From an optimization exercise on the open Yosys and OpenROAD flow, aimed at small area and a short achievable clock period; shortcuts taken in it are not production practice. In this exercise RTL edits were held to simulation tests only and were not proved equivalent to the original. The series may have gaps, and a smaller design here may also do less where the tests do not look. The clock cells of runs 11 and 12 come from the design's own scripts or RTL, not from TritonCTS. The clock input has no modelled driver; a real chip could not lean on it and would need a root buffer or a full tree.

--- flow/run.sh ---
#!/bin/bash
# synth_recipe.tcl (not shown) runs the flow's synth.tcl, then flattens the netlist and writes it again
# the make line also repeats each setting of config.mk as NAME=value (left out here)
make -C /OpenROAD-flow-scripts/flow DESIGN_CONFIG=/design/flow/config.mk WORK_HOME=/design/flow/orfs CLKGATE_MAP_FILE= SYNTH_SCRIPT=/design/flow/synth_recipe.tcl finish
--- flow/config.mk ---
export PLATFORM = sky130hd
export DESIGN_NAME = Top
export DESIGN_NICKNAME = Top
export VERILOG_FILES = /design/flow/design.v
export SDC_FILE = /design/flow/constraint.sdc
export NUM_CORES = 4
export LEC_CHECK = 0
export CAP_MARGIN = 20
export CORE_MARGIN = 2
export CORE_UTILIZATION = 40
export SLEW_MARGIN = 20
--- flow/constraint.sdc ---
create_clock -name core_clock -period 120.0 [get_ports {clk_50ns}]
set_input_delay 24.0000 -clock core_clock [delete_from_list [all_inputs] [get_ports {clk_50ns}]]
set_output_delay 24.0000 -clock core_clock [all_outputs]
set_load 0.01 [all_outputs]
--- flow/design.v ---
`timescale 1ns / 1ps
module Fdiv #(
    parameter [31:0] DIV = 32'd4
) (
    input  wire reset,
    input  wire clk_50ns,
    output wire tick_1s
);
  reg [31:0] counter;
  reg clk_1s;
  assign tick_1s = (counter == DIV) && !clk_1s;
  always @(posedge reset or posedge clk_50ns) begin
    if (reset) begin
      counter <= 32'd0;
      clk_1s  <= 1'b0;
    end else if (counter == DIV) begin
      counter <= 32'd0;
      clk_1s <= ~clk_1s;
    end else counter <= counter + 1'b1;
  end
endmodule
`timescale 1ns / 1ps
module Dis (
    input wire reset,
    input wire start,
    input wire pause,
    input wire waitt,
    input wire clk_50ns,
    input wire tick_1s,
    input wire [1:0] speedup,
    output reg [15:0] distance
);
  reg start_ff;
  always @(posedge reset or posedge clk_50ns) begin
    if (reset) begin
      distance <= 16'd0;
      start_ff <= 1'b0;
    end else if (tick_1s) begin
      if ((start || start_ff) && !pause && !waitt) begin
        case (speedup)
          2'b00: distance <= distance + 16'd1;
          2'b01: distance <= distance + 16'd2;
          2'b10: distance <= distance + 16'd4;
          2'b11: distance <= distance + 16'd6;
        endcase
        if (start) start_ff <= start;
      end
    end
  end
endmodule
`timescale 1ns / 1ps
module Traffic (
    input  wire reset,
    input  wire pause,
    input  wire waitt,
    input  wire clk_50ns,
    input  wire tick_1s,
    output reg  addition
);
  reg [3:0] count;
  always @(posedge reset or posedge clk_50ns) begin
    if (reset) begin
      count <= 4'd0;
      addition <= 1'b0;
    end else if (tick_1s) begin
      if (count == 4'd10) begin
        count <= 4'd0;
        addition <= 1'b1;
      end else if (!pause && waitt) begin
        count <= count + 4'd1;
        addition <= 1'b0;
      end
    end
  end
endmodule
`timescale 1ns / 1ps
module Fare (
    input wire reset,
    input wire start,
    input wire pause,
    input wire waitt,
    input wire clk_50ns,
    input wire tick_1s,
    input wire addition,
    input wire [15:0] distance,
    output reg [15:0] fare
);
  parameter s_fare = 16'd60;   
  reg start_ff;
  always @(posedge reset or posedge clk_50ns) begin
    if (reset) begin
      fare <= 16'd0;
      start_ff <= 1'b0;
    end else if (tick_1s) begin
      if ((start || start_ff) && !waitt && !pause) begin
        if (distance <= 16'd30) begin
          fare <= s_fare;
        end else if (fare <= 16'd200) begin
          fare <= s_fare + (12 * (distance - 30)) / 10;
        end else begin
          fare <= 16'd204 + (18 * (distance - 150)) / 10;
        end
        if (start) start_ff <= start;
      end else if (addition && waitt && !pause) begin
        fare <= fare + 16'd5;
      end
    end
  end
endmodule
`timescale 1ns / 1ps
module Delay #(
    parameter integer SCAN = 2
) (
    input wire reset,
    input wire clk_50ns,
    output reg [2:0] Bit_Sel
);
  integer cnt;
  always @(posedge reset or posedge clk_50ns) begin
    if (reset) begin
      cnt <= 0;
      Bit_Sel <= 3'b000;
    end else begin
      cnt <= cnt + 1;
      if (cnt == SCAN) begin
        Bit_Sel <= Bit_Sel + 3'b001;
        cnt <= 0;
      end
    end
  end
endmodule
`timescale 1ns / 1ps
module BcdCode (
    input  wire [15:0] bin,
    output reg  [15:0] bcd
);
  always @(*) begin
    bcd[3:0]   = bin % 10;
    bcd[7:4]   = bin / 10 % 10;
    bcd[11:8]  = bin / 100 % 10;
    bcd[15:12] = bin / 1000 % 10;
  end
endmodule
`timescale 1ns / 1ps
module SLed (
    input wire [15:0] distance_bcd,
    input wire [15:0] fare_bcd,
    input wire [2:0] Bit_Sel,
    output reg [3:0] AN,   
    output reg [7:0] Seg   
);
  reg [3:0] digit;
  always @(*) begin
    case (Bit_Sel)
      3'b000: AN <= 4'b1000;
      3'b001: AN <= 4'b1001;
      3'b010: AN <= 4'b1010;
      3'b011: AN <= 4'b1011;
      3'b100: AN <= 4'b1100;
      3'b101: AN <= 4'b1101;
      3'b110: AN <= 4'b1110;
      3'b111: AN <= 4'b1111;
    endcase
  end
  always @(*) begin
    case (Bit_Sel)
      3'b000: digit <= fare_bcd[15:12];
      3'b001: digit <= fare_bcd[11:8];
      3'b010: digit <= fare_bcd[7:4];
      3'b011: digit <= fare_bcd[3:0];
      3'b100: digit <= distance_bcd[15:12];
      3'b101: digit <= distance_bcd[11:8];
      3'b110: digit <= distance_bcd[7:4];
      3'b111: digit <= distance_bcd[3:0];
    endcase
  end
  always @(*) begin
    if (Bit_Sel == 3'b010 || Bit_Sel == 3'b110) begin
      case (digit)
        4'b0000: Seg <= 8'b0000_0010;
        4'b0001: Seg <= 8'b1001_1110;
        4'b0010: Seg <= 8'b0010_0100;
        4'b0011: Seg <= 8'b0000_1100;
        4'b0100: Seg <= 8'b1001_1000;
        4'b0101: Seg <= 8'b0100_1000;
        4'b0110: Seg <= 8'b0100_0000;
        4'b0111: Seg <= 8'b0001_1110;
        4'b1000: Seg <= 8'b0000_0000;
        4'b1001: Seg <= 8'b0000_1000;
        default: Seg <= 8'b1111_1110;
      endcase
    end else begin
      case (digit)
        4'b0000: Seg <= 8'b0000_0011;
        4'b0001: Seg <= 8'b1001_1111;
        4'b0010: Seg <= 8'b0010_0101;
        4'b0011: Seg <= 8'b0000_1101;
        4'b0100: Seg <= 8'b1001_1001;
        4'b0101: Seg <= 8'b0100_1001;
        4'b0110: Seg <= 8'b0100_0001;
        4'b0111: Seg <= 8'b0001_1111;
        4'b1000: Seg <= 8'b0000_0001;
        4'b1001: Seg <= 8'b0000_1001;
        default: Seg <= 8'b1111_1111;
      endcase
    end
  end
endmodule
`timescale 1ns / 1ps
module Top(reset,start,pause,waitt,clk_50ns,speedup,AN,Seg);
  input reset;
  input start;
  input pause;
  input waitt;
  input clk_50ns;
  input [1:0]speedup;
  output [3:0]AN;
  output [7:0]Seg;
  wire tick_1s;
  wire addition;
  wire [2:0]Bit_Sel;
  wire [15:0]fare;
  wire [15:0]fare_bcd;
  wire [15:0]distance;
  wire [15:0]distance_bcd;
  Fdiv u1(reset,clk_50ns,tick_1s);
  Dis  u2(reset,start,pause,waitt,clk_50ns,tick_1s,speedup,distance);
  Traffic u3(reset,pause,waitt,clk_50ns,tick_1s,addition);
  Fare u4(reset,start,pause,waitt,clk_50ns,tick_1s,addition,distance,fare);
  Delay u5(reset,clk_50ns,Bit_Sel);
  BcdCode u6(distance,distance_bcd);
  BcdCode u7(fare,fare_bcd);
  SLed  u8(distance_bcd,fare_bcd,Bit_Sel,AN,Seg);
endmodule
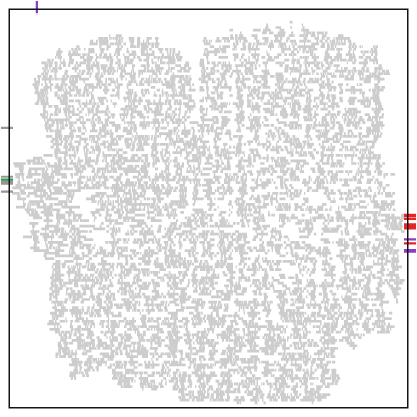
(run_1/pins.png)
(1 px per µm) Pins as bars across the die edge, other pins in gray.
green -> waitt  # pins 1, direction input, edge left
red -> Seg  # pins 8, direction output, edge right
purple -> AN  # pins 4, direction output, edge 3 right, 1 top
die width: 397 µm
Port Buf Inserts: 17
DIE HEIGHT: 397 µm

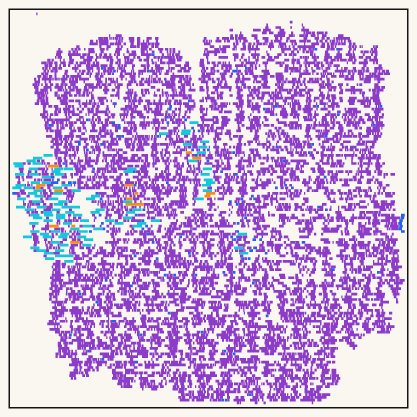
(run_1/cell_classes.png)
(1 px per µm)
orange -> clock drivers and dummy loads  # cells 16, share of their area 0.54%
cyan -> flip-flops  # cells 107, share of their area 4.3%
blue -> other buffers and delay cells  # cells 134, share of their area 1.7%
purple -> all other logic  # cells 8663, share of their area 93%

==> flow_metrics.py, run 1 <==
metrics = {
    "logic_synthesis": {
        "synthXorXnorAreaFrac_pct": 11.2,
        "synth_cells": 9064,
        "yosysTopAreaCellShare_pct": 10.3,
        "syn_avg_cell_area_um2": 6.81,
        "synthTopCellsByArea": "ha_1 (10%), xnor2_1 (7.7%), nor2_1 (5.7%), nand2_1 (5.2%), a21oi_1 (4.9%)",
        "synthTopCellsByCount": "nor2_1 (937), nand2_1 (863), a21oi_1 (603), xnor2_1 (545), ha_1 (509)",
        "ys_seq_area_share_pct": 4.34,
        "synth_edf_count": 0,
        "synth_top_area_cell": "ha_1",
        "yosysMostFrequentCell": "nor2_1",
    },
    "sta": {
        "setup_viol_count_final": 0,
        "worst_slack_ns": 6.81,
        "slew_headroom_pct": 21.7,
        "slew_viol_final": 0,
        "fmax_mhz": 8.83,
    },
    "cts": {
        "htreeDepth": 3,
        "cts_buffers": 9,
        "cts_tree": "built",
        "clk_path_buf_depth": 2,
    },
    "placement": {
        "placed_cell_area_mm2": 0.0642,
        "place_congestion": 0.987,
        "dp_slack_ns": 6.66,
    },
    "worst_setup_path": {
        "crit_end": "Seg[3]",
        "r2r_cells": 110,
        "critPathLaunchType": "register",
        "cp.depth": 322,
        "timing.critical_path.buf_inv": 15,
    },
    "route": {
        "routed_wirelength_mm": 224,
        "met1_length_mm": 103,
        "dr_wl_met2_mm": 100,
    },
    "cells_and_area": {
        "antennaDiodeCount": 1,
        "num-fill-cells": 16100,
        "multi_input_area_share_pct": 88.2,
        "seq_cells": 107,
        "layout_commonest_cell": "nor2_1",
        "clk_share_pct": 0.523,
        "top_area_cell_class": "multi-input combinational cells",
        "nClkBuffers": 9,
    },
    "die": {
        "die_area_mm2": 0.158,
        "boundaryPins": 19,
    },
    "outcome": {
        "status": "complete, no violations",
    },
    "worst_hold_path": {
        "min_to": "u2.start_ff",
    },
    "global_routing": {
        "busiest_layer": "met2",
        "antenna_found_initial": 5,
        "grt_pass1_vias": 65100,
    },
}
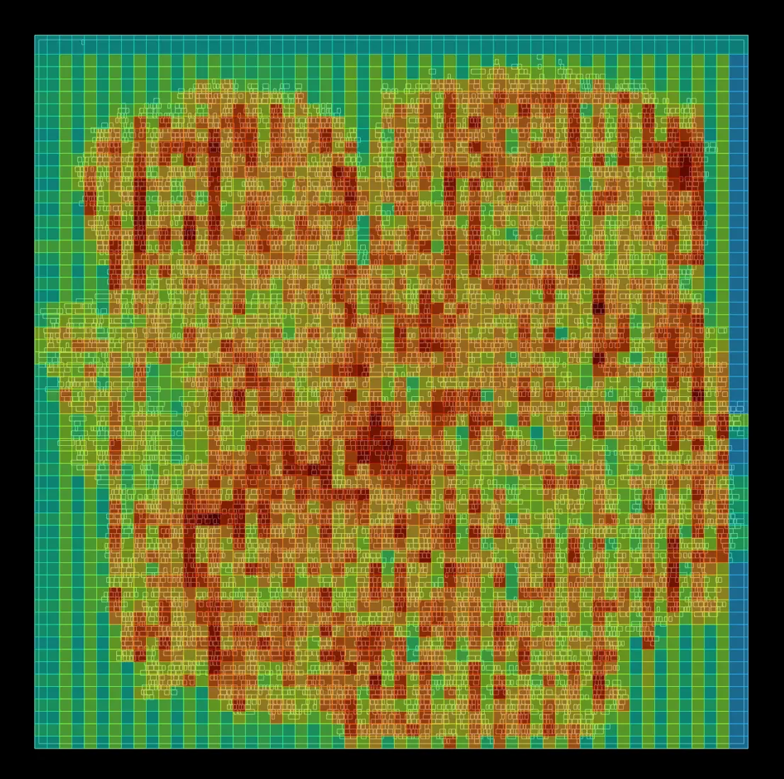
(run_1/final_congestion.png)
met3 usage: 2.26%
Final Util: 42.0%

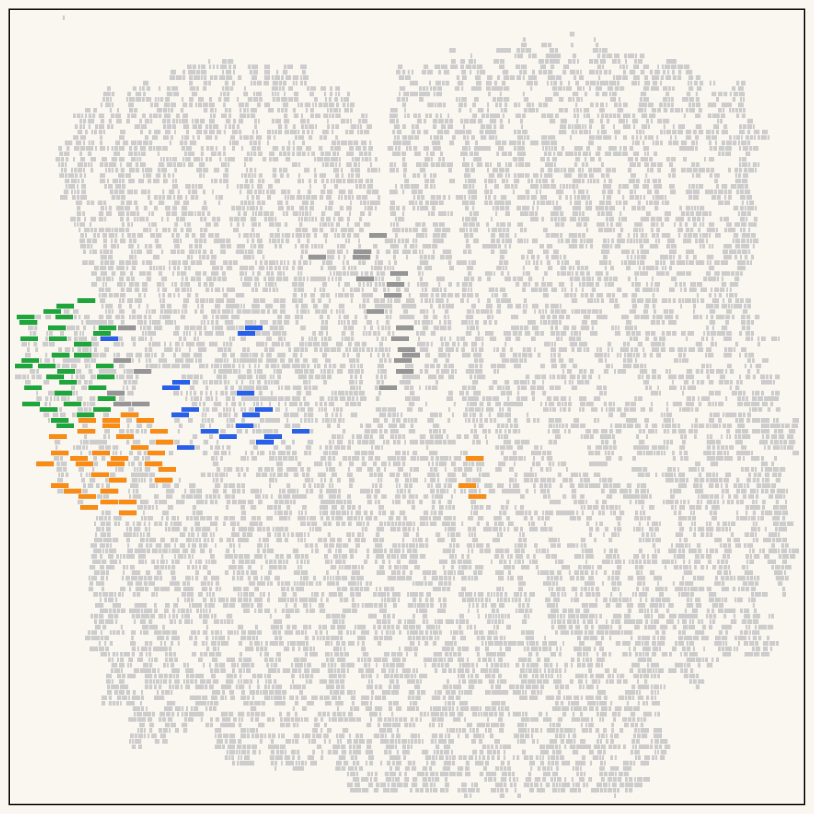
(run_1/hierarchy.png)
(2 px per µm)
orange -> u5  # sequential cells 35, where middle left
blue -> u2  # sequential cells 17
green -> u1  # sequential cells 33, where middle left
not colored = 22

==> run 2: a larger rewrite; changed files in full <==
==> flow/design.v <==
`timescale 1ns / 1ps
module Fdiv (
    input  wire reset,
    input  wire clk_50ns,
    output reg  [3:0] phase,
    output wire tick_1s
);
  assign tick_1s = (phase == 4'd4);
  always @(posedge reset or posedge clk_50ns) begin
    if (reset) phase <= 4'd0;
    else if (phase == 4'd9) phase <= 4'd0;
    else phase <= phase + 4'd1;
  end
endmodule
`timescale 1ns / 1ps
module Dis (
    input wire reset,
    input wire start,
    input wire pause,
    input wire waitt,
    input wire clk_50ns,
    input wire tick_1s,
    input wire [1:0] speedup,
    output reg [18:0] distance,
    output wire drive
);
  reg start_ff;
  assign drive = (start || start_ff) && !pause && !waitt;
  wire en = tick_1s && drive;
  wire [3:0] d0 = distance[3:0];
  wire [3:0] d1 = distance[7:4];
  wire [3:0] d2 = distance[11:8];
  wire [3:0] d3 = distance[15:12];
  wire [2:0] d4 = distance[18:16];
  wire [3:0] inc = en ? {1'b0, speedup[1], speedup[0], ~(speedup[0] | speedup[1])} : 4'd0;
  wire [4:0] u = d0 + inc;
  wire c0 = (u >= 5'd10);
  wire [3:0] n0 = c0 ? u[3:0] - 4'd10 : u[3:0];
  wire c1 = c0 && (d1 == 4'd9);
  wire [3:0] n1 = c0 ? (c1 ? 4'd0 : d1 + 4'd1) : d1;
  wire c2 = c1 && (d2 == 4'd9);
  wire [3:0] n2 = c1 ? (c2 ? 4'd0 : d2 + 4'd1) : d2;
  wire c3 = c2 && (d3 == 4'd9);
  wire [3:0] n3 = c2 ? (c3 ? 4'd0 : d3 + 4'd1) : d3;
  wire [2:0] n4 = c3 ? d4 + 3'd1 : d4;
  wire wrap = (d4 == 3'd6) && (d3 == 4'd5) && (d2 == 4'd5) && (d1 == 4'd3) && (u >= 5'd6);
  wire [3:0] w0 = u[3:0] - 4'd6;
  always @(posedge reset or posedge clk_50ns) begin
    if (reset) begin
      distance <= 19'd0;
      start_ff <= 1'b0;
    end else begin
      distance <= wrap ? {15'd0, w0} : {n4, n3, n2, n1, n0};
      if (en && start) start_ff <= 1'b1;
    end
  end
endmodule
`timescale 1ns / 1ps
module Traffic (
    input  wire reset,
    input  wire pause,
    input  wire waitt,
    input  wire clk_50ns,
    input  wire tick_1s,
    output reg  addition
);
  reg [3:0] count;
  always @(posedge reset or posedge clk_50ns) begin
    if (reset) begin
      count <= 4'd0;
      addition <= 1'b0;
    end else if (tick_1s) begin
      if (count == 4'd10) begin
        count <= 4'd0;
        addition <= 1'b1;
      end else if (!pause && waitt) begin
        count <= count + 4'd1;
        addition <= 1'b0;
      end
    end
  end
endmodule
`timescale 1ns / 1ps
module Fare (
    input wire reset,
    input wire drive,
    input wire pause,
    input wire waitt,
    input wire clk_50ns,
    input wire tick_1s,
    input wire [3:0] phase,
    input wire addition,
    input wire [18:0] distance,
    output reg [18:0] fare
);
  wire [3:0] f0 = fare[3:0];
  wire [3:0] f1 = fare[7:4];
  wire [3:0] f2 = fare[11:8];
  wire [3:0] f3 = fare[15:12];
  wire [2:0] f4 = fare[18:16];
  wire le200 = (fare <= 19'h00200);   
  wire [18:0] calc;
  BcdCode u_calc (
      .reset(reset),
      .clk_50ns(clk_50ns),
      .phase(phase),
      .d(distance),
      .le200(le200),
      .fare_new(calc)
  );
  wire en5 = tick_1s && addition && waitt && !pause;
  wire [4:0] u = f0 + (en5 ? 4'd5 : 4'd0);
  wire c0 = (u >= 5'd10);
  wire [3:0] n0 = c0 ? u[3:0] - 4'd10 : u[3:0];
  wire c1 = c0 && (f1 == 4'd9);
  wire [3:0] n1 = c0 ? (c1 ? 4'd0 : f1 + 4'd1) : f1;
  wire c2 = c1 && (f2 == 4'd9);
  wire [3:0] n2 = c1 ? (c2 ? 4'd0 : f2 + 4'd1) : f2;
  wire c3 = c2 && (f3 == 4'd9);
  wire [3:0] n3 = c2 ? (c3 ? 4'd0 : f3 + 4'd1) : f3;
  wire [2:0] n4 = c3 ? f4 + 3'd1 : f4;
  wire wrap = en5 && (f4 == 3'd6) && (f3 == 4'd5) && (f2 == 4'd5) && (f1 == 4'd3) && (f0 != 4'd0);
  wire [3:0] w0 = f0 - 4'd1;
  always @(posedge reset or posedge clk_50ns) begin
    if (reset) fare <= 19'd0;
    else if (tick_1s && drive) fare <= calc;
    else fare <= wrap ? {15'd0, w0} : {n4, n3, n2, n1, n0};
  end
endmodule
`timescale 1ns / 1ps
module Delay (
    input wire reset,
    input wire clk_50ns,
    output reg [2:0] Bit_Sel
);
  reg [1:0] cnt;
  always @(posedge reset or posedge clk_50ns) begin
    if (reset) begin
      cnt <= 2'd0;
      Bit_Sel <= 3'b000;
    end else if (cnt == 2'd2) begin
      cnt <= 2'd0;
      Bit_Sel <= Bit_Sel + 3'b001;
    end else begin
      cnt <= cnt + 2'd1;
    end
  end
endmodule
`timescale 1ns / 1ps
module BcdCode (
    input  wire        reset,
    input  wire        clk_50ns,
    input  wire [3:0]  phase,
    input  wire [18:0] d,         
    input  wire        le200,     
    output wire [18:0] fare_new   
);
  wire le30 = (d <= 19'h00030);
  wire ge150 = (d >= 19'h00150);
  wire geA = (d >= 19'h54594);
  wire geB = (d >= 19'h36446);
  reg  [19:0] cst;   
  always @(*) begin
    if (le30) cst = 20'h00060;
    else if (le200) cst = geA ? 20'h34488 : 20'h00024;
    else if (ge150) cst = geB ? 20'h34398 : 20'h99934;
    else cst = 20'h39255;
  end
  wire k8 = !le200;   
  wire [4:0] c0 = (!le30 && !le200 && !ge150) ? 5'd6 : 5'd0;
  reg  [3:0] dj;   
  reg  [3:0] cj;   
  always @(*) begin
    case (phase)
      4'd9: begin dj = d[3:0];   cj = 4'd0; end
      4'd0: begin dj = d[7:4];   cj = cst[3:0]; end
      4'd1: begin dj = d[11:8];  cj = cst[7:4]; end
      4'd2: begin dj = d[15:12]; cj = cst[11:8]; end
      4'd3: begin dj = {1'b0, d[18:16]}; cj = cst[15:12]; end
      default: begin dj = 4'd0;  cj = cst[19:16]; end
    endcase
    if (le30) dj = 4'd0;
  end
  reg  [4:0] carry;
  wire [4:0] cin = (phase == 4'd9) ? c0 : carry;
  wire [6:0] t = (k8 ? {dj, 3'b000} : {2'b00, dj, 1'b0}) + cj + cin;   
  wire [3:0] tq = t / 7'd10;
  wire [3:0] q = t % 7'd10;
  wire [4:0] cout = dj + tq;
  reg  [15:0] sr;
  always @(posedge reset or posedge clk_50ns) begin
    if (reset) carry <= 5'd0;
    else carry <= cout;
  end
  always @(posedge clk_50ns) sr <= {q, sr[15:4]};
  assign fare_new = {q[2:0], sr};
endmodule
`timescale 1ns / 1ps
module SLed (
    input wire [15:0] distance_bcd,
    input wire [15:0] fare_bcd,
    input wire [2:0] Bit_Sel,
    output wire [3:0] AN,   
    output reg [7:0] Seg   
);
  reg [3:0] digit;
  assign AN = {1'b1, Bit_Sel};
  always @(*) begin
    case (Bit_Sel)
      3'b000: digit = fare_bcd[15:12];
      3'b001: digit = fare_bcd[11:8];
      3'b010: digit = fare_bcd[7:4];
      3'b011: digit = fare_bcd[3:0];
      3'b100: digit = distance_bcd[15:12];
      3'b101: digit = distance_bcd[11:8];
      3'b110: digit = distance_bcd[7:4];
      default: digit = distance_bcd[3:0];
    endcase
  end
  always @(*) begin
    case (digit)
      4'd0: Seg[7:1] = 7'b0000001;
      4'd1: Seg[7:1] = 7'b1001111;
      4'd2: Seg[7:1] = 7'b0010010;
      4'd3: Seg[7:1] = 7'b0000110;
      4'd4: Seg[7:1] = 7'b1001100;
      4'd5: Seg[7:1] = 7'b0100100;
      4'd6: Seg[7:1] = 7'b0100000;
      4'd7: Seg[7:1] = 7'b0001111;
      4'd8: Seg[7:1] = 7'b0000000;
      4'd9: Seg[7:1] = 7'b0000100;
      default: Seg[7:1] = 7'b1111111;
    endcase
    Seg[0] = (Bit_Sel[1:0] != 2'b10);
  end
endmodule
`timescale 1ns / 1ps
module Top(reset,start,pause,waitt,clk_50ns,speedup,AN,Seg);
  input reset;
  input start;
  input pause;
  input waitt;
  input clk_50ns;
  input [1:0]speedup;
  output [3:0]AN;
  output [7:0]Seg;
  wire tick_1s;
  wire [3:0]phase;
  wire addition;
  wire drive;
  wire [2:0]Bit_Sel;
  wire [18:0]fare;
  wire [18:0]distance;
  Fdiv u1(reset,clk_50ns,phase,tick_1s);
  Dis  u2(reset,start,pause,waitt,clk_50ns,tick_1s,speedup,distance,drive);
  Traffic u3(reset,pause,waitt,clk_50ns,tick_1s,addition);
  Fare u4(reset,drive,pause,waitt,clk_50ns,tick_1s,phase,addition,distance,fare);
  Delay u5(reset,clk_50ns,Bit_Sel);
  SLed  u8(distance[15:0],fare[15:0],Bit_Sel,AN,Seg);
endmodule
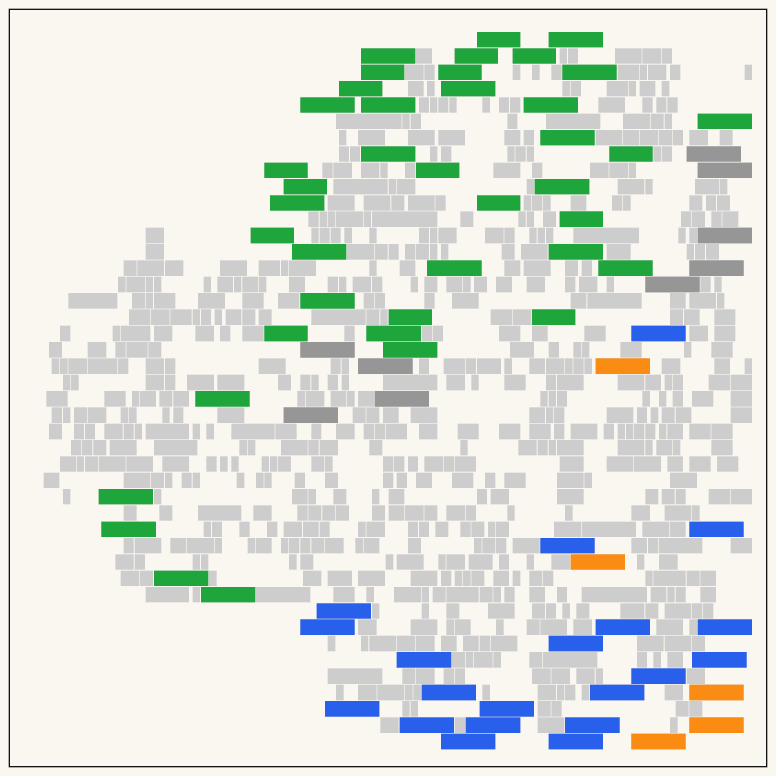
(run_2/hierarchy.png)
(6 px per µm)
blue -> u2  # sequential cells 20
green -> u4  # sequential cells 40
orange -> u5  # sequential cells 5
not colored = 9

==> run 2 against run 1 <==
Compared with the run above:
- global-route usage shrank 7.9 points
- count of clock-buffer cells in the layout is the same
- sequential share of layout area rose by 23 points
- core utilization rose by 3.4 points
- wire length shrank 94%
- still clean on timing, DRC and antenna
- register-to-register slack better by 31 ns
- clock skew down 0.014 ns
==> flow_metrics.py, run 2 <==
metrics = {
    "logic_synthesis": {
        "synth-compound-area-share_pct": 20.3,
        "synthXorXnorAreaFrac_pct": 4.50,
        "synth_edf_count": 0,
        "synthTopCellsByArea": "dfrtp_1 (24%), ha_1 (12%), dfxtp_1 (5.4%), o21ai_0 (4.4%), nand2_1 (3.6%)",
        "synthTopCellsByCount": "ha_1 (59), dfrtp_1 (58), nand2_1 (57), inv_1 (56), nor2_1 (55)",
        "yosysMostFrequentCell": "ha_1",
        "synth_cells": 705,
        "synth_top_area_cell": "dfrtp_1",
        "ys_seq_area_share_pct": 29.8,
        "yosysTopAreaCellShare_pct": 24.4,
    },
    "global_routing": {
        "antenna_found_initial": 0,
        "grt_use_total_pct": 19.0,
        "grt_pass1_vias": 4943,
        "busiest_layer": "met2",
    },
    "worst_hold_path": {
        "min_to": "u4.u_calc.sr[2]",
    },
    "route": {
        "met1_length_mm": 6.86,
        "dr_wl_met2_mm": 6.84,
        "routed_wirelength_mm": 14.4,
    },
    "placement": {
        "dp_slack_ns": 91.66,
        "placed_cell_area_mm2": 0.00623,
        "place_congestion": 0.854,
        "io_buffers": 17,
    },
    "cts": {
        "postCtsSetupBuffers": 0,
        "clk_path_buf_depth": 2,
        "htreeDepth": 3,
        "cts_buffers": 9,
        "cts.sinks": 74,
        "cts_tree": "built",
    },
    "cells_and_area": {
        "multi_input_area_share_pct": 57.9,
        "final_util_pct": 45.5,
        "seq_cells": 74,
        "layout_commonest_cell": "ha_1",
        "top_area_cell_class": "multi-input combinational cells",
        "num-fill-cells": 1390,
    },
    "worst_setup_path": {
        "crit_end": "u2.distance[18]",
        "cp.depth": 14,
        "r2r_cells": 27,
        "critPathLaunchType": "primary input",
    },
    "die": {
        "die_h_um": 126,
        "die_area_mm2": 0.0159,
    },
    "sta": {
        "slew_headroom_pct": 32.9,
        "worst_slack_ns": 92.04,
        "setup_viol_count_final": 0,
        "slew_viol_final": 0,
    },
    "outcome": {
        "status": "complete, no violations",
    },
}
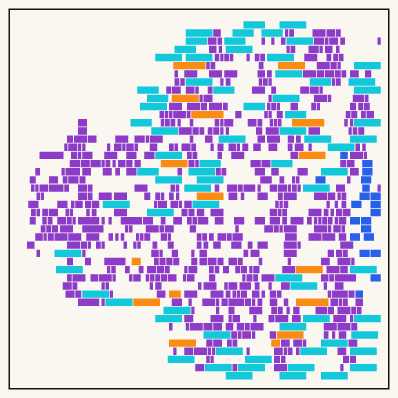
(run_2/cell_classes.png)
(3 px per µm)
purple -> all other logic  # cells 596, share of their area 63%
blue -> other buffers and delay cells  # cells 20, share of their area 3.0%
orange -> clock drivers and dummy loads  # cells 16, share of their area 5.9%
cyan -> flip-flops  # cells 74, share of their area 28%

==> run_2/pins.png <==
(4 px per µm) Pins as bars across the die edge, other pins in gray.
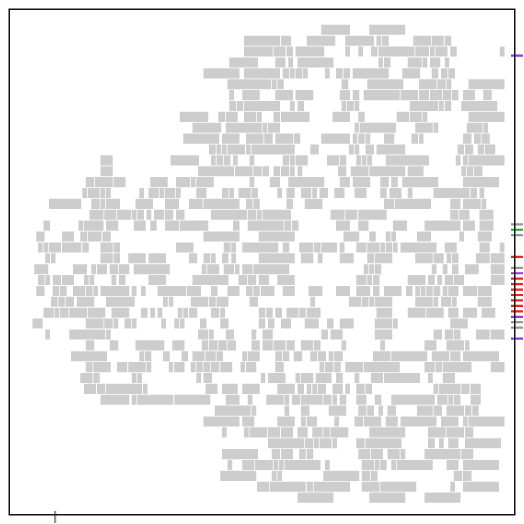

--- run 3 (diff from run 2) ---
==> flow/flow/run.sh (new file) <==
#!/bin/bash
# Layout flow: the standard synthesis, then its combinational logic
# re-mapped by ABC with an area-oriented script (flip-flops kept as they
# are, same cells and names), then the standard ORFS flow from the
# floorplan on, with a leaner clock tree.  Each tool's output goes to a
# log file of its own in this folder.
set -euo pipefail
R=orfs/results/${FLOW_PLATFORM}/Top/base
LIB=${FLOW_HOME}/platforms/${FLOW_PLATFORM}/lib/sky130_fd_sc_hd__tt_025C_1v80.lib

bash standard.sh synth > 1_standard_synth.log 2>&1

cp ${R}/1_2_yosys.v ${R}/1_2_yosys_standard.v
FFS=$(grep -oE "sky130_fd_sc_hd__(df|edf|sdf|dl)[a-z0-9_]+" ${R}/1_2_yosys_standard.v | sort -u | tr '\n' ' ')
sed -e "s#@LIB@#${LIB}#g" -e "s#@FFS@#${FFS}#g" -e "s#@IN@#${R}/1_2_yosys_standard.v#g" \
    -e "s#@OUT@#${R}/1_2_yosys.v#g" flow/remap.ys > remap.ys
yosys -s remap.ys > 2_remap_yosys.log 2>&1
rm -f ${R}/1_synth.odb ${R}/1_synth.sdc
touch ${R}/1_2_yosys.v ${R}/1_2_yosys.sdc

bash standard.sh \
  "CTS_ARGS=-sink_clustering_enable -repair_clock_nets -dont_use_dummy_load" \
  finish > 3_standard_finish.log 2>&1
==> flow/flow/remap.ys (new file) <==
# Re-map the combinational logic of the standard synthesis netlist.  The
# flip-flop cells are black boxes, so every register keeps its cell and name.
read_liberty -ignore_miss_func @LIB@
blackbox @FFS@
read_verilog @IN@
hierarchy -check -top Top
flatten
opt_clean -purge
abc -script +strash;&get,-n;&deepsyn,-T,60;&dch,-f;&nf,-R,1000;&put -liberty @LIB@ -dont_use *probe* -dont_use *lpflow* -D 120000
opt_clean -purge
splitnets
opt_clean -purge
hilomap -singleton -hicell sky130_fd_sc_hd__conb_1 HI -locell sky130_fd_sc_hd__conb_1 LO
insbuf -buf sky130_fd_sc_hd__buf_4 A X
check
stat -liberty @LIB@
write_verilog -noattr -nohex -nodec @OUT@
==> flow/standard.sh (new file) <==
#!/bin/bash
# synth_recipe.tcl (not shown) runs the flow's synth.tcl, then flattens the netlist and writes it again
# the make line also repeats each setting of config.mk as NAME=value (left out here)
make -C /OpenROAD-flow-scripts/flow DESIGN_CONFIG=/design/flow/config.mk WORK_HOME=/design/flow/orfs CLKGATE_MAP_FILE= SYNTH_SCRIPT=/design/flow/synth_recipe.tcl "${@:-finish}"
removed: flow/run.sh
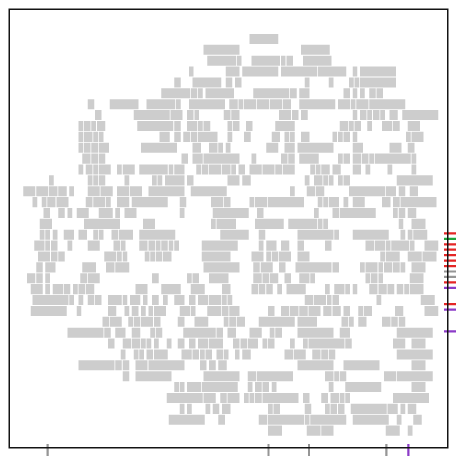
(run_3/pins.png)
(4 px per µm) Pins as bars across the die edge, other pins in gray.
green -> waitt  # pins 1, direction input, edge right
red -> Seg  # pins 8, direction output, edge right
purple -> AN  # pins 4, direction output, edge 3 right, 1 bottom

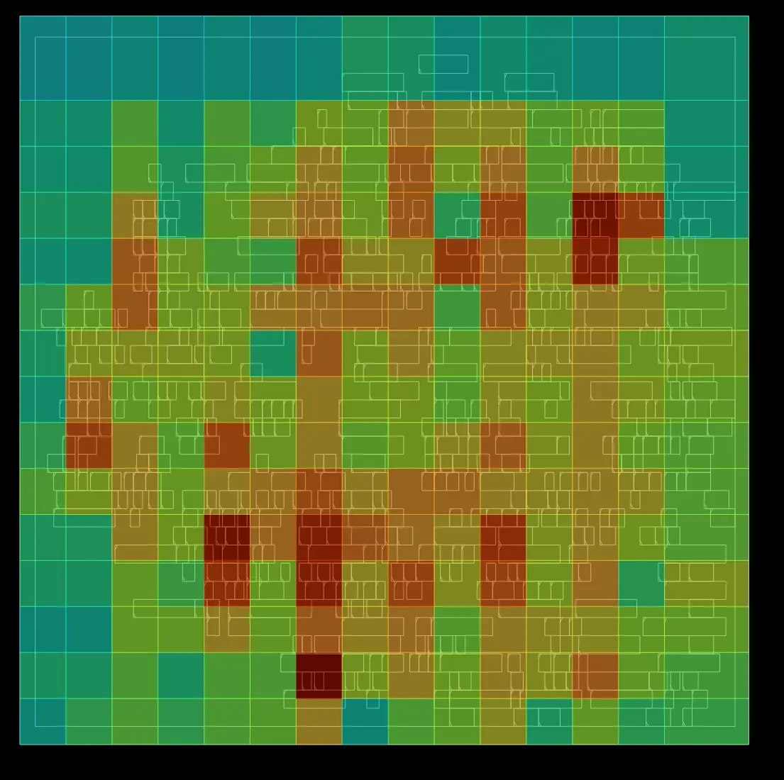
(run_3/final_congestion.png)
gr busiest metal: met2
Final Util: 45.2%
Avg WL per Cell: 15.4 µm

==> run 3 against run 2 <==
Compared with the run above:
- still clean
- critical path depth is 2 higher
- flip-flop and latch count stayed put
- global-route usage is 0.73 points higher
- synthesized area is 26% lower
- highest routed layer unchanged
- core utilization is 0.28 points lower
- cell area is 26% lower
- wire length is 23% lower
==> flow_metrics.py, run 3 <==
metrics = {
    "cts": {
        "cts_tree": "built",
        "cts_buffers": 9,
        "clk_path_buf_depth": 2,
        "clock-root-buffer": "clkbuf_8",
        "htreeDepth": 3,
        "cts.sinks": 74,
        "postCtsSetupBuffers": 0,
    },
    "global_routing": {
        "antenna_found_initial": 0,
        "grt_pass1_vias": 3898,
        "grt_use_total_pct": 19.7,
    },
    "route": {
        "routed_wirelength_mm": 11.1,
        "vias": 4133,
        "met1_length_mm": 5.15,
        "dr_wl_met2_mm": 5.23,
    },
    "sta": {
        "setup_viol_count_final": 0,
        "slew_viol_final": 0,
        "worst_slack_ns": 92.36,
        "slew_headroom_pct": 44.9,
    },
    "cells_and_area": {
        "top_area_cell_class": "multi-input combinational cells",
        "num-fill-cells": 1071,
        "layout_commonest_cell": "nor2_1",
        "seq_cells": 74,
        "multi_input_area_share_pct": 52.6,
        "buf_share_pct": 3.93,
    },
    "worst_setup_path": {
        "worstReg2RegStart": "u1.phase[0]",
        "cp.depth": 16,
        "critPathCaptureType": "register",
        "critPathLaunchType": "primary input",
        "crit_end": "u2.distance[18]",
        "r2r_cells": 24,
    },
    "die": {
        "die_area_mm2": 0.0119,
        "die_h_um": 109,
    },
    "placement": {
        "place_congestion": 0.892,
        "io_buffers": 17,
        "dp_slack_ns": 92.04,
        "placed_cell_area_mm2": 0.00477,
    },
    "outcome": {
        "status": "complete, no violations",
    },
    "logic_synthesis": {
        "synthesis.area_mm2": 0.00443,
        "synth_cells": 555,
    },
    "worst_hold_path": {
        "min_to": "u4.u_calc.sr[4]",
    },
}
==> run_3/gate_families.png <==
(4 px per µm)
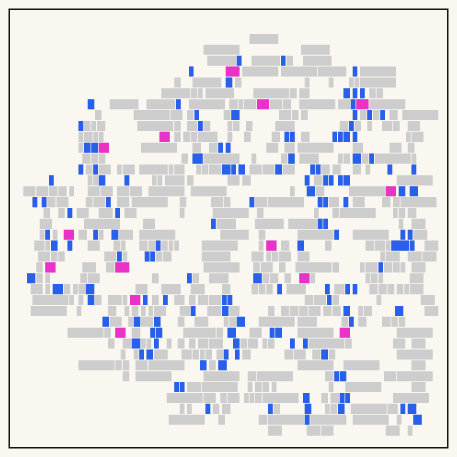

--- run 4 (changed files replaced; the others as in run 3) ---
==> flow/design.v <==
`timescale 1ns / 1ps
module Fdiv (
    input  wire reset,
    input  wire clk_50ns,
    output reg  [3:0] phase,
    output wire tick_1s
);
  assign tick_1s = phase[2] & ~phase[1] & phase[0];
  always @(posedge reset or posedge clk_50ns) begin
    if (reset) phase <= 4'd1;
    else begin
      phase[0] <= ~phase[0];
      phase[1] <= phase[1] ^ (phase[0] & ~phase[3]);
      phase[2] <= phase[2] ^ (phase[1] & phase[0]);
      phase[3] <= phase[3] ^ (phase[0] & (phase[3] | (phase[2] & phase[1])));
    end
  end
endmodule
`timescale 1ns / 1ps
module Dis (
    input wire reset,
    input wire start,
    input wire pause,
    input wire waitt,
    input wire clk_50ns,
    input wire tick_1s,
    input wire [1:0] speedup,
    output reg [18:0] distance,
    output wire drive
);
  reg start_ff;
  assign drive = (start | start_ff) & ~pause & ~waitt;
  wire en = tick_1s & drive;
  wire [3:0] x  = distance[3:0];
  wire [3:0] d1 = distance[7:4];
  wire [3:0] d2 = distance[11:8];
  wire [3:0] d3 = distance[15:12];
  wire [2:0] d4 = distance[18:16];
  wire W = d4[2] & d4[1] & d3[2] & ~d3[1] & d3[0] & d2[2] & ~d2[1] & d2[0] & ~d1[2] & d1[1] & d1[0];
  wire n9_1 = d1[3] & d1[0];
  wire n9_2 = d2[3] & d2[0];
  wire n9_3 = d3[3] & d3[0];
  function [5:0] addu;   
    input [3:0] x;
    input [2:0] k;
    input w;
    reg [4:0] u;
    begin
      u = x + k;
      if (w && u >= 5'd6) addu = {2'b10, u[3:0] - 4'd6};
      else if (u >= 5'd10) addu = {2'b01, u[3:0] - 4'd10};
      else addu = {2'b00, u[3:0]};
    end
  endfunction
  wire [5:0] a0 = addu(x, 3'd1, W);
  wire [5:0] a1 = addu(x, 3'd2, W);
  wire [5:0] a2 = addu(x, 3'd4, W);
  wire [5:0] a3 = addu(x, 3'd6, W);
  reg  [5:0] a;
  always @(*) begin
    case (speedup)
      2'd0: a = a0;
      2'd1: a = a1;
      2'd2: a = a2;
      default: a = a3;
    endcase
  end
  wire z = en & a[5];    
  wire cc = en & a[4];   
  function [3:0] inc;
    input [3:0] d;
    begin
      inc[0] = ~d[0];
      inc[1] = d[1] ^ (d[0] & ~d[3]);
      inc[2] = d[2] ^ (d[1] & d[0]);
      inc[3] = d[3] ^ (d[0] & (d[3] | (d[2] & d[1])));
    end
  endfunction
  wire [3:0] n0 = en ? a[3:0] : x;
  wire [3:0] n1 = cc ? inc(d1) : d1;
  wire [3:0] n2 = (cc & n9_1) ? inc(d2) : d2;
  wire [3:0] n3 = (cc & n9_1 & n9_2) ? inc(d3) : d3;
  wire [2:0] n4 = (cc & n9_1 & n9_2 & n9_3) ? d4 + 3'd1 : d4;
  always @(posedge reset or posedge clk_50ns) begin
    if (reset) begin
      distance <= 19'd0;
      start_ff <= 1'b0;
    end else begin
      distance <= z ? {15'd0, n0} : {n4, n3, n2, n1, n0};
      if (tick_1s & start & ~pause & ~waitt) start_ff <= 1'b1;
    end
  end
endmodule
`timescale 1ns / 1ps
module Traffic (
    input  wire reset,
    input  wire pause,
    input  wire waitt,
    input  wire clk_50ns,
    input  wire tick_1s,
    output wire addition
);
  reg [3:0] s;
  wire t = tick_1s;
  wire c = ~pause & waitt;
  assign addition = s[3] & s[1] & s[0];
  always @(posedge reset or posedge clk_50ns) begin
    if (reset) s <= 4'd0;
    else begin
      s[3] <= (~t & s[3]) | (~c & s[3]) | (s[3] & ~s[1]) | (s[3] & ~s[0]) | (t & c & s[2] & s[1] & s[0]);
      s[2] <= (~t & s[2]) | (~c & s[2]) | (t & c & ~s[3] & ~s[2] & s[1] & s[0]) | (s[2] & ~s[1]) | (s[2] & ~s[0]);
      s[1] <= (~t & s[1]) | (~c & s[1]) | (t & c & ~s[1] & s[0]) | (s[1] & ~s[0]);
      s[0] <= (~t & s[0]) | (~c & s[0]) | (t & s[3] & s[1]) | (t & c & ~s[0]);
    end
  end
endmodule
`timescale 1ns / 1ps
module Fare (
    input wire reset,
    input wire drive,
    input wire pause,
    input wire waitt,
    input wire clk_50ns,
    input wire tick_1s,
    input wire [3:0] phase,
    input wire addition,
    input wire [18:0] distance,
    output reg [18:0] fare
);
  wire [3:0] x  = fare[3:0];
  wire [3:0] f1 = fare[7:4];
  wire [3:0] f2 = fare[11:8];
  wire [3:0] f3 = fare[15:12];
  wire [2:0] f4 = fare[18:16];
  wire le200 = ~f4[2] & ~f4[1] & ~f4[0] & ~f3[3] & ~f3[2] & ~f3[1] & ~f3[0] & ~f2[3] & ~f2[2] &
               (~f2[1] | (~f2[0] & ~f1[3] & ~f1[2] & ~f1[1] & ~f1[0] & ~x[3] & ~x[2] & ~x[1] & ~x[0]));
  wire [18:0] calc;
  BcdCode u_calc (
      .reset(reset),
      .clk_50ns(clk_50ns),
      .phase(phase),
      .d(distance),
      .le200(le200),
      .fare_new(calc)
  );
  wire load = tick_1s & drive;
  wire e = tick_1s & addition & waitt & ~pause;
  wire W = f4[2] & f4[1] & f3[2] & ~f3[1] & f3[0] & f2[2] & ~f2[1] & f2[0] & ~f1[2] & f1[1] & f1[0];
  wire [3:0] n0;
  assign n0[3] = (~W & ~x[2] & x[1] & x[0]) | (~W & x[2] & ~x[1] & ~x[0]);
  assign n0[2] = (W & x[2] & x[0]) | (~W & ~x[3] & ~x[2] & ~x[1]) | (x[3] & x[0]) |
                 (W & ~x[2] & ~x[1] & ~x[0]) | (~W & ~x[2] & x[1] & ~x[0]);
  assign n0[1] = (~W & ~x[3] & ~x[2] & ~x[1] & x[0]) | (~W & ~x[2] & x[1] & ~x[0]) |
                 (x[3] & ~x[0]) | (W & x[1] & x[0]) | (W & x[2] & ~x[0]) | (x[2] & x[1] & x[0]);
  assign n0[0] = ~x[0];
  wire c0 = (x[2] & x[0]) | x[3] | (x[2] & x[1]);
  wire z = W & (x[0] | x[1] | x[2]);
  function [4:0] inc;   
    input [3:0] d;
    input c;
    begin
      inc[0] = d[0] ^ c;
      inc[1] = d[1] ^ (c & d[0] & ~d[3]);
      inc[2] = d[2] ^ (c & d[1] & d[0]);
      inc[3] = d[3] ^ (c & d[0] & (d[3] | (d[2] & d[1])));
      inc[4] = c & d[3] & d[0];
    end
  endfunction
  wire [4:0] n1 = inc(f1, c0);
  wire [4:0] n2 = inc(f2, n1[4]);
  wire [4:0] n3 = inc(f3, n2[4]);
  wire c3 = n3[4];
  wire [2:0] n4 = {f4[2] ^ (c3 & f4[1] & f4[0]), f4[1] ^ (c3 & f4[0]), f4[0] ^ c3};
  wire [18:0] plus5 = {n4 & {3{~z}}, n3[3:0] & {4{~z}}, n2[3:0] & {4{~z}}, n1[3:0] & {4{~z}}, n0};
  always @(posedge reset or posedge clk_50ns) begin
    if (reset) fare <= 19'd0;
    else fare <= load ? calc : (e ? plus5 : fare);
  end
endmodule
`timescale 1ns / 1ps
module Delay (
    input wire reset,
    input wire clk_50ns,
    output reg [2:0] Bit_Sel
);
  reg [1:0] cnt;   
  always @(posedge reset or posedge clk_50ns) begin
    if (reset) begin
      cnt <= 2'd0;
      Bit_Sel <= 3'b000;
    end else begin
      cnt <= {cnt[0], ~cnt[1] & ~cnt[0]};
      Bit_Sel <= Bit_Sel + {2'b00, cnt[1]};
    end
  end
endmodule
`timescale 1ns / 1ps
module BcdCode (
    input  wire        reset,
    input  wire        clk_50ns,
    input  wire [3:0]  phase,
    input  wire [18:0] d,         
    input  wire        le200,     
    output wire [18:0] fare_new   
);
  wire le30 = (d <= 19'h00030);
  wire ge150 = (d >= 19'h00150);
  wire geA = (d >= 19'h54594);
  wire geB = (d >= 19'h36446);
  reg  [19:0] cst;   
  always @(*) begin
    if (le30) cst = 20'h00060;
    else if (le200) cst = geA ? 20'h34488 : 20'h00024;
    else if (ge150) cst = geB ? 20'h34398 : 20'h99934;
    else cst = 20'h39255;
  end
  wire k8 = ~le200;   
  wire [4:0] c0 = (~le30 & ~le200 & ~ge150) ? 5'd6 : 5'd0;
  wire [2:0] j = phase[2:0];   
  reg  [3:0] dj;   
  reg  [3:0] cj;   
  always @(*) begin
    case (j)
      3'd0: begin dj = d[3:0];   cj = 4'd0; end
      3'd1: begin dj = d[7:4];   cj = cst[3:0]; end
      3'd2: begin dj = d[11:8];  cj = cst[7:4]; end
      3'd3: begin dj = d[15:12]; cj = cst[11:8]; end
      3'd4: begin dj = {1'b0, d[18:16]}; cj = cst[15:12]; end
      default: begin dj = 4'd0; cj = cst[19:16]; end
    endcase
    if (le30) dj = 4'd0;
  end
  reg  [4:0] carry;
  wire [4:0] cin = (j == 3'd0) ? c0 : carry;
  wire [6:0] t = (k8 ? {dj, 3'b000} : {2'b00, dj, 1'b0}) + cj + cin;   
  wire [3:0] tq = t / 7'd10;
  wire [3:0] q = t % 7'd10;
  wire [4:0] cout = dj + tq;
  reg  [15:0] sr;
  always @(posedge reset or posedge clk_50ns) begin
    if (reset) carry <= 5'd0;
    else carry <= cout;
  end
  always @(posedge clk_50ns) sr <= {q, sr[15:4]};
  assign fare_new = {q[2:0], sr};
endmodule
`timescale 1ns / 1ps
module SLed (
    input wire [15:0] distance_bcd,
    input wire [15:0] fare_bcd,
    input wire [2:0] Bit_Sel,
    output wire [3:0] AN,   
    output wire [7:0] Seg   
);
  reg [3:0] x;
  assign AN = {1'b1, Bit_Sel};
  always @(*) begin
    case (Bit_Sel)
      3'b000: x = fare_bcd[15:12];
      3'b001: x = fare_bcd[11:8];
      3'b010: x = fare_bcd[7:4];
      3'b011: x = fare_bcd[3:0];
      3'b100: x = distance_bcd[15:12];
      3'b101: x = distance_bcd[11:8];
      3'b110: x = distance_bcd[7:4];
      default: x = distance_bcd[3:0];
    endcase
  end
  assign Seg[7] = (~x[3] & ~x[2] & ~x[1] & x[0]) | (x[2] & ~x[1] & ~x[0]);
  assign Seg[6] = (x[2] & ~x[1] & x[0]) | (x[2] & x[1] & ~x[0]);
  assign Seg[5] = ~x[2] & x[1] & ~x[0];
  assign Seg[4] = (~x[3] & ~x[2] & ~x[1] & x[0]) | (x[2] & ~x[1] & ~x[0]) | (x[2] & x[1] & x[0]);
  assign Seg[3] = x[0] | (x[2] & ~x[1]);
  assign Seg[2] = (~x[3] & ~x[2] & x[0]) | (~x[2] & x[1]) | (x[1] & x[0]);
  assign Seg[1] = (~x[3] & ~x[2] & ~x[1]) | (x[2] & x[1] & x[0]);
  assign Seg[0] = ~(Bit_Sel[1] & ~Bit_Sel[0]);
endmodule
`timescale 1ns / 1ps
module Top(reset,start,pause,waitt,clk_50ns,speedup,AN,Seg);
  input reset;
  input start;
  input pause;
  input waitt;
  input clk_50ns;
  input [1:0]speedup;
  output [3:0]AN;
  output [7:0]Seg;
  wire tick_1s;
  wire [3:0]phase;
  wire addition;
  wire drive;
  wire [2:0]Bit_Sel;
  wire [18:0]fare;
  wire [18:0]distance;
  Fdiv u1(reset,clk_50ns,phase,tick_1s);
  Dis  u2(reset,start,pause,waitt,clk_50ns,tick_1s,speedup,distance,drive);
  Traffic u3(reset,pause,waitt,clk_50ns,tick_1s,addition);
  Fare u4(reset,drive,pause,waitt,clk_50ns,tick_1s,phase,addition,distance,fare);
  Delay u5(reset,clk_50ns,Bit_Sel);
  SLed  u8(distance[15:0],fare[15:0],Bit_Sel,AN,Seg);
endmodule
==> flow/flow/run.sh <==
#!/bin/bash
# Layout flow: the standard synthesis, then its combinational logic
# re-mapped by ABC with an area-oriented script (flip-flops kept as they
# are, same cells and names), then the standard ORFS flow from the
# floorplan on, with a leaner clock tree and plain buffers on the ports.  Each tool's output goes to a
# log file of its own in this folder.
set -euo pipefail
R=orfs/results/${FLOW_PLATFORM}/Top/base
LIB=${FLOW_HOME}/platforms/${FLOW_PLATFORM}/lib/sky130_fd_sc_hd__tt_025C_1v80.lib

bash standard.sh synth > 1_standard_synth.log 2>&1

cp ${R}/1_2_yosys.v ${R}/1_2_yosys_standard.v
FFS=$(grep -oE "sky130_fd_sc_hd__(df|edf|sdf|dl)[a-z0-9_]+" ${R}/1_2_yosys_standard.v | sort -u | tr '\n' ' ')
sed -e "s#@LIB@#${LIB}#g" -e "s#@FFS@#${FFS}#g" -e "s#@IN@#${R}/1_2_yosys_standard.v#g" \
    -e "s#@OUT@#${R}/1_2_yosys.v#g" flow/remap.ys > remap.ys
yosys -s remap.ys > 2_remap_yosys.log 2>&1
rm -f ${R}/1_synth.odb ${R}/1_synth.sdc
touch ${R}/1_2_yosys.v ${R}/1_2_yosys.sdc

bash standard.sh \
  "CTS_ARGS=-sink_clustering_enable -repair_clock_nets -dont_use_dummy_load -sink_clustering_size 40 -sink_clustering_max_diameter 200 -buf_list {sky130_fd_sc_hd__clkbuf_8 sky130_fd_sc_hd__clkbuf_16}" \
  "BUFFER_PORTS_ARGS=-buffer_cell sky130_fd_sc_hd__buf_2" \
  finish > 3_standard_finish.log 2>&1
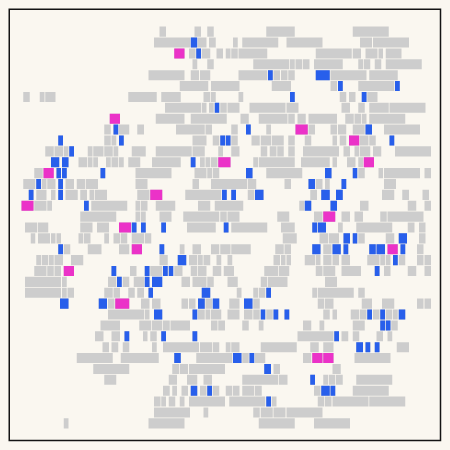
(run_4/gate_families.png)
(4 px per µm)
blue -> NOR gates  # cells 103
magenta -> AND-OR and OR-AND gates  # cells 17

==> run 4 against run 3 <==
Compared with the run above:
- clock skew shrank 0.0044 ns
- register-to-register slack lost 0.30 ns
- critical endpoint is now Seg[4]
- flip-flop and latch count shrank 1
- non-clock buffer count grew 1
- final cell count shrank 3.8%
- largest cell class unchanged
- sequential share of layout area grew 1.4 points
- cell area shrank 4.9%
- maximum frequency grew 3.2%
==> flow_metrics.py, run 4 <==
metrics = {
    "global_routing": {
        "grt_pass1_vias": 3701,
        "grt_use_total_pct": 20.1,
        "antenna_found_initial": 0,
    },
    "logic_synthesis": {
        "synthesis.area_mm2": 0.00428,
    },
    "cts": {
        "clock-root-buffer": "clkbuf_8",
        "htreeDepth": 3,
        "clk_path_buf_depth": 2,
        "cts_tree": "built",
        "cts.sinks": 73,
        "postCtsSetupBuffers": 0,
    },
    "worst_setup_path": {
        "critPathLaunchType": "register",
        "worstReg2RegStart": "u2.distance[14]",
        "crit_end": "Seg[4]",
        "r2r_cells": 32,
        "cp.depth": 9,
        "critPathCaptureType": "primary output",
    },
    "cells_and_area": {
        "seq_cells": 73,
        "layout_commonest_cell": "nor2_1",
        "top_area_cell_class": "multi-input combinational cells",
        "num-fill-cells": 1058,
    },
    "placement": {
        "place_congestion": 0.891,
        "io_buffers": 17,
        "placed_cell_area_mm2": 0.00453,
    },
    "route": {
        "met1_length_mm": 5.26,
        "vias": 4116,
    },
    "worst_hold_path": {
        "min_to": "u4.u_calc.sr[6]",
    },
    "die": {
        "die_area_mm2": 0.0115,
    },
    "sta": {
        "slew_viol_final": 0,
        "setup_viol_count_final": 0,
    },
    "outcome": {
        "status": "complete, no violations",
    },
}
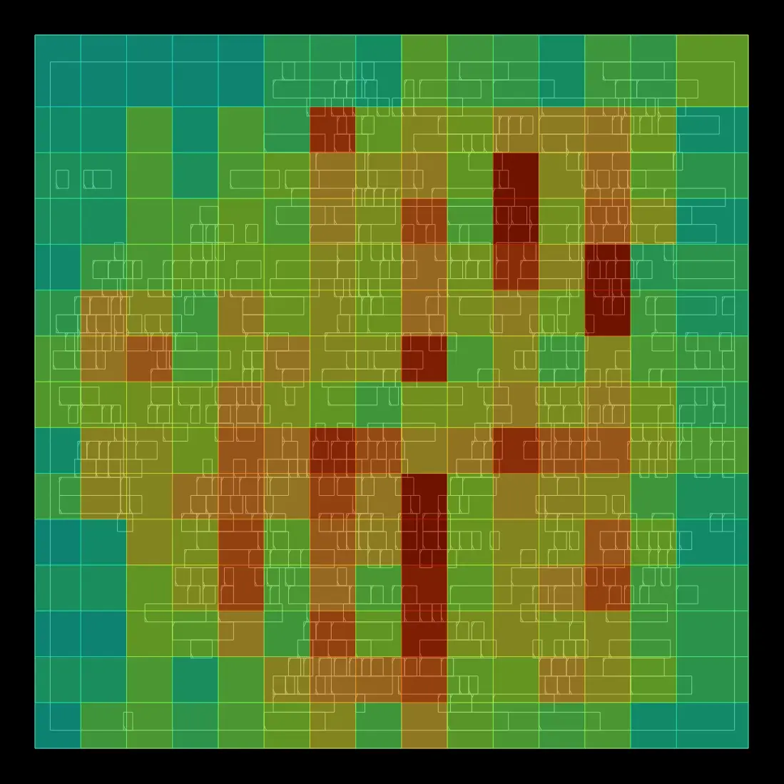
(run_4/final_congestion.png)
met1 Use GR: 27.0%
Avg WL per Cell: 16.0 µm

--- run 5 (diff from run 4) ---
--- a/flow/flow/run.sh
+++ b/flow/flow/run.sh
@@ -21,3 +21,3 @@
 bash standard.sh \
-  "CTS_ARGS=-sink_clustering_enable -repair_clock_nets -dont_use_dummy_load -sink_clustering_size 40 -sink_clustering_max_diameter 200 -buf_list {sky130_fd_sc_hd__clkbuf_8 sky130_fd_sc_hd__clkbuf_16}" \
+  "CTS_ARGS=-sink_clustering_enable -repair_clock_nets -dont_use_dummy_load -sink_clustering_size 25 -sink_clustering_max_diameter 60 -buf_list sky130_fd_sc_hd__clkbuf_8" \
   "BUFFER_PORTS_ARGS=-buffer_cell sky130_fd_sc_hd__buf_2" \
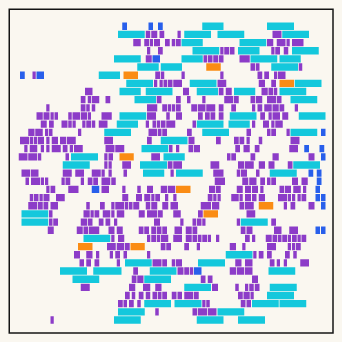
(run_5/cell_classes.png)
(3 px per µm)
orange -> cells driving clock nets  # cells 9, share of their area 2.8%
purple -> all other logic  # cells 454, share of their area 56%
cyan -> flip-flops  # cells 73, share of their area 39%
blue -> other buffers and delay cells  # cells 21, share of their area 2.6%

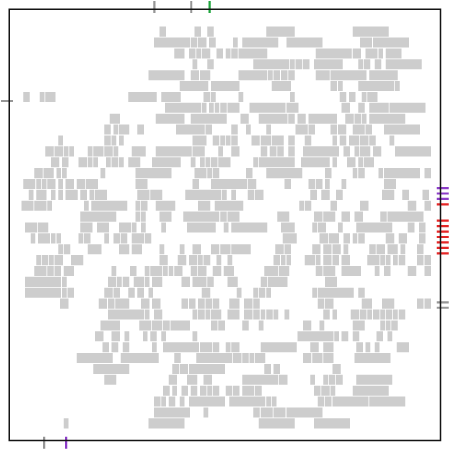
(run_5/pins.png)
(4 px per µm) Pins as bars across the die edge, other pins in gray.
purple -> AN  # pins 4, direction output, edge 3 right, 1 bottom
red -> Seg  # pins 8, direction output, edge right
green -> waitt  # pins 1, direction input, edge top
all pins by edge = 13 right, 3 top, 2 bottom, 1 left

==> run 5 against run 4 <==
Compared with the run above:
- register-to-register slack about the same
- count of clock-buffer cells in the layout unchanged
- maximum frequency stayed put
- final cell count unchanged
- wire length did not move
- synthesized area did not move
- flip-flop and latch count is the same
- critical path type unchanged
- largest cell class unchanged
==> flow_metrics.py, run 5 <==
metrics = {
    "global_routing": {
        "antenna_found_initial": 0,
        "use_met1_pct": 27.0,
        "grt_use_total_pct": 20.1,
        "grt_pass1_vias": 3701,
    },
    "cells_and_area": {
        "top_area_cell_class": "multi-input combinational cells",
        "layout_commonest_cell": "nor2_1",
        "reg_top3": "u4.fare: 19 flops, u2.distance: 18 flops, u4.u_calc.sr: 16 flops",
        "seq_cells": 73,
        "num-fill-cells": 1058,
    },
    "sta": {
        "setup_viol_count_final": 0,
        "slew_viol_final": 0,
    },
    "placement": {
        "place_congestion": 0.891,
        "io_buffers": 17,
        "placed_cell_area_mm2": 0.00453,
    },
    "worst_setup_path": {
        "crit_end": "Seg[4]",
        "cp.depth": 9,
        "critPathCaptureType": "primary output",
        "worstReg2RegStart": "u2.distance[14]",
        "critPathLaunchType": "register",
    },
    "route": {
        "vias": 4116,
        "wl_per_cell_um": 16.0,
        "met1_length_mm": 5.26,
    },
    "cts": {
        "htreeDepth": 3,
        "postCtsSetupBuffers": 0,
        "clk_path_buf_depth": 2,
        "clock-root-buffer": "clkbuf_8",
    },
    "logic_synthesis": {
        "synthesis.area_mm2": 0.00428,
    },
    "outcome": {
        "status": "complete, no violations",
    },
    "worst_hold_path": {
        "min_to": "u4.u_calc.sr[6]",
    },
}
==> run_5/hierarchy.png <==
(8 px per µm)
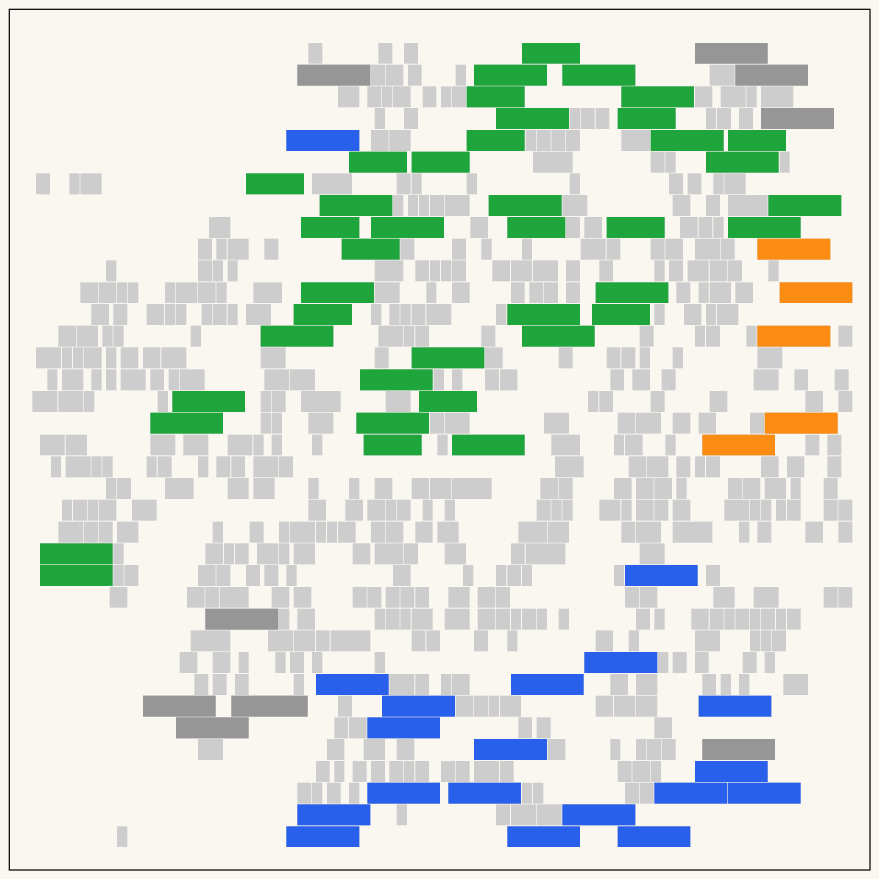

--- run 6 (diff from run 5) ---
--- a/flow/design.v
+++ b/flow/design.v
@@ -38,47 +38,37 @@
   wire [2:0] d4 = distance[18:16];
+  wire s1 = speedup[1];
+  wire s0 = speedup[0];
   wire W = d4[2] & d4[1] & d3[2] & ~d3[1] & d3[0] & d2[2] & ~d2[1] & d2[0] & ~d1[2] & d1[1] & d1[0];
-  wire n9_1 = d1[3] & d1[0];
-  wire n9_2 = d2[3] & d2[0];
-  wire n9_3 = d3[3] & d3[0];
-  function [5:0] addu;   
-    input [3:0] x;
-    input [2:0] k;
-    input w;
-    reg [4:0] u;
+  wire [3:0] n0;
+  assign n0[3] = (en & s1 & ~s0 & ~W & x[2] & ~x[1]) | (en & s1 & s0 & ~W & ~x[2] & x[1]) |
+                 (en & ~s1 & s0 & x[2] & x[1]) | (en & ~s1 & x[2] & x[1] & x[0]) | (~en & x[3]) |
+                 (~s1 & ~s0 & x[3] & ~x[0]);
+  assign n0[2] = (~en & x[2]) | (~s1 & ~W & x[2] & ~x[1]) | (~s1 & ~s0 & x[2] & ~x[0]) |
+                 (en & ~s1 & s0 & ~x[2] & x[1]) | (s1 & s0 & W & x[2]) |
+                 (en & s1 & ~s0 & ~W & ~x[3] & ~x[2]) | (en & s1 & s0 & ~W & ~x[2] & ~x[1]) |
+                 (en & ~s1 & ~x[2] & x[1] & x[0]) | (en & s1 & ~s0 & ~x[3] & ~x[2] & ~x[1]);
+  assign n0[1] = (~en & x[1]) | (~s1 & ~s0 & x[1] & ~x[0]) | (s1 & ~s0 & ~W & ~x[2] & x[1]) |
+                 (en & s1 & ~s0 & x[3]) | (en & s0 & ~W & ~x[3] & ~x[2] & ~x[1]) | (s1 & s0 & x[2] & x[1]) |
+                 (s1 & s0 & W & x[1]) | (en & s1 & ~s0 & W & x[2]) | (en & ~s1 & ~W & ~x[3] & ~x[1] & x[0]) |
+                 (en & ~s1 & W & ~x[2] & ~x[1] & x[0]) | (en & ~s1 & s0 & ~W & x[2] & ~x[1]) |
+                 (en & ~s1 & s0 & W & ~x[2] & ~x[1]);
+  assign n0[0] = (~en & x[0]) | (en & ~s1 & ~s0 & ~x[0]) | (s0 & x[0]) | (s1 & x[0]);
+  wire c0 = (en & s1 & s0 & ~W & x[2]) | (en & s1 & x[2] & x[1]) | (en & s0 & x[3]) | (en & s1 & x[3]) | (en & x[3] & x[0]);
+  wire z = (en & s1 & s0 & W) | (en & s1 & W & x[1]) | (en & s1 & W & x[2]) | (en & s0 & W & x[2]) | (en & W & x[2] & x[0]);
+  function [4:0] inc;   
+    input [3:0] d;
+    input c;
     begin
-      u = x + k;
-      if (w && u >= 5'd6) addu = {2'b10, u[3:0] - 4'd6};
-      else if (u >= 5'd10) addu = {2'b01, u[3:0] - 4'd10};
-      else addu = {2'b00, u[3:0]};
+      inc[0] = d[0] ^ c;
+      inc[1] = d[1] ^ (c & d[0] & ~d[3]);
+      inc[2] = d[2] ^ (c & d[1] & d[0]);
+      inc[3] = d[3] ^ (c & d[0] & (d[3] | (d[2] & d[1])));
+      inc[4] = c & d[3] & d[0];
     end
   endfunction
-  wire [5:0] a0 = addu(x, 3'd1, W);
-  wire [5:0] a1 = addu(x, 3'd2, W);
-  wire [5:0] a2 = addu(x, 3'd4, W);
-  wire [5:0] a3 = addu(x, 3'd6, W);
-  reg  [5:0] a;
-  always @(*) begin
-    case (speedup)
-      2'd0: a = a0;
-      2'd1: a = a1;
-      2'd2: a = a2;
-      default: a = a3;
-    endcase
-  end
-  wire z = en & a[5];    
-  wire cc = en & a[4];   
-  function [3:0] inc;
-    input [3:0] d;
-    begin
-      inc[0] = ~d[0];
-      inc[1] = d[1] ^ (d[0] & ~d[3]);
-      inc[2] = d[2] ^ (d[1] & d[0]);
-      inc[3] = d[3] ^ (d[0] & (d[3] | (d[2] & d[1])));
-    end
-  endfunction
-  wire [3:0] n0 = en ? a[3:0] : x;
-  wire [3:0] n1 = cc ? inc(d1) : d1;
-  wire [3:0] n2 = (cc & n9_1) ? inc(d2) : d2;
-  wire [3:0] n3 = (cc & n9_1 & n9_2) ? inc(d3) : d3;
-  wire [2:0] n4 = (cc & n9_1 & n9_2 & n9_3) ? d4 + 3'd1 : d4;
+  wire [4:0] n1 = inc(d1, c0);
+  wire [4:0] n2 = inc(d2, n1[4]);
+  wire [4:0] n3 = inc(d3, n2[4]);
+  wire c3 = n3[4];
+  wire [2:0] n4 = {d4[2] ^ (c3 & d4[1] & d4[0]), d4[1] ^ (c3 & d4[0]), d4[0] ^ c3};
   always @(posedge reset or posedge clk_50ns) begin
@@ -88,4 +78,7 @@
     end else begin
-      distance <= z ? {15'd0, n0} : {n4, n3, n2, n1, n0};
-      if (tick_1s & start & ~pause & ~waitt) start_ff <= 1'b1;
+      distance <= {n4[2] & ~z, n4[1] & ~z, n4[0],
+                   n3[3], n3[2] & ~z, n3[1], n3[0] & ~z,
+                   n2[3], n2[2] & ~z, n2[1], n2[0] & ~z,
+                   n1[3], n1[2], n1[1] & ~z, n1[0] & ~z, n0};
+      if (en && start) start_ff <= 1'b1;
     end
@@ -149,10 +142,10 @@
   wire [3:0] n0;
-  assign n0[3] = (~W & ~x[2] & x[1] & x[0]) | (~W & x[2] & ~x[1] & ~x[0]);
-  assign n0[2] = (W & x[2] & x[0]) | (~W & ~x[3] & ~x[2] & ~x[1]) | (x[3] & x[0]) |
-                 (W & ~x[2] & ~x[1] & ~x[0]) | (~W & ~x[2] & x[1] & ~x[0]);
-  assign n0[1] = (~W & ~x[3] & ~x[2] & ~x[1] & x[0]) | (~W & ~x[2] & x[1] & ~x[0]) |
-                 (x[3] & ~x[0]) | (W & x[1] & x[0]) | (W & x[2] & ~x[0]) | (x[2] & x[1] & x[0]);
-  assign n0[0] = ~x[0];
-  wire c0 = (x[2] & x[0]) | x[3] | (x[2] & x[1]);
-  wire z = W & (x[0] | x[1] | x[2]);
+  assign n0[3] = (~e & x[3]) | (e & ~W & ~x[2] & x[1] & x[0]) | (e & ~W & x[2] & ~x[1] & ~x[0]);
+  assign n0[2] = (~e & x[2]) | (W & x[2] & x[0]) | (e & ~W & ~x[3] & ~x[2] & ~x[1]) | (e & x[3] & x[0]) |
+                 (e & W & ~x[2] & ~x[1] & ~x[0]) | (e & ~W & ~x[2] & x[1] & ~x[0]);
+  assign n0[1] = (e & ~W & ~x[3] & ~x[2] & ~x[1] & x[0]) | (~e & x[1]) | (~W & ~x[2] & x[1] & ~x[0]) |
+                 (e & x[3] & ~x[0]) | (W & x[1] & x[0]) | (e & W & x[2] & ~x[0]) | (x[2] & x[1] & x[0]);
+  assign n0[0] = x[0] ^ e;
+  wire c0 = (e & ~W & x[2] & x[0]) | (e & x[3]) | (e & x[2] & x[1]);
+  wire z = (e & W & x[0]) | (e & W & x[1]) | (e & W & x[2]);
   function [4:0] inc;   
@@ -173,6 +166,9 @@
   wire [2:0] n4 = {f4[2] ^ (c3 & f4[1] & f4[0]), f4[1] ^ (c3 & f4[0]), f4[0] ^ c3};
-  wire [18:0] plus5 = {n4 & {3{~z}}, n3[3:0] & {4{~z}}, n2[3:0] & {4{~z}}, n1[3:0] & {4{~z}}, n0};
+  wire [18:0] plus5 = {n4[2] & ~z, n4[1] & ~z, n4[0],
+                       n3[3], n3[2] & ~z, n3[1], n3[0] & ~z,
+                       n2[3], n2[2] & ~z, n2[1], n2[0] & ~z,
+                       n1[3], n1[2], n1[1] & ~z, n1[0] & ~z, n0};
   always @(posedge reset or posedge clk_50ns) begin
     if (reset) fare <= 19'd0;
-    else fare <= load ? calc : (e ? plus5 : fare);
+    else fare <= load ? calc : plus5;
   end
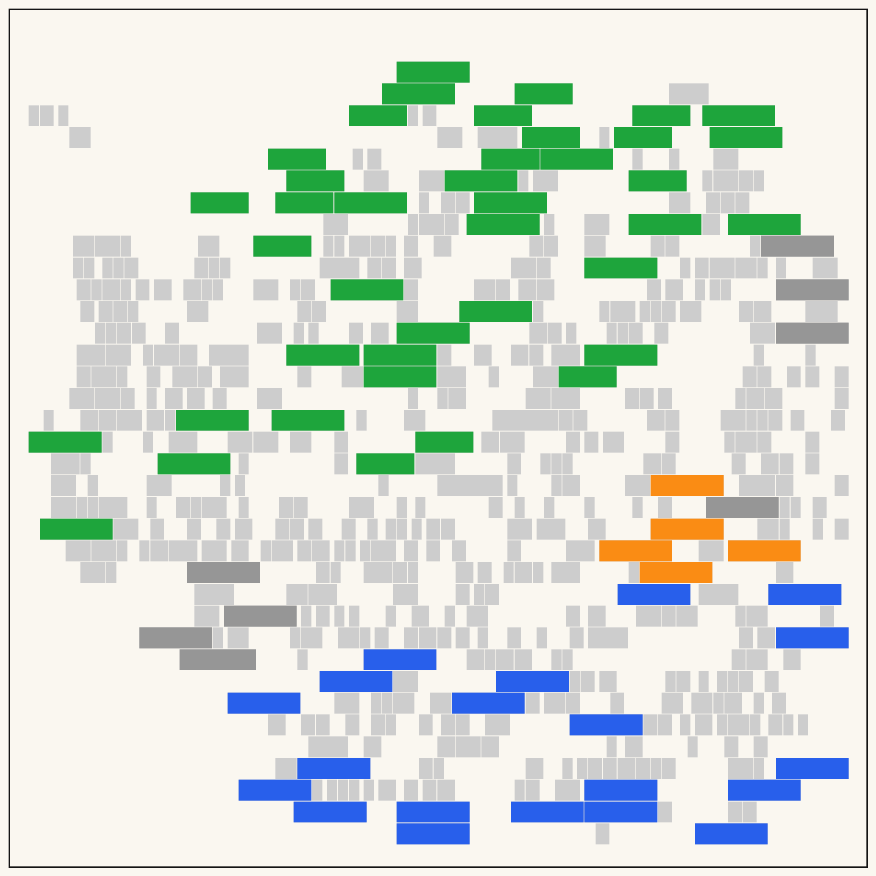
(run_6/hierarchy.png)
(8 px per µm)
blue -> u2  # sequential cells 20
orange -> u5  # sequential cells 5
green -> u4  # sequential cells 40
not colored = 8

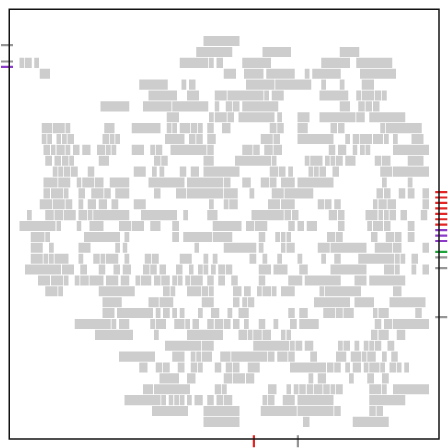
(run_6/pins.png)
(4 px per µm) Pins as bars across the die edge, other pins in gray.
purple -> AN  # pins 4, direction output, edge 3 right, 1 left
green -> waitt  # pins 1, direction input, edge right
red -> Seg  # pins 8, direction output, edge 7 right, 1 bottom
all pins by edge = 14 right, 3 left, 2 bottom

==> run 6 against run 5 <==
Compared with the run above:
- first-iteration DRC count down 26%
- largest cell class unchanged
- hold slack improved by 0.014 ns
- non-clock buffer count did not move
- wire length shrank 4.8%
- critical endpoint is now Seg[7]
- cell area shrank 0.54%
- clock skew is 0.0021 ns lower
==> flow_metrics.py, run 6 <==
metrics = {
    "route": {
        "route.detailed.drc": 0,
        "vias_per_cell": 5.82,
        "wl_met3_um": 591,
        "wl_per_cell_um": 15.6,
        "vias": 3948,
        "highest_layer": "met4",
        "met1_length_mm": 5.03,
    },
    "outcome": {
        "status": "complete, no violations",
    },
    "worst_setup_path": {
        "critPathLaunchType": "register",
        "r2r_setup_slack_ns": 111.89,
        "critPathCaptureType": "primary output",
        "cp_max_fo": 9,
        "crit_end": "Seg[7]",
        "worstReg2RegStart": "u4.fare[1]",
        "cp.depth": 9,
    },
    "logic_synthesis": {
        "synthesis.area_mm2": 0.00425,
        "synth_cells": 516,
    },
    "cells_and_area": {
        "multi_input_area_share_pct": 51.9,
        "top_area_cell_class": "multi-input combinational cells",
        "num-fill-cells": 1019,
        "sh_seq_area_pct": 37.7,
        "layout_commonest_cell": "nor2_1",
        "reg_top3": "u2.distance: 19 flops, u4.fare: 19 flops, u4.u_calc.sr: 16 flops",
        "seq_cells": 73,
        "fin_nets": 551,
    },
    "cts": {
        "clock-root-buffer": "clkbuf_8",
        "clock_latency_ns": 0.37,
        "postCtsSetupBuffers": 0,
        "cts.repair.resized": 0,
        "htreeDepth": 3,
        "clk_path_buf_depth": 2,
    },
    "sta": {
        "hold_viol_final": 0,
        "fmax_mhz": 37.4,
        "setup_viol_count_final": 0,
        "slew_viol_final": 0,
    },
    "die": {
        "die-width_um": 107,
        "die_area_mm2": 0.0115,
    },
    "placement": {
        "placed_cell_area_mm2": 0.00450,
        "place_congestion": 0.924,
        "io_buffers": 17,
    },
    "worst_hold_path": {
        "min_to": "u4.u_calc.sr[5]",
        "hp-start": "u4.u_calc.sr[9]",
    },
    "global_routing": {
        "grt_pass1_vias": 3776,
        "grt_use_total_pct": 19.9,
        "use_met1_pct": 26.8,
        "antenna_found_initial": 0,
    },
}
==> run_6/final_congestion.png <==
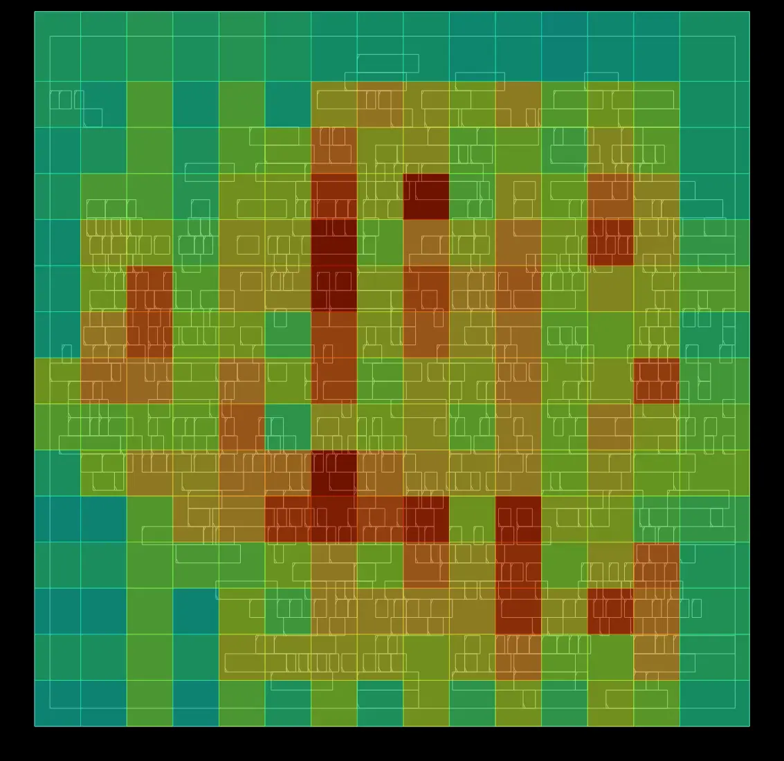

--- run 7 (diff from run 6) ---
--- a/flow/flow/run.sh
+++ b/flow/flow/run.sh
@@ -23,2 +23,3 @@
   "BUFFER_PORTS_ARGS=-buffer_cell sky130_fd_sc_hd__buf_2" \
+  "SETUP_SLACK_MARGIN=94" \
   finish > 3_standard_finish.log 2>&1
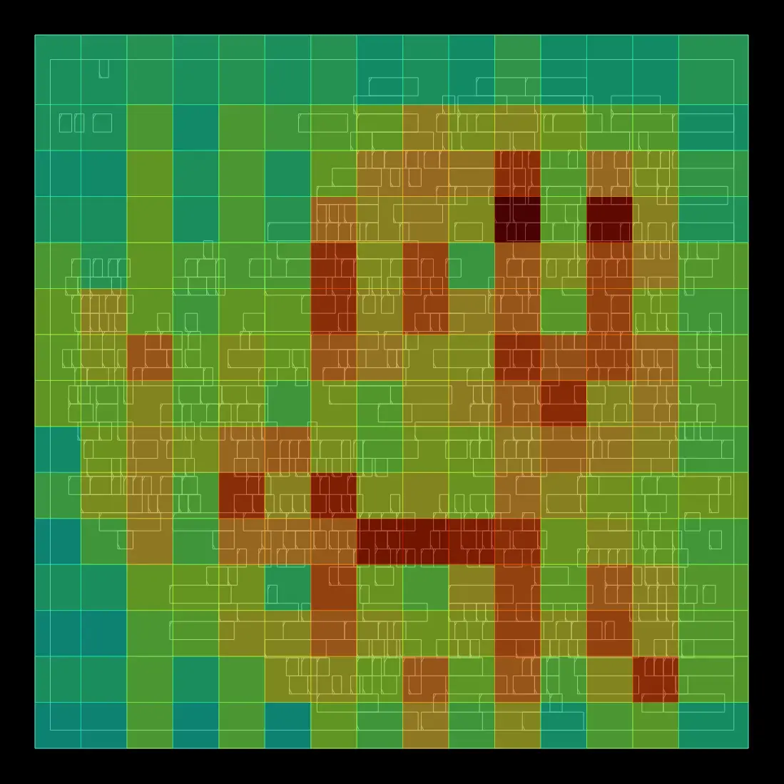
(run_7/final_congestion.png)
met1 Use GR: 26.8%
met3 usage: 5.78%
Final Util: 47.1%
grt met2 use: 32.5%
GRT Resource Usage Total: 20.5%

==> run 7 against run 6 <==
Compared with the run above:
- wire length rose by 6.4%
- synthesized cell count is the same
- maximum frequency increased by 1.8%
- synthesized area is the same
- first-iteration DRC count is 20% higher
- die area stayed put
- cell area up 4.9%
==> flow_metrics.py, run 7 <==
metrics = {
    "route": {
        "vias": 4031,
        "met1_length_mm": 5.42,
        "wl_met3_um": 531,
        "route.detailed.drc": 0,
    },
    "sta": {
        "setup_viol_count_final": 0,
        "slew_viol_final": 0,
        "hold_viol_final": 0,
    },
    "cells_and_area": {
        "seq_cells": 73,
        "num-fill-cells": 1026,
        "multi_input_area_share_pct": 52.2,
        "sh_seq_area_pct": 36.1,
        "layout_commonest_cell": "nor2_1",
        "fin_nets": 563,
        "top_area_cell_class": "multi-input combinational cells",
    },
    "worst_setup_path": {
        "r2r_setup_slack_ns": 111.93,
        "critPathCaptureType": "primary output",
        "cp.depth": 8,
        "crit_end": "Seg[7]",
        "critPathLaunchType": "register",
        "cp_max_fo": 6,
    },
    "cts": {
        "clock-root-buffer": "clkbuf_8",
        "clk_path_buf_depth": 2,
        "postCtsSetupBuffers": 8,
        "clock_latency_ns": 0.36,
        "htreeDepth": 3,
    },
    "placement": {
        "io_buffers": 17,
    },
    "outcome": {
        "status": "complete, no violations",
    },
    "logic_synthesis": {
        "synth_cells": 516,
    },
    "die": {
        "die-width_um": 107,
    },
    "global_routing": {
        "grt_pass1_vias": 3849,
    },
    "worst_hold_path": {
        "hp-start": "u4.u_calc.sr[8]",
    },
}
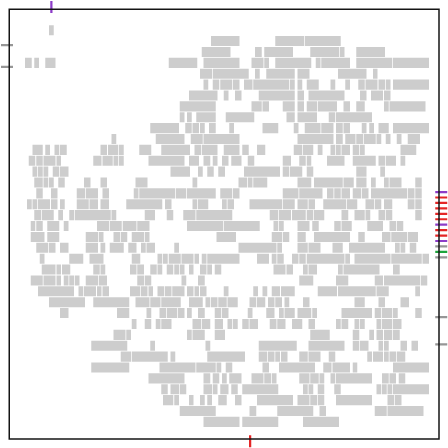
(run_7/pins.png)
(4 px per µm) Pins as bars across the die edge, other pins in gray.
purple -> AN  # pins 4, direction output, edge 3 right, 1 top
green -> waitt  # pins 1, direction input, edge right
red -> Seg  # pins 8, direction output, edge 7 right, 1 bottom

==> run_7/gate_families.png <==
(4 px per µm)
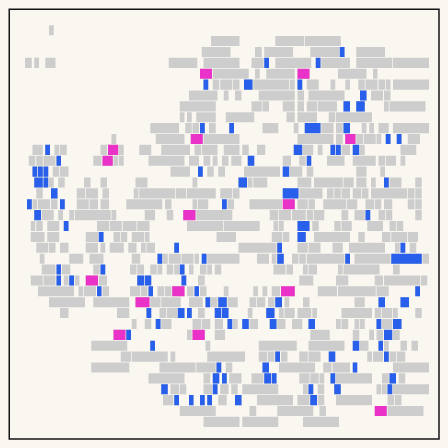

--- run 8 (diff from run 7) ---
--- a/flow/flow/run.sh
+++ b/flow/flow/run.sh
@@ -23,3 +23,3 @@
   "BUFFER_PORTS_ARGS=-buffer_cell sky130_fd_sc_hd__buf_2" \
-  "SETUP_SLACK_MARGIN=94" \
+  "SETUP_SLACK_MARGIN=95" \
   finish > 3_standard_finish.log 2>&1
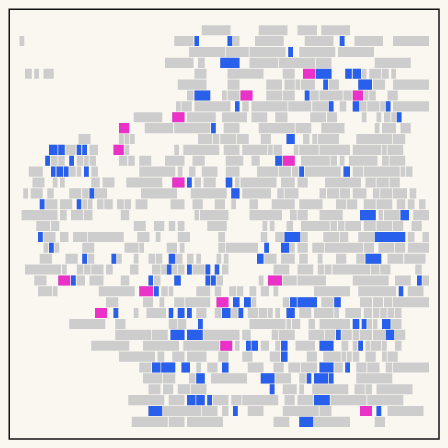
(run_8/gate_families.png)
(4 px per µm)
blue -> NOR gates  # cells 109, where spread over the die
magenta -> AND-OR and OR-AND gates  # cells 15

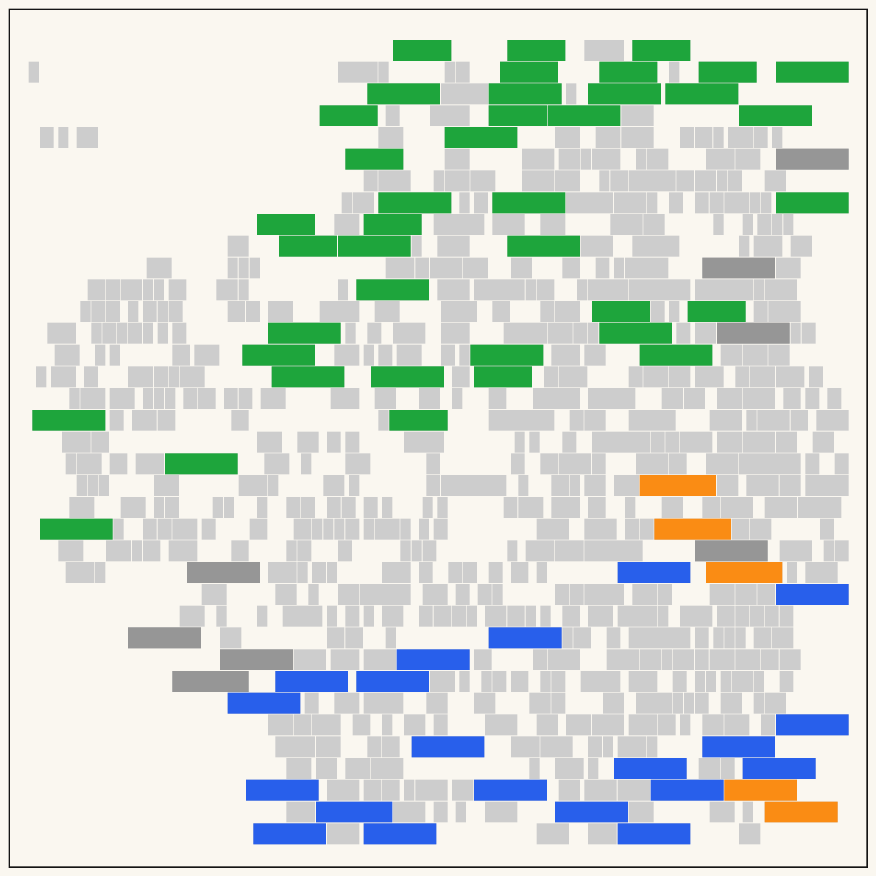
(run_8/hierarchy.png)
(8 px per µm)
blue -> u2  # sequential cells 20
orange -> u5  # sequential cells 5
green -> u4  # sequential cells 40
not colored = 8

==> run 8 against run 7 <==
Compared with the run above:
- final cell count is 6.2% higher
- global-route usage is 2.1 points higher
- flip-flop and latch count stayed put
- count of clock-buffer cells in the layout stayed put
- register-to-register slack worse by 0.20 ns
- setup slack worse by 0.025 ns
- critical path type unchanged
- critical endpoint is now Seg[4]
==> flow_metrics.py, run 8 <==
metrics = {
    "cells_and_area": {
        "top_area_cell_class": "multi-input combinational cells",
        "seq_cells": 73,
        "layout_commonest_cell": "nand2_1",
        "num-fill-cells": 929,
        "fin_nets": 606,
        "multi_input_area_share_pct": 50.8,
        "final_util_pct": 55.1,
    },
    "logic_synthesis": {
        "synth_cells": 516,
    },
    "global_routing": {
        "grt_first_pass_wirelength_mm": 20.7,
        "grt_use_total_pct": 22.6,
        "grt_use_met2_pct": 35.3,
        "grt_pass1_vias": 4240,
        "use_met1_pct": 30.2,
        "met3_usage_pct": 5.41,
    },
    "sta": {
        "hold_viol_final": 0,
        "setup_viol_count_final": 0,
        "slew_viol_final": 0,
        "fin_crit_ns": 26.28,
        "clock-skew-final_ns": 0.0185,
    },
    "cts": {
        "htreeDepth": 3,
        "clock-root-buffer": "clkbuf_8",
        "postCtsSetupBuffers": 44,
        "cts.repair.resized": 61,
    },
    "route": {
        "drtIter0Drc": 290,
        "route.detailed.drc": 0,
        "wl_met3_um": 645,
        "vias": 4294,
        "met1_length_mm": 5.61,
    },
    "worst_setup_path": {
        "crit_end": "Seg[4]",
        "critPathLaunchType": "register",
        "r2r_setup_slack_ns": 111.73,
        "cp.depth": 6,
        "critPathCaptureType": "primary output",
        "critPathTopFamily": "multiplexers",
        "cp_max_fo": 5,
    },
    "placement": {
        "placed_cell_area_mm2": 0.00471,
        "io_buffers": 17,
    },
    "outcome": {
        "status": "complete, no violations",
    },
    "die": {
        "die-width_um": 107,
    },
    "worst_hold_path": {
        "hp-start": "u4.u_calc.sr[9]",
    },
}
==> run_8/pins.png <==
(4 px per µm) Pins as bars across the die edge, other pins in gray.
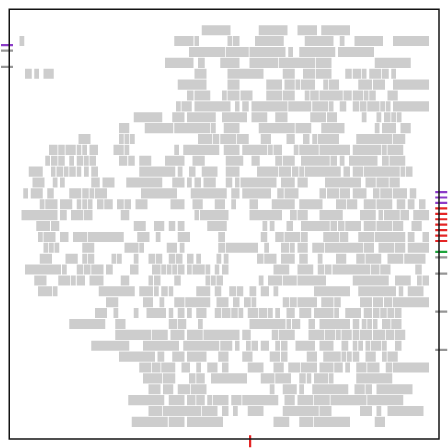

--- run 9 (diff from run 8) ---
--- a/flow/flow/run.sh
+++ b/flow/flow/run.sh
@@ -23,3 +23,3 @@
   "BUFFER_PORTS_ARGS=-buffer_cell sky130_fd_sc_hd__buf_2" \
-  "SETUP_SLACK_MARGIN=95" \
+  "SETUP_SLACK_MARGIN=94" "SETUP_MOVE_SEQUENCE=sizeup,swap" "SKIP_GATE_CLONING=1" "SKIP_LAST_GASP=1" \
   finish > 3_standard_finish.log 2>&1
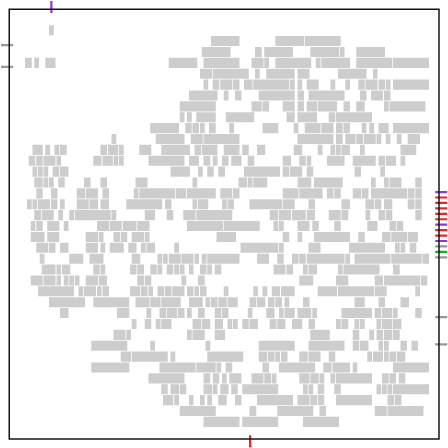
(run_9/pins.png)
(4 px per µm) Pins as bars across the die edge, other pins in gray.
red -> Seg  # pins 8, direction output, edge 7 right, 1 bottom
purple -> AN  # pins 4, direction output, edge 3 right, 1 top
green -> waitt  # pins 1, direction input, edge right
all pins by edge = 15 right, 2 left, 1 top, 1 bottom
DIE HEIGHT: 107 µm
die width: 107 µm

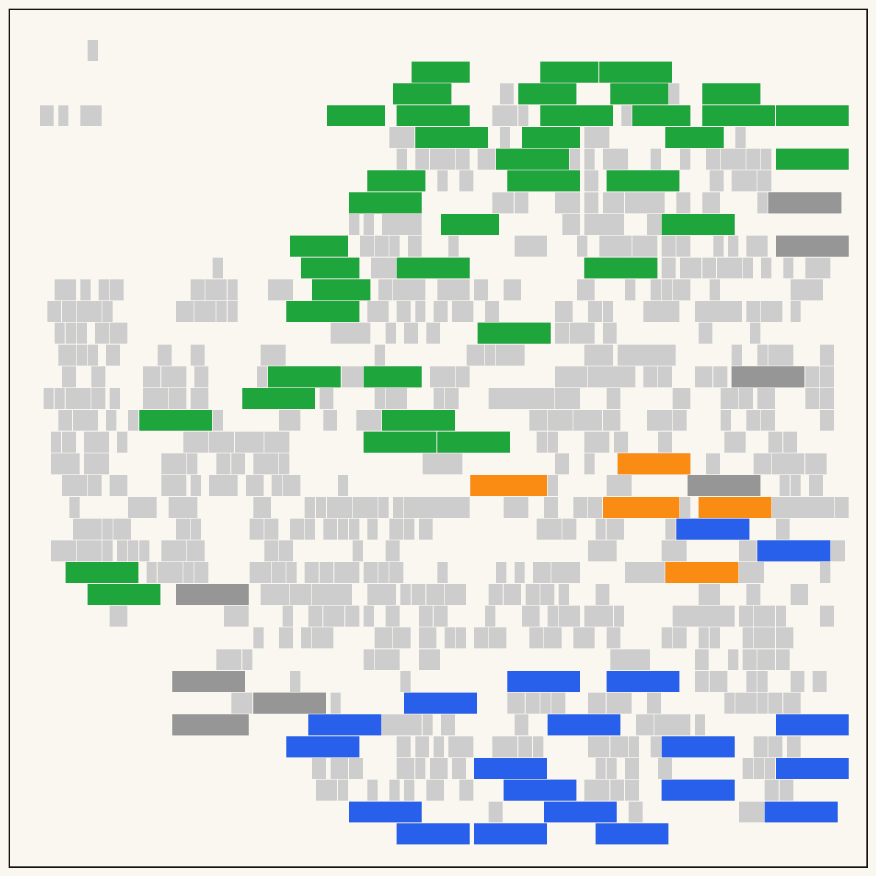
(run_9/hierarchy.png)
(8 px per µm)
green -> u4  # sequential cells 40
blue -> u2  # sequential cells 20
orange -> u5  # sequential cells 5, where middle right

==> run 9 against run 8 <==
Compared with the run above:
- wire length is 11% lower
- synthesized area unchanged
- synthesized cell count unchanged
- still clean on timing, DRC and antenna
- global-route usage shrank 2.2 points
- first-iteration DRC count is 28% higher
==> flow_metrics.py, run 9 <==
metrics = {
    "global_routing": {
        "use_met1_pct": 26.7,
        "met3_usage_pct": 5.78,
        "grt_use_total_pct": 20.3,
        "grt_pass1_vias": 3816,
        "grt_use_met2_pct": 32.1,
        "busiest_layer": "met2",
        "grt_first_pass_wirelength_mm": 18.6,
    },
    "logic_synthesis": {
        "yosys_warnings": 7,
        "synth_cells": 516,
    },
    "worst_setup_path": {
        "cp.depth": 8,
        "crit_end": "Seg[7]",
        "r2r_setup_slack_ns": 111.92,
        "critPathTopFamily": "simple AND/OR/NAND/NOR gates",
        "critPathLaunchType": "register",
        "cp.required_ns": 96.00,
        "critical_path.startpoint": "u5.Bit_Sel[0]",
        "critPathCaptureType": "primary output",
        "cp_max_fo": 12,
        "crit_chain": "nor2_1 -> a222oi_1 -> and3_1 -> a21oi_2 -> xnor2_2 -> nand2b_1 -> a21oi_1 -> buf_2",
    },
    "sta": {
        "whs_ns": 0.328,
        "fin_crit_ns": 26.31,
        "clock-skew-final_ns": 0.0271,
        "hold_viol_final": 0,
        "finalSetupTns_ns": 0,
        "setup_viol_count_final": 0,
        "slew_viol_final": 0,
    },
    "cts": {
        "cts.repair.resized": 19,
        "htreeDepth": 3,
        "clock-root-buffer": "clkbuf_8",
        "postCtsSetupBuffers": 0,
        "clk_path_buf_depth": 2,
    },
    "cells_and_area": {
        "layout_commonest_cell": "nor2_1",
        "antennaDiodeCount": 0,
        "seq_cells": 73,
        "final_util_pct": 46.0,
        "top_area_cell_class": "multi-input combinational cells",
        "multi_input_area_share_pct": 53.1,
        "nClkBuffers": 9,
        "num-fill-cells": 1043,
        "fin_nets": 550,
    },
    "route": {
        "drtIter0Drc": 370,
        "route.detailed.drc": 0,
        "wl_met3_um": 568,
        "ant_nets": 0,
        "routed_wirelength_mm": 11.1,
        "vias": 3948,
        "met1_length_mm": 5.38,
    },
    "die": {
        "tap_cells": 136,
    },
    "outcome": {
        "status": "complete, no violations",
    },
    "placement": {
        "placed_cell_area_mm2": 0.00456,
        "io_buffers": 17,
    },
    "worst_hold_path": {
        "hold_depth": 0,
        "hp-start": "u4.u_calc.sr[8]",
    },
}
==> run_9/gate_families.png <==
(4 px per µm)
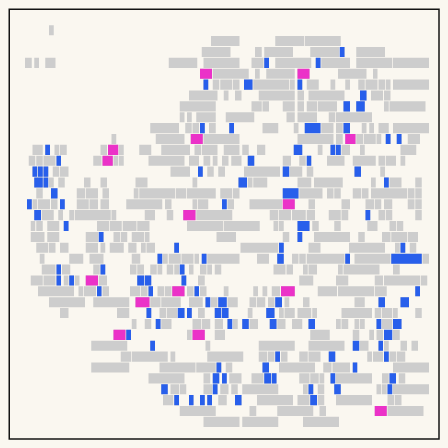

--- run 10 (diff from run 9) ---
--- a/flow/flow/run.sh
+++ b/flow/flow/run.sh
@@ -23,3 +23,3 @@
   "BUFFER_PORTS_ARGS=-buffer_cell sky130_fd_sc_hd__buf_2" \
-  "SETUP_SLACK_MARGIN=94" "SETUP_MOVE_SEQUENCE=sizeup,swap" "SKIP_GATE_CLONING=1" "SKIP_LAST_GASP=1" \
+  "SETUP_SLACK_MARGIN=93.7" "SETUP_MOVE_SEQUENCE=sizeup,swap" "SKIP_GATE_CLONING=1" "SKIP_LAST_GASP=1" \
   finish > 3_standard_finish.log 2>&1
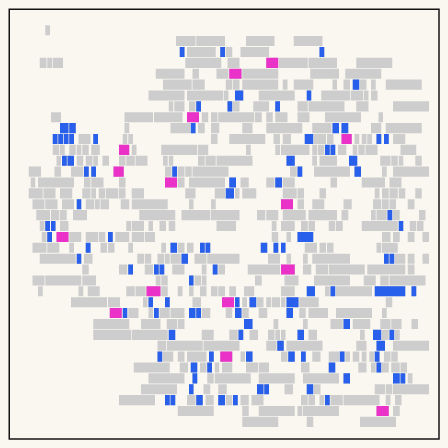
(run_10/gate_families.png)
(4 px per µm)
magenta -> AND-OR and OR-AND gates  # cells 15
blue -> NOR gates  # cells 109
final std cells w/o fill: 677
most common cell after layout, fill and taps aside: nor2_1
fraction of area in multi-input gates: 52.7%

==> run 10 against run 9 <==
Compared with the run above:
- maximum frequency about the same
- via count decreased by 1.6%
- hold slack improved by 0.016 ns
- non-clock buffer count unchanged
- critical path type unchanged
- critical endpoint unchanged
==> flow_metrics.py, run 10 <==
metrics = {
    "worst_setup_path": {
        "critPathTopFamily": "simple AND/OR/NAND/NOR gates",
        "cp.required_ns": 96.00,
        "crit_end": "Seg[7]",
        "cp.depth": 8,
        "cp_max_fo": 9,
    },
    "cells_and_area": {
        "top_area_cell_class": "multi-input combinational cells",
        "fin_nets": 550,
        "nClkBuffers": 9,
    },
    "sta": {
        "clock-skew-final_ns": 0.0203,
        "slew_viol_final": 0,
        "whs_ns": 0.344,
        "hold_viol_final": 0,
    },
    "outcome": {
        "status": "complete, no violations",
    },
    "global_routing": {
        "grt_use_total_pct": 19.7,
        "busiest_layer": "met2",
        "grt_use_met2_pct": 30.9,
        "met3_usage_pct": 3.71,
        "use_met1_pct": 27.4,
    },
    "logic_synthesis": {
        "synth_cells": 516,
        "yosys_warnings": 7,
    },
    "cts": {
        "clock-root-buffer": "clkbuf_8",
        "cts.repair.resized": 13,
    },
    "route": {
        "route.detailed.drc": 0,
        "vias": 3883,
        "wl_met3_um": 497,
    },
    "placement": {
        "placed_cell_area_mm2": 0.00452,
        "io_buffers": 17,
    },
}
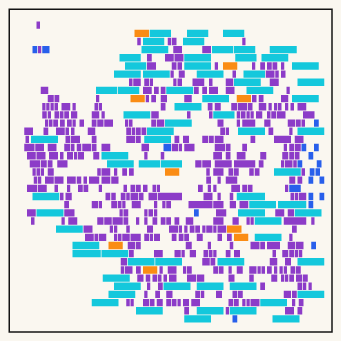
(run_10/cell_classes.png)
(3 px per µm)
blue -> other buffers and delay cells  # cells 20, share of their area 2.5%
purple -> all other logic  # cells 439, share of their area 56%
cyan -> flip-flops  # cells 73, share of their area 39%
orange -> cells driving clock nets  # cells 9, share of their area 2.7%
sequential cell area share: 37.1%
final instance area: 0.00471 mm²
row count: 37
Core Region: 0.0103 mm²

==> run_10/pins.png <==
(4 px per µm) Pins as bars across the die edge, other pins in gray.
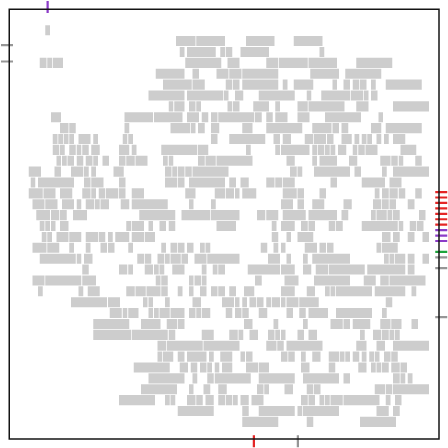

--- run 11 (diff from run 10) ---
--- a/flow/flow/run.sh
+++ b/flow/flow/run.sh
@@ -3,4 +3,5 @@
 # re-mapped by ABC with an area-oriented script (flip-flops kept as they
-# are, same cells and names), then the standard ORFS flow from the
-# floorplan on, with a leaner clock tree and plain buffers on the ports.  Each tool's output goes to a
+# are, same cells and names), then the standard ORFS flow, with plain
+# buffers on the ports and a small two-level clock tree built by cts.tcl
+# in place of ORFS's clock tree synthesis.  Each tool's output goes to a
 # log file of its own in this folder.
@@ -20,6 +21,7 @@
 
-bash standard.sh \
-  "CTS_ARGS=-sink_clustering_enable -repair_clock_nets -dont_use_dummy_load -sink_clustering_size 25 -sink_clustering_max_diameter 60 -buf_list sky130_fd_sc_hd__clkbuf_8" \
-  "BUFFER_PORTS_ARGS=-buffer_cell sky130_fd_sc_hd__buf_2" \
-  "SETUP_SLACK_MARGIN=93.7" "SETUP_MOVE_SEQUENCE=sizeup,swap" "SKIP_GATE_CLONING=1" "SKIP_LAST_GASP=1" \
-  finish > 3_standard_finish.log 2>&1
+bash standard.sh "BUFFER_PORTS_ARGS=-buffer_cell sky130_fd_sc_hd__buf_2" place > 3_standard_place.log 2>&1
+
+RESULTS=${R} CLK_PORT=clk_50ns NLEAF=5 ROOT_BUF=sky130_fd_sc_hd__clkbuf_8 LEAF_BUF=sky130_fd_sc_hd__clkbuf_8 \
+  openroad -no_init -exit flow/cts.tcl > 4_cts_openroad.log 2>&1
+
+bash standard.sh "BUFFER_PORTS_ARGS=-buffer_cell sky130_fd_sc_hd__buf_2" finish > 5_standard_finish.log 2>&1
==> flow/flow/cts.tcl (new file) <==
# Clock tree: one root buffer at the clock port's side of the core feeding a
# few leaf buffers, each leaf driving the flip-flops of one cluster (k-means
# on the flip-flop positions).  All flip-flops are two buffers from the port.
set P $::env(FLOW_HOME)/platforms/$::env(FLOW_PLATFORM)
set R $::env(RESULTS)
read_lef $P/lef/sky130_fd_sc_hd.tlef
read_lef $P/lef/sky130_fd_sc_hd_merged.lef
read_liberty $P/lib/sky130_fd_sc_hd__tt_025C_1v80.lib
read_db $R/3_place.odb
read_sdc $R/3_place.sdc
source $P/setRC.tcl

set db [ord::get_db]
set blk [ord::get_db_block]
set clknet [$blk findNet $::env(CLK_PORT)]
set nleaf $::env(NLEAF)
set rootm [$db findMaster $::env(ROOT_BUF)]
set leafm [$db findMaster $::env(LEAF_BUF)]

set sinks {}
foreach it [$clknet getITerms] {
  set inst [$it getInst]
  set loc [$inst getLocation]
  lappend sinks [list [lindex $loc 0] [lindex $loc 1] $it]
}
set n [llength $sinks]
puts "clock sinks: $n"

# k-means with deterministic seeds spread along x
set sorted [lsort -integer -index 0 $sinks]
set cent {}
for {set k 0} {$k < $nleaf} {incr k} {
  set e [lindex $sorted [expr {int(($k + 0.5) * $n / $nleaf)}]]
  lappend cent [list [lindex $e 0] [lindex $e 1]]
}
for {set iter 0} {$iter < 50} {incr iter} {
  set assign {}
  foreach s $sinks {
    set best 0; set bd 1e30
    for {set k 0} {$k < $nleaf} {incr k} {
      set c [lindex $cent $k]
      set d [expr {abs([lindex $s 0] - [lindex $c 0]) + abs([lindex $s 1] - [lindex $c 1])}]
      if {$d < $bd} { set bd $d; set best $k }
    }
    lappend assign $best
  }
  set new {}
  for {set k 0} {$k < $nleaf} {incr k} {
    set sx 0; set sy 0; set m 0
    foreach s $sinks a $assign {
      if {$a == $k} { incr sx [lindex $s 0]; incr sy [lindex $s 1]; incr m }
    }
    if {$m > 0} { lappend new [list [expr {$sx / $m}] [expr {$sy / $m}]] } else { lappend new [lindex $cent $k] }
  }
  set cent $new
}

set rnet [odb::dbNet_create $blk clknet_root]
$rnet setSigType CLOCK
set root [odb::dbInst_create $blk $rootm clkbuf_root]
set rx 0; set ry 0
foreach c $cent { incr rx [lindex $c 0]; incr ry [lindex $c 1] }
$root setLocation [expr {$rx / $nleaf}] [expr {$ry / $nleaf}]
$root setPlacementStatus PLACED
[$root findITerm A] connect $clknet
[$root findITerm X] connect $rnet
for {set k 0} {$k < $nleaf} {incr k} {
  set lnet [odb::dbNet_create $blk clknet_leaf_$k]
  $lnet setSigType CLOCK
  set leaf [odb::dbInst_create $blk $leafm clkbuf_leaf_$k]
  set c [lindex $cent $k]
  $leaf setLocation [lindex $c 0] [lindex $c 1]
  $leaf setPlacementStatus PLACED
  [$leaf findITerm A] connect $rnet
  [$leaf findITerm X] connect $lnet
  set m 0
  foreach s $sinks a $assign {
    if {$a == $k} { set it [lindex $s 2]; $it disconnect; $it connect $lnet; incr m }
  }
  puts "leaf $k: $m sinks at $c"
}
$clknet setSigType CLOCK

set_placement_padding -global -left 0 -right 0
detailed_placement
set_propagated_clock [all_clocks]
estimate_parasitics -placement
report_clock_skew
set worst 0
foreach pin [get_pins -hierarchical */CLK] {
  set s [get_property $pin slew_max]
  if {$s > $worst} { set worst $s }
}
puts "worst clock pin slew (placement estimate): $worst"
repair_timing -hold -verbose
detailed_placement
check_placement -verbose
report_worst_slack -max
report_worst_slack -min
write_db $R/4_1_cts.odb
exec cp $R/4_1_cts.odb $R/4_cts.odb
write_sdc -no_timestamp $R/4_cts.sdc
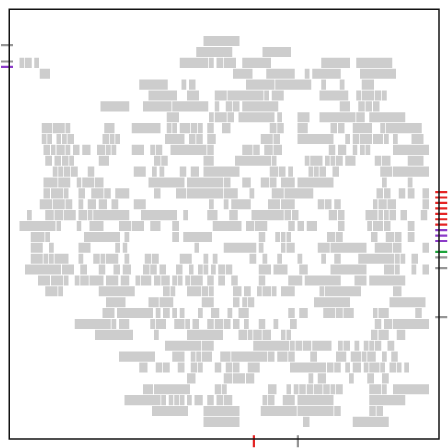
(run_11/pins.png)
(4 px per µm) Pins as bars across the die edge, other pins in gray.
purple -> AN  # pins 4, direction output, edge 3 right, 1 left
green -> waitt  # pins 1, direction input, edge right
red -> Seg  # pins 8, direction output, edge 7 right, 1 bottom

==> run 11 against run 10 <==
Compared with the run above:
- critical path type unchanged
- sequential share of layout area is 0.93 points higher
- hold slack better by 0.0082 ns
- global-route usage is 0.94 points lower
==> flow_metrics.py, run 11 <==
metrics = {
    "sta": {
        "whs_ns": 0.353,
        "slew_viol_final": 0,
        "setup_viol_count_final": 0,
        "worst_pin_slew_ns": 0.773,
        "hold_viol_final": 0,
        "clock-skew-final_ns": 0.0410,
    },
    "global_routing": {
        "grt_use_met2_pct": 31.0,
        "met3_usage_pct": 1.58,
        "use_met1_pct": 27.3,
        "grt_use_total_pct": 18.8,
        "busiest_layer": "met2",
        "grt_pass1_vias": 3715,
        "grt_first_pass_wirelength_mm": 18.2,
    },
    "worst_setup_path": {
        "r2r_setup_slack_ns": 111.92,
        "cp.depth": 9,
        "cp_max_fo": 9,
        "critPathTopFamily": "compound AO/OA/AOI/OAI gates",
        "crit_slowest_cell": "dfrtp_1",
        "cp_data_arrival_time_ns": 2.75,
        "cp.required_ns": 96.00,
        "crit_end": "Seg[7]",
    },
    "die": {
        "core_mm2": 0.0103,
        "die_h_um": 107,
        "tap_cells": 136,
        "row_count": 37,
    },
    "route": {
        "wl_met3_um": 519,
        "vias": 3925,
        "route.detailed.drc": 0,
        "met1_length_mm": 5.09,
    },
    "placement": {
        "io_buffers": 17,
        "place_congestion": 0.924,
        "placed_cell_area_mm2": 0.00450,
    },
    "cells_and_area": {
        "fin_nets": 548,
        "layout_commonest_cell": "nor2_1",
        "reg_top3": "u2.distance: 19 flops, u4.fare: 19 flops, u4.u_calc.sr: 16 flops",
        "multi_input_gates": 420,
        "nNonClkInverters": 19,
        "top_area_cell_class": "multi-input combinational cells",
        "stdcell_count": 675,
        "multi_input_area_share_pct": 52.4,
    },
    "logic_synthesis": {
        "yosys_warnings": 7,
        "synth_cells": 516,
    },
    "outcome": {
        "status": "complete, no violations",
    },
    "worst_hold_path": {
        "hold_depth": 0,
    },
}
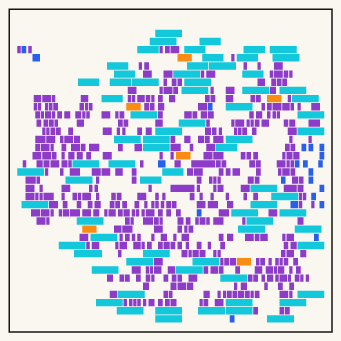
(run_11/cell_classes.png)
(3 px per µm)
purple -> all other logic  # cells 439, share of their area 56%
cyan -> flip-flops  # cells 73, share of their area 40%
blue -> other buffers and delay cells  # cells 21, share of their area 2.5%
orange -> cells driving clock nets  # cells 6, share of their area 1.9%
sequential cell area share: 38.1%
final instance area: 0.00459 mm²
Final Util: 44.5%

==> run_11/hierarchy.png <==
(8 px per µm)
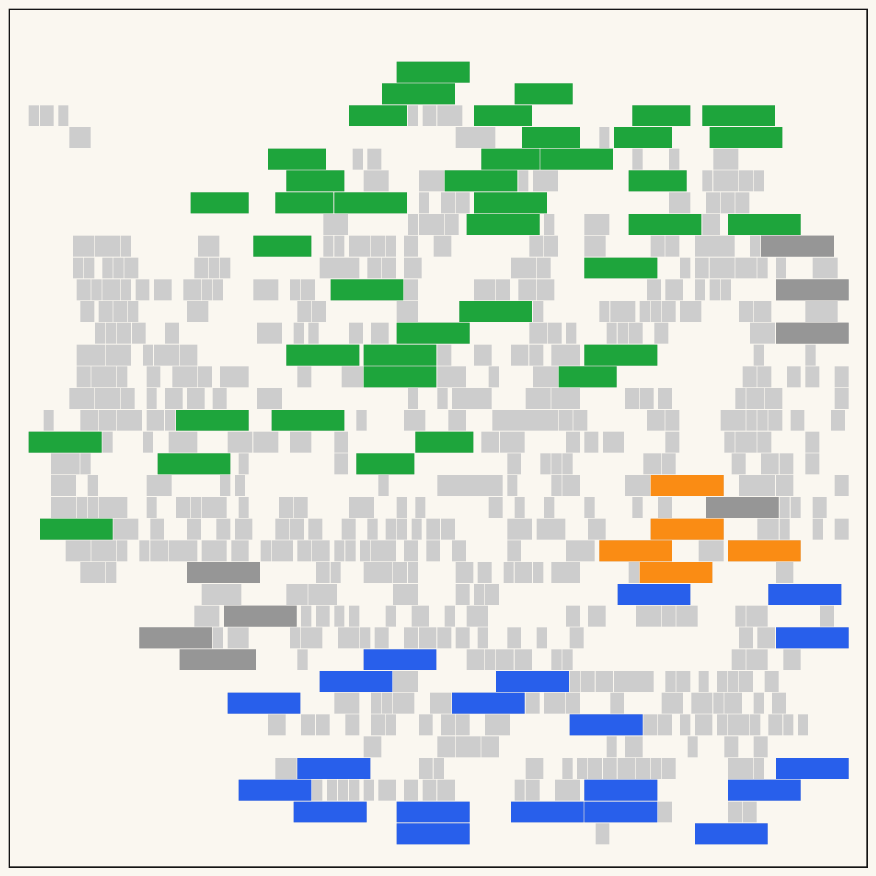

--- run 12 (diff from run 11) ---
--- a/flow/flow/run.sh
+++ b/flow/flow/run.sh
@@ -21,7 +21,7 @@
 
-bash standard.sh "BUFFER_PORTS_ARGS=-buffer_cell sky130_fd_sc_hd__buf_2" place > 3_standard_place.log 2>&1
+bash standard.sh "BUFFER_PORTS_ARGS=-buffer_cell sky130_fd_sc_hd__buf_2" "CORE_UTILIZATION=60" "PLACE_DENSITY=0.7" place > 3_standard_place.log 2>&1
 
-RESULTS=${R} CLK_PORT=clk_50ns NLEAF=5 ROOT_BUF=sky130_fd_sc_hd__clkbuf_8 LEAF_BUF=sky130_fd_sc_hd__clkbuf_8 \
+RESULTS=${R} CLK_PORT=clk_50ns NLEAF=5 LEAF_CAP=15 ROOT_BUF=sky130_fd_sc_hd__clkbuf_8 LEAF_BUF=sky130_fd_sc_hd__clkbuf_8 \
   openroad -no_init -exit flow/cts.tcl > 4_cts_openroad.log 2>&1
 
-bash standard.sh "BUFFER_PORTS_ARGS=-buffer_cell sky130_fd_sc_hd__buf_2" finish > 5_standard_finish.log 2>&1
+bash standard.sh "BUFFER_PORTS_ARGS=-buffer_cell sky130_fd_sc_hd__buf_2" "CORE_UTILIZATION=60" "PLACE_DENSITY=0.7" finish > 5_standard_finish.log 2>&1
--- a/flow/flow/cts.tcl
+++ b/flow/flow/cts.tcl
@@ -1,4 +1,4 @@
-# Clock tree: one root buffer at the clock port's side of the core feeding a
-# few leaf buffers, each leaf driving the flip-flops of one cluster (k-means
-# on the flip-flop positions).  All flip-flops are two buffers from the port.
+# Clock tree: one root buffer feeding a few leaf buffers, each leaf driving
+# the flip-flops of one cluster (k-means on the flip-flop positions, at most
+# LEAF_CAP flip-flops per leaf).  All flip-flops are two buffers from the port.
 set P $::env(FLOW_HOME)/platforms/$::env(FLOW_PLATFORM)
@@ -35,12 +35,22 @@
 }
-for {set iter 0} {$iter < 50} {incr iter} {
-  set assign {}
+# capacitated k-means: each leaf drives at most CAP flip-flops
+set cap $::env(LEAF_CAP)
+for {set iter 0} {$iter < 30} {incr iter} {
+  set pairs {}
+  set i 0
   foreach s $sinks {
-    set best 0; set bd 1e30
     for {set k 0} {$k < $nleaf} {incr k} {
       set c [lindex $cent $k]
-      set d [expr {abs([lindex $s 0] - [lindex $c 0]) + abs([lindex $s 1] - [lindex $c 1])}]
-      if {$d < $bd} { set bd $d; set best $k }
+      lappend pairs [list [expr {abs([lindex $s 0] - [lindex $c 0]) + abs([lindex $s 1] - [lindex $c 1])}] $i $k]
     }
-    lappend assign $best
+    incr i
+  }
+  set pairs [lsort -integer -index 0 $pairs]
+  set assign [lrepeat $n -1]
+  set used [lrepeat $nleaf 0]
+  foreach p $pairs {
+    lassign $p d i k
+    if {[lindex $assign $i] >= 0 || [lindex $used $k] >= $cap} { continue }
+    lset assign $i $k
+    lset used $k [expr {[lindex $used $k] + 1}]
   }
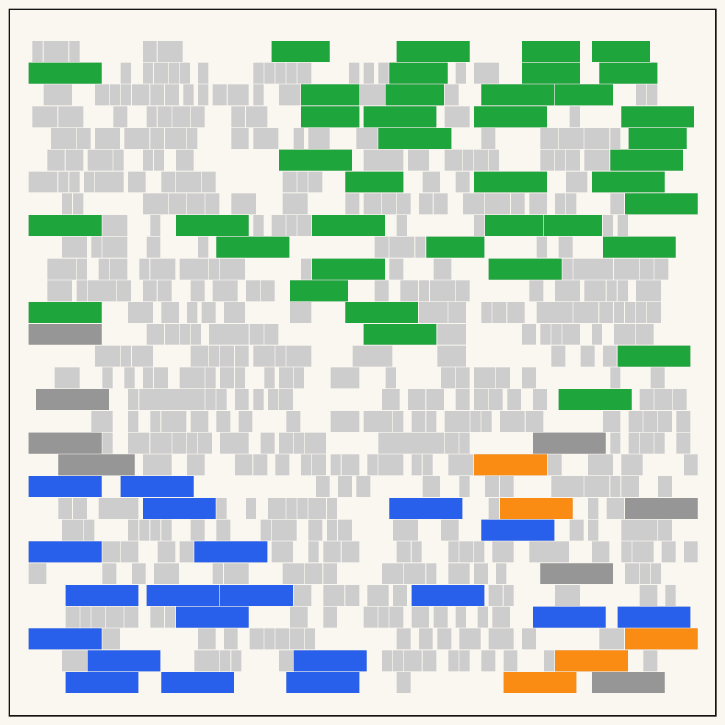
(run_12/hierarchy.png)
(8 px per µm)
blue -> u2  # sequential cells 20
orange -> u5  # sequential cells 5, where lower right
green -> u4  # sequential cells 40
not colored = 8

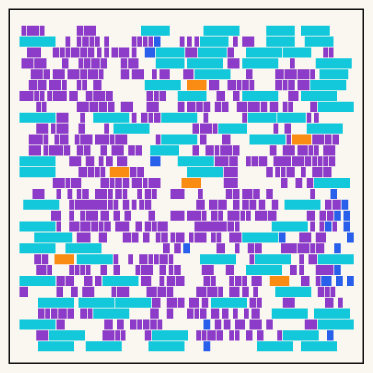
(run_12/cell_classes.png)
(4 px per µm)
blue -> other buffers and delay cells  # cells 20, share of their area 2.4%
cyan -> flip-flops  # cells 73, share of their area 40%
orange -> cells driving clock nets  # cells 6, share of their area 1.9%
purple -> all other logic  # cells 439, share of their area 56%
Core Region: 0.00683 mm²
final instance area: 0.00454 mm²

==> run 12 against run 11 <==
Compared with the run above:
- flip-flop and latch count unchanged
- highest routed layer unchanged
- final cell count decreased by 6.1%
- critical path depth unchanged
- still clean
- die area is 32% lower
- largest cell class unchanged
- hold slack better by 0.0010 ns
==> flow_metrics.py, run 12 <==
metrics = {
    "global_routing": {
        "grt_first_pass_wirelength_mm": 17.2,
        "grt_pass1_vias": 3530,
        "grt_use_met2_pct": 44.2,
        "use_met1_pct": 40.0,
        "grt_use_total_pct": 27.3,
        "met3_usage_pct": 2.92,
    },
    "sta": {
        "hold_viol_final": 0,
        "setup_viol_count_final": 0,
        "clock-skew-final_ns": 0.0164,
        "whs_ns": 0.354,
    },
    "logic_synthesis": {
        "yosys_warnings": 7,
        "synth_cells": 516,
    },
    "cells_and_area": {
        "final_util_pct": 66.5,
        "fin_nets": 547,
        "nNonClkInverters": 19,
        "sh_seq_area_pct": 38.5,
        "multi_input_gates": 420,
        "drive_above_1_share_pct": 5.95,
        "multi_input_area_share_pct": 53.1,
    },
    "worst_setup_path": {
        "cp_data_arrival_time_ns": 2.76,
        "r2r_setup_slack_ns": 112.07,
        "crit_end": "Seg[7]",
        "cp.depth": 9,
        "cp.required_ns": 96.00,
        "crit_slowest_cell": "dfrtp_1",
        "cp_max_fo": 9,
    },
    "route": {
        "vias": 4007,
        "wl_met3_um": 658,
        "route.detailed.drc": 0,
        "met1_length_mm": 4.58,
    },
    "die": {
        "row_count": 30,
        "die_h_um": 88.1,
        "tap_cells": 96,
    },
    "placement": {
        "io_buffers": 17,
        "placed_cell_area_mm2": 0.00445,
    },
    "outcome": {
        "status": "complete, no violations",
    },
}

==> gallery <==
Track usage over the die.
(a)
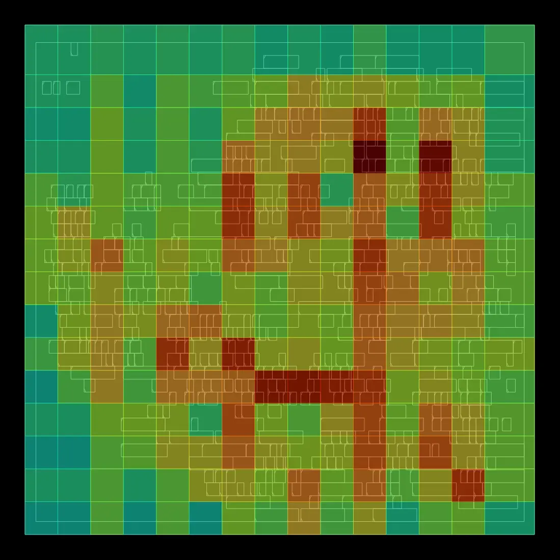
(b)
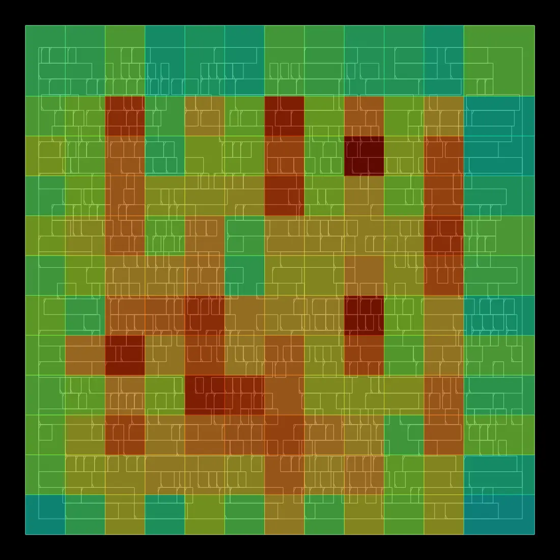
(c)
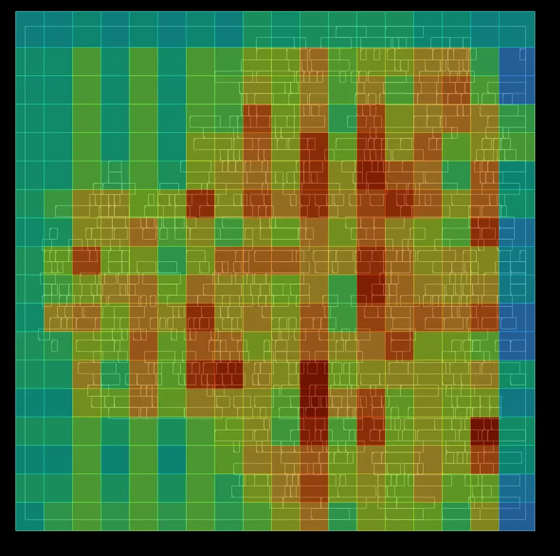
| picture | from |
|---|---|
| (a) | run 9 |
| (b) | run 12 |
| (c) | run 2 |
The one with the highest track usage is (b).

re-timing with driven ports:
The flow's constraints put no driver on any port. The routed layouts listed below were extracted and timed again, unchanged, in two steps. Step 1, drivers: a clkbuf_16 drives clk_50ns and a buf_2 each remaining input, both assumed. Step 2 also shifts input and output timing later by t, the mid clock arrival at the registers, as if the neighbouring blocks saw the same clock. Slacks: ideal ports / drivers / drivers and shift; pairs: ideal ports / drivers.
run	t (ns)	slack for setup (ns)	hold slack, ns	clock arrival spread, ns
run 1	0.436	6.807 / 6.752 / 7.188	0.472 / 0.472 / 0.472	0.024 / 0.024
run 2	0.387	92.036 / 92.050 / 91.663	0.353 / 0.353 / 0.353	0.010 / 0.009
run 3	0.367	92.360 / 92.369 / 92.002	0.334 / 0.334 / 0.334	0.033 / 0.034
run 4	0.384	93.213 / 93.181 / 92.861	0.325 / 0.325 / 0.325	0.030 / 0.029
run 5	0.384	93.213 / 93.181 / 92.861	0.325 / 0.325 / 0.325	0.030 / 0.029
run 6	0.386	93.284 / 93.250 / 93.215	0.339 / 0.339 / 0.339	0.027 / 0.027
run 7	0.383	93.748 / 93.715 / 93.786	0.329 / 0.329 / 0.329	0.027 / 0.026
run 8	0.389	93.723 / 93.690 / 93.942	0.332 / 0.332 / 0.332	0.021 / 0.021
run 9	0.383	93.689 / 93.656 / 93.791	0.328 / 0.328 / 0.328	0.027 / 0.028
run 10	0.378	93.702 / 93.669 / 93.541	0.344 / 0.344 / 0.344	0.022 / 0.023
run 11	0.380	93.251 / 93.220 / 93.222	0.353 / 0.353 / 0.353	0.043 / 0.042
run 12	0.363	93.244 / 93.216 / 93.199	0.354 / 0.354 / 0.354	0.016 / 0.016
After both steps every run listed still meets setup and hold. For run 2, which loses most, drivers alone change the setup slack by +0.014 ns; drivers and shift together by -0.373 ns.
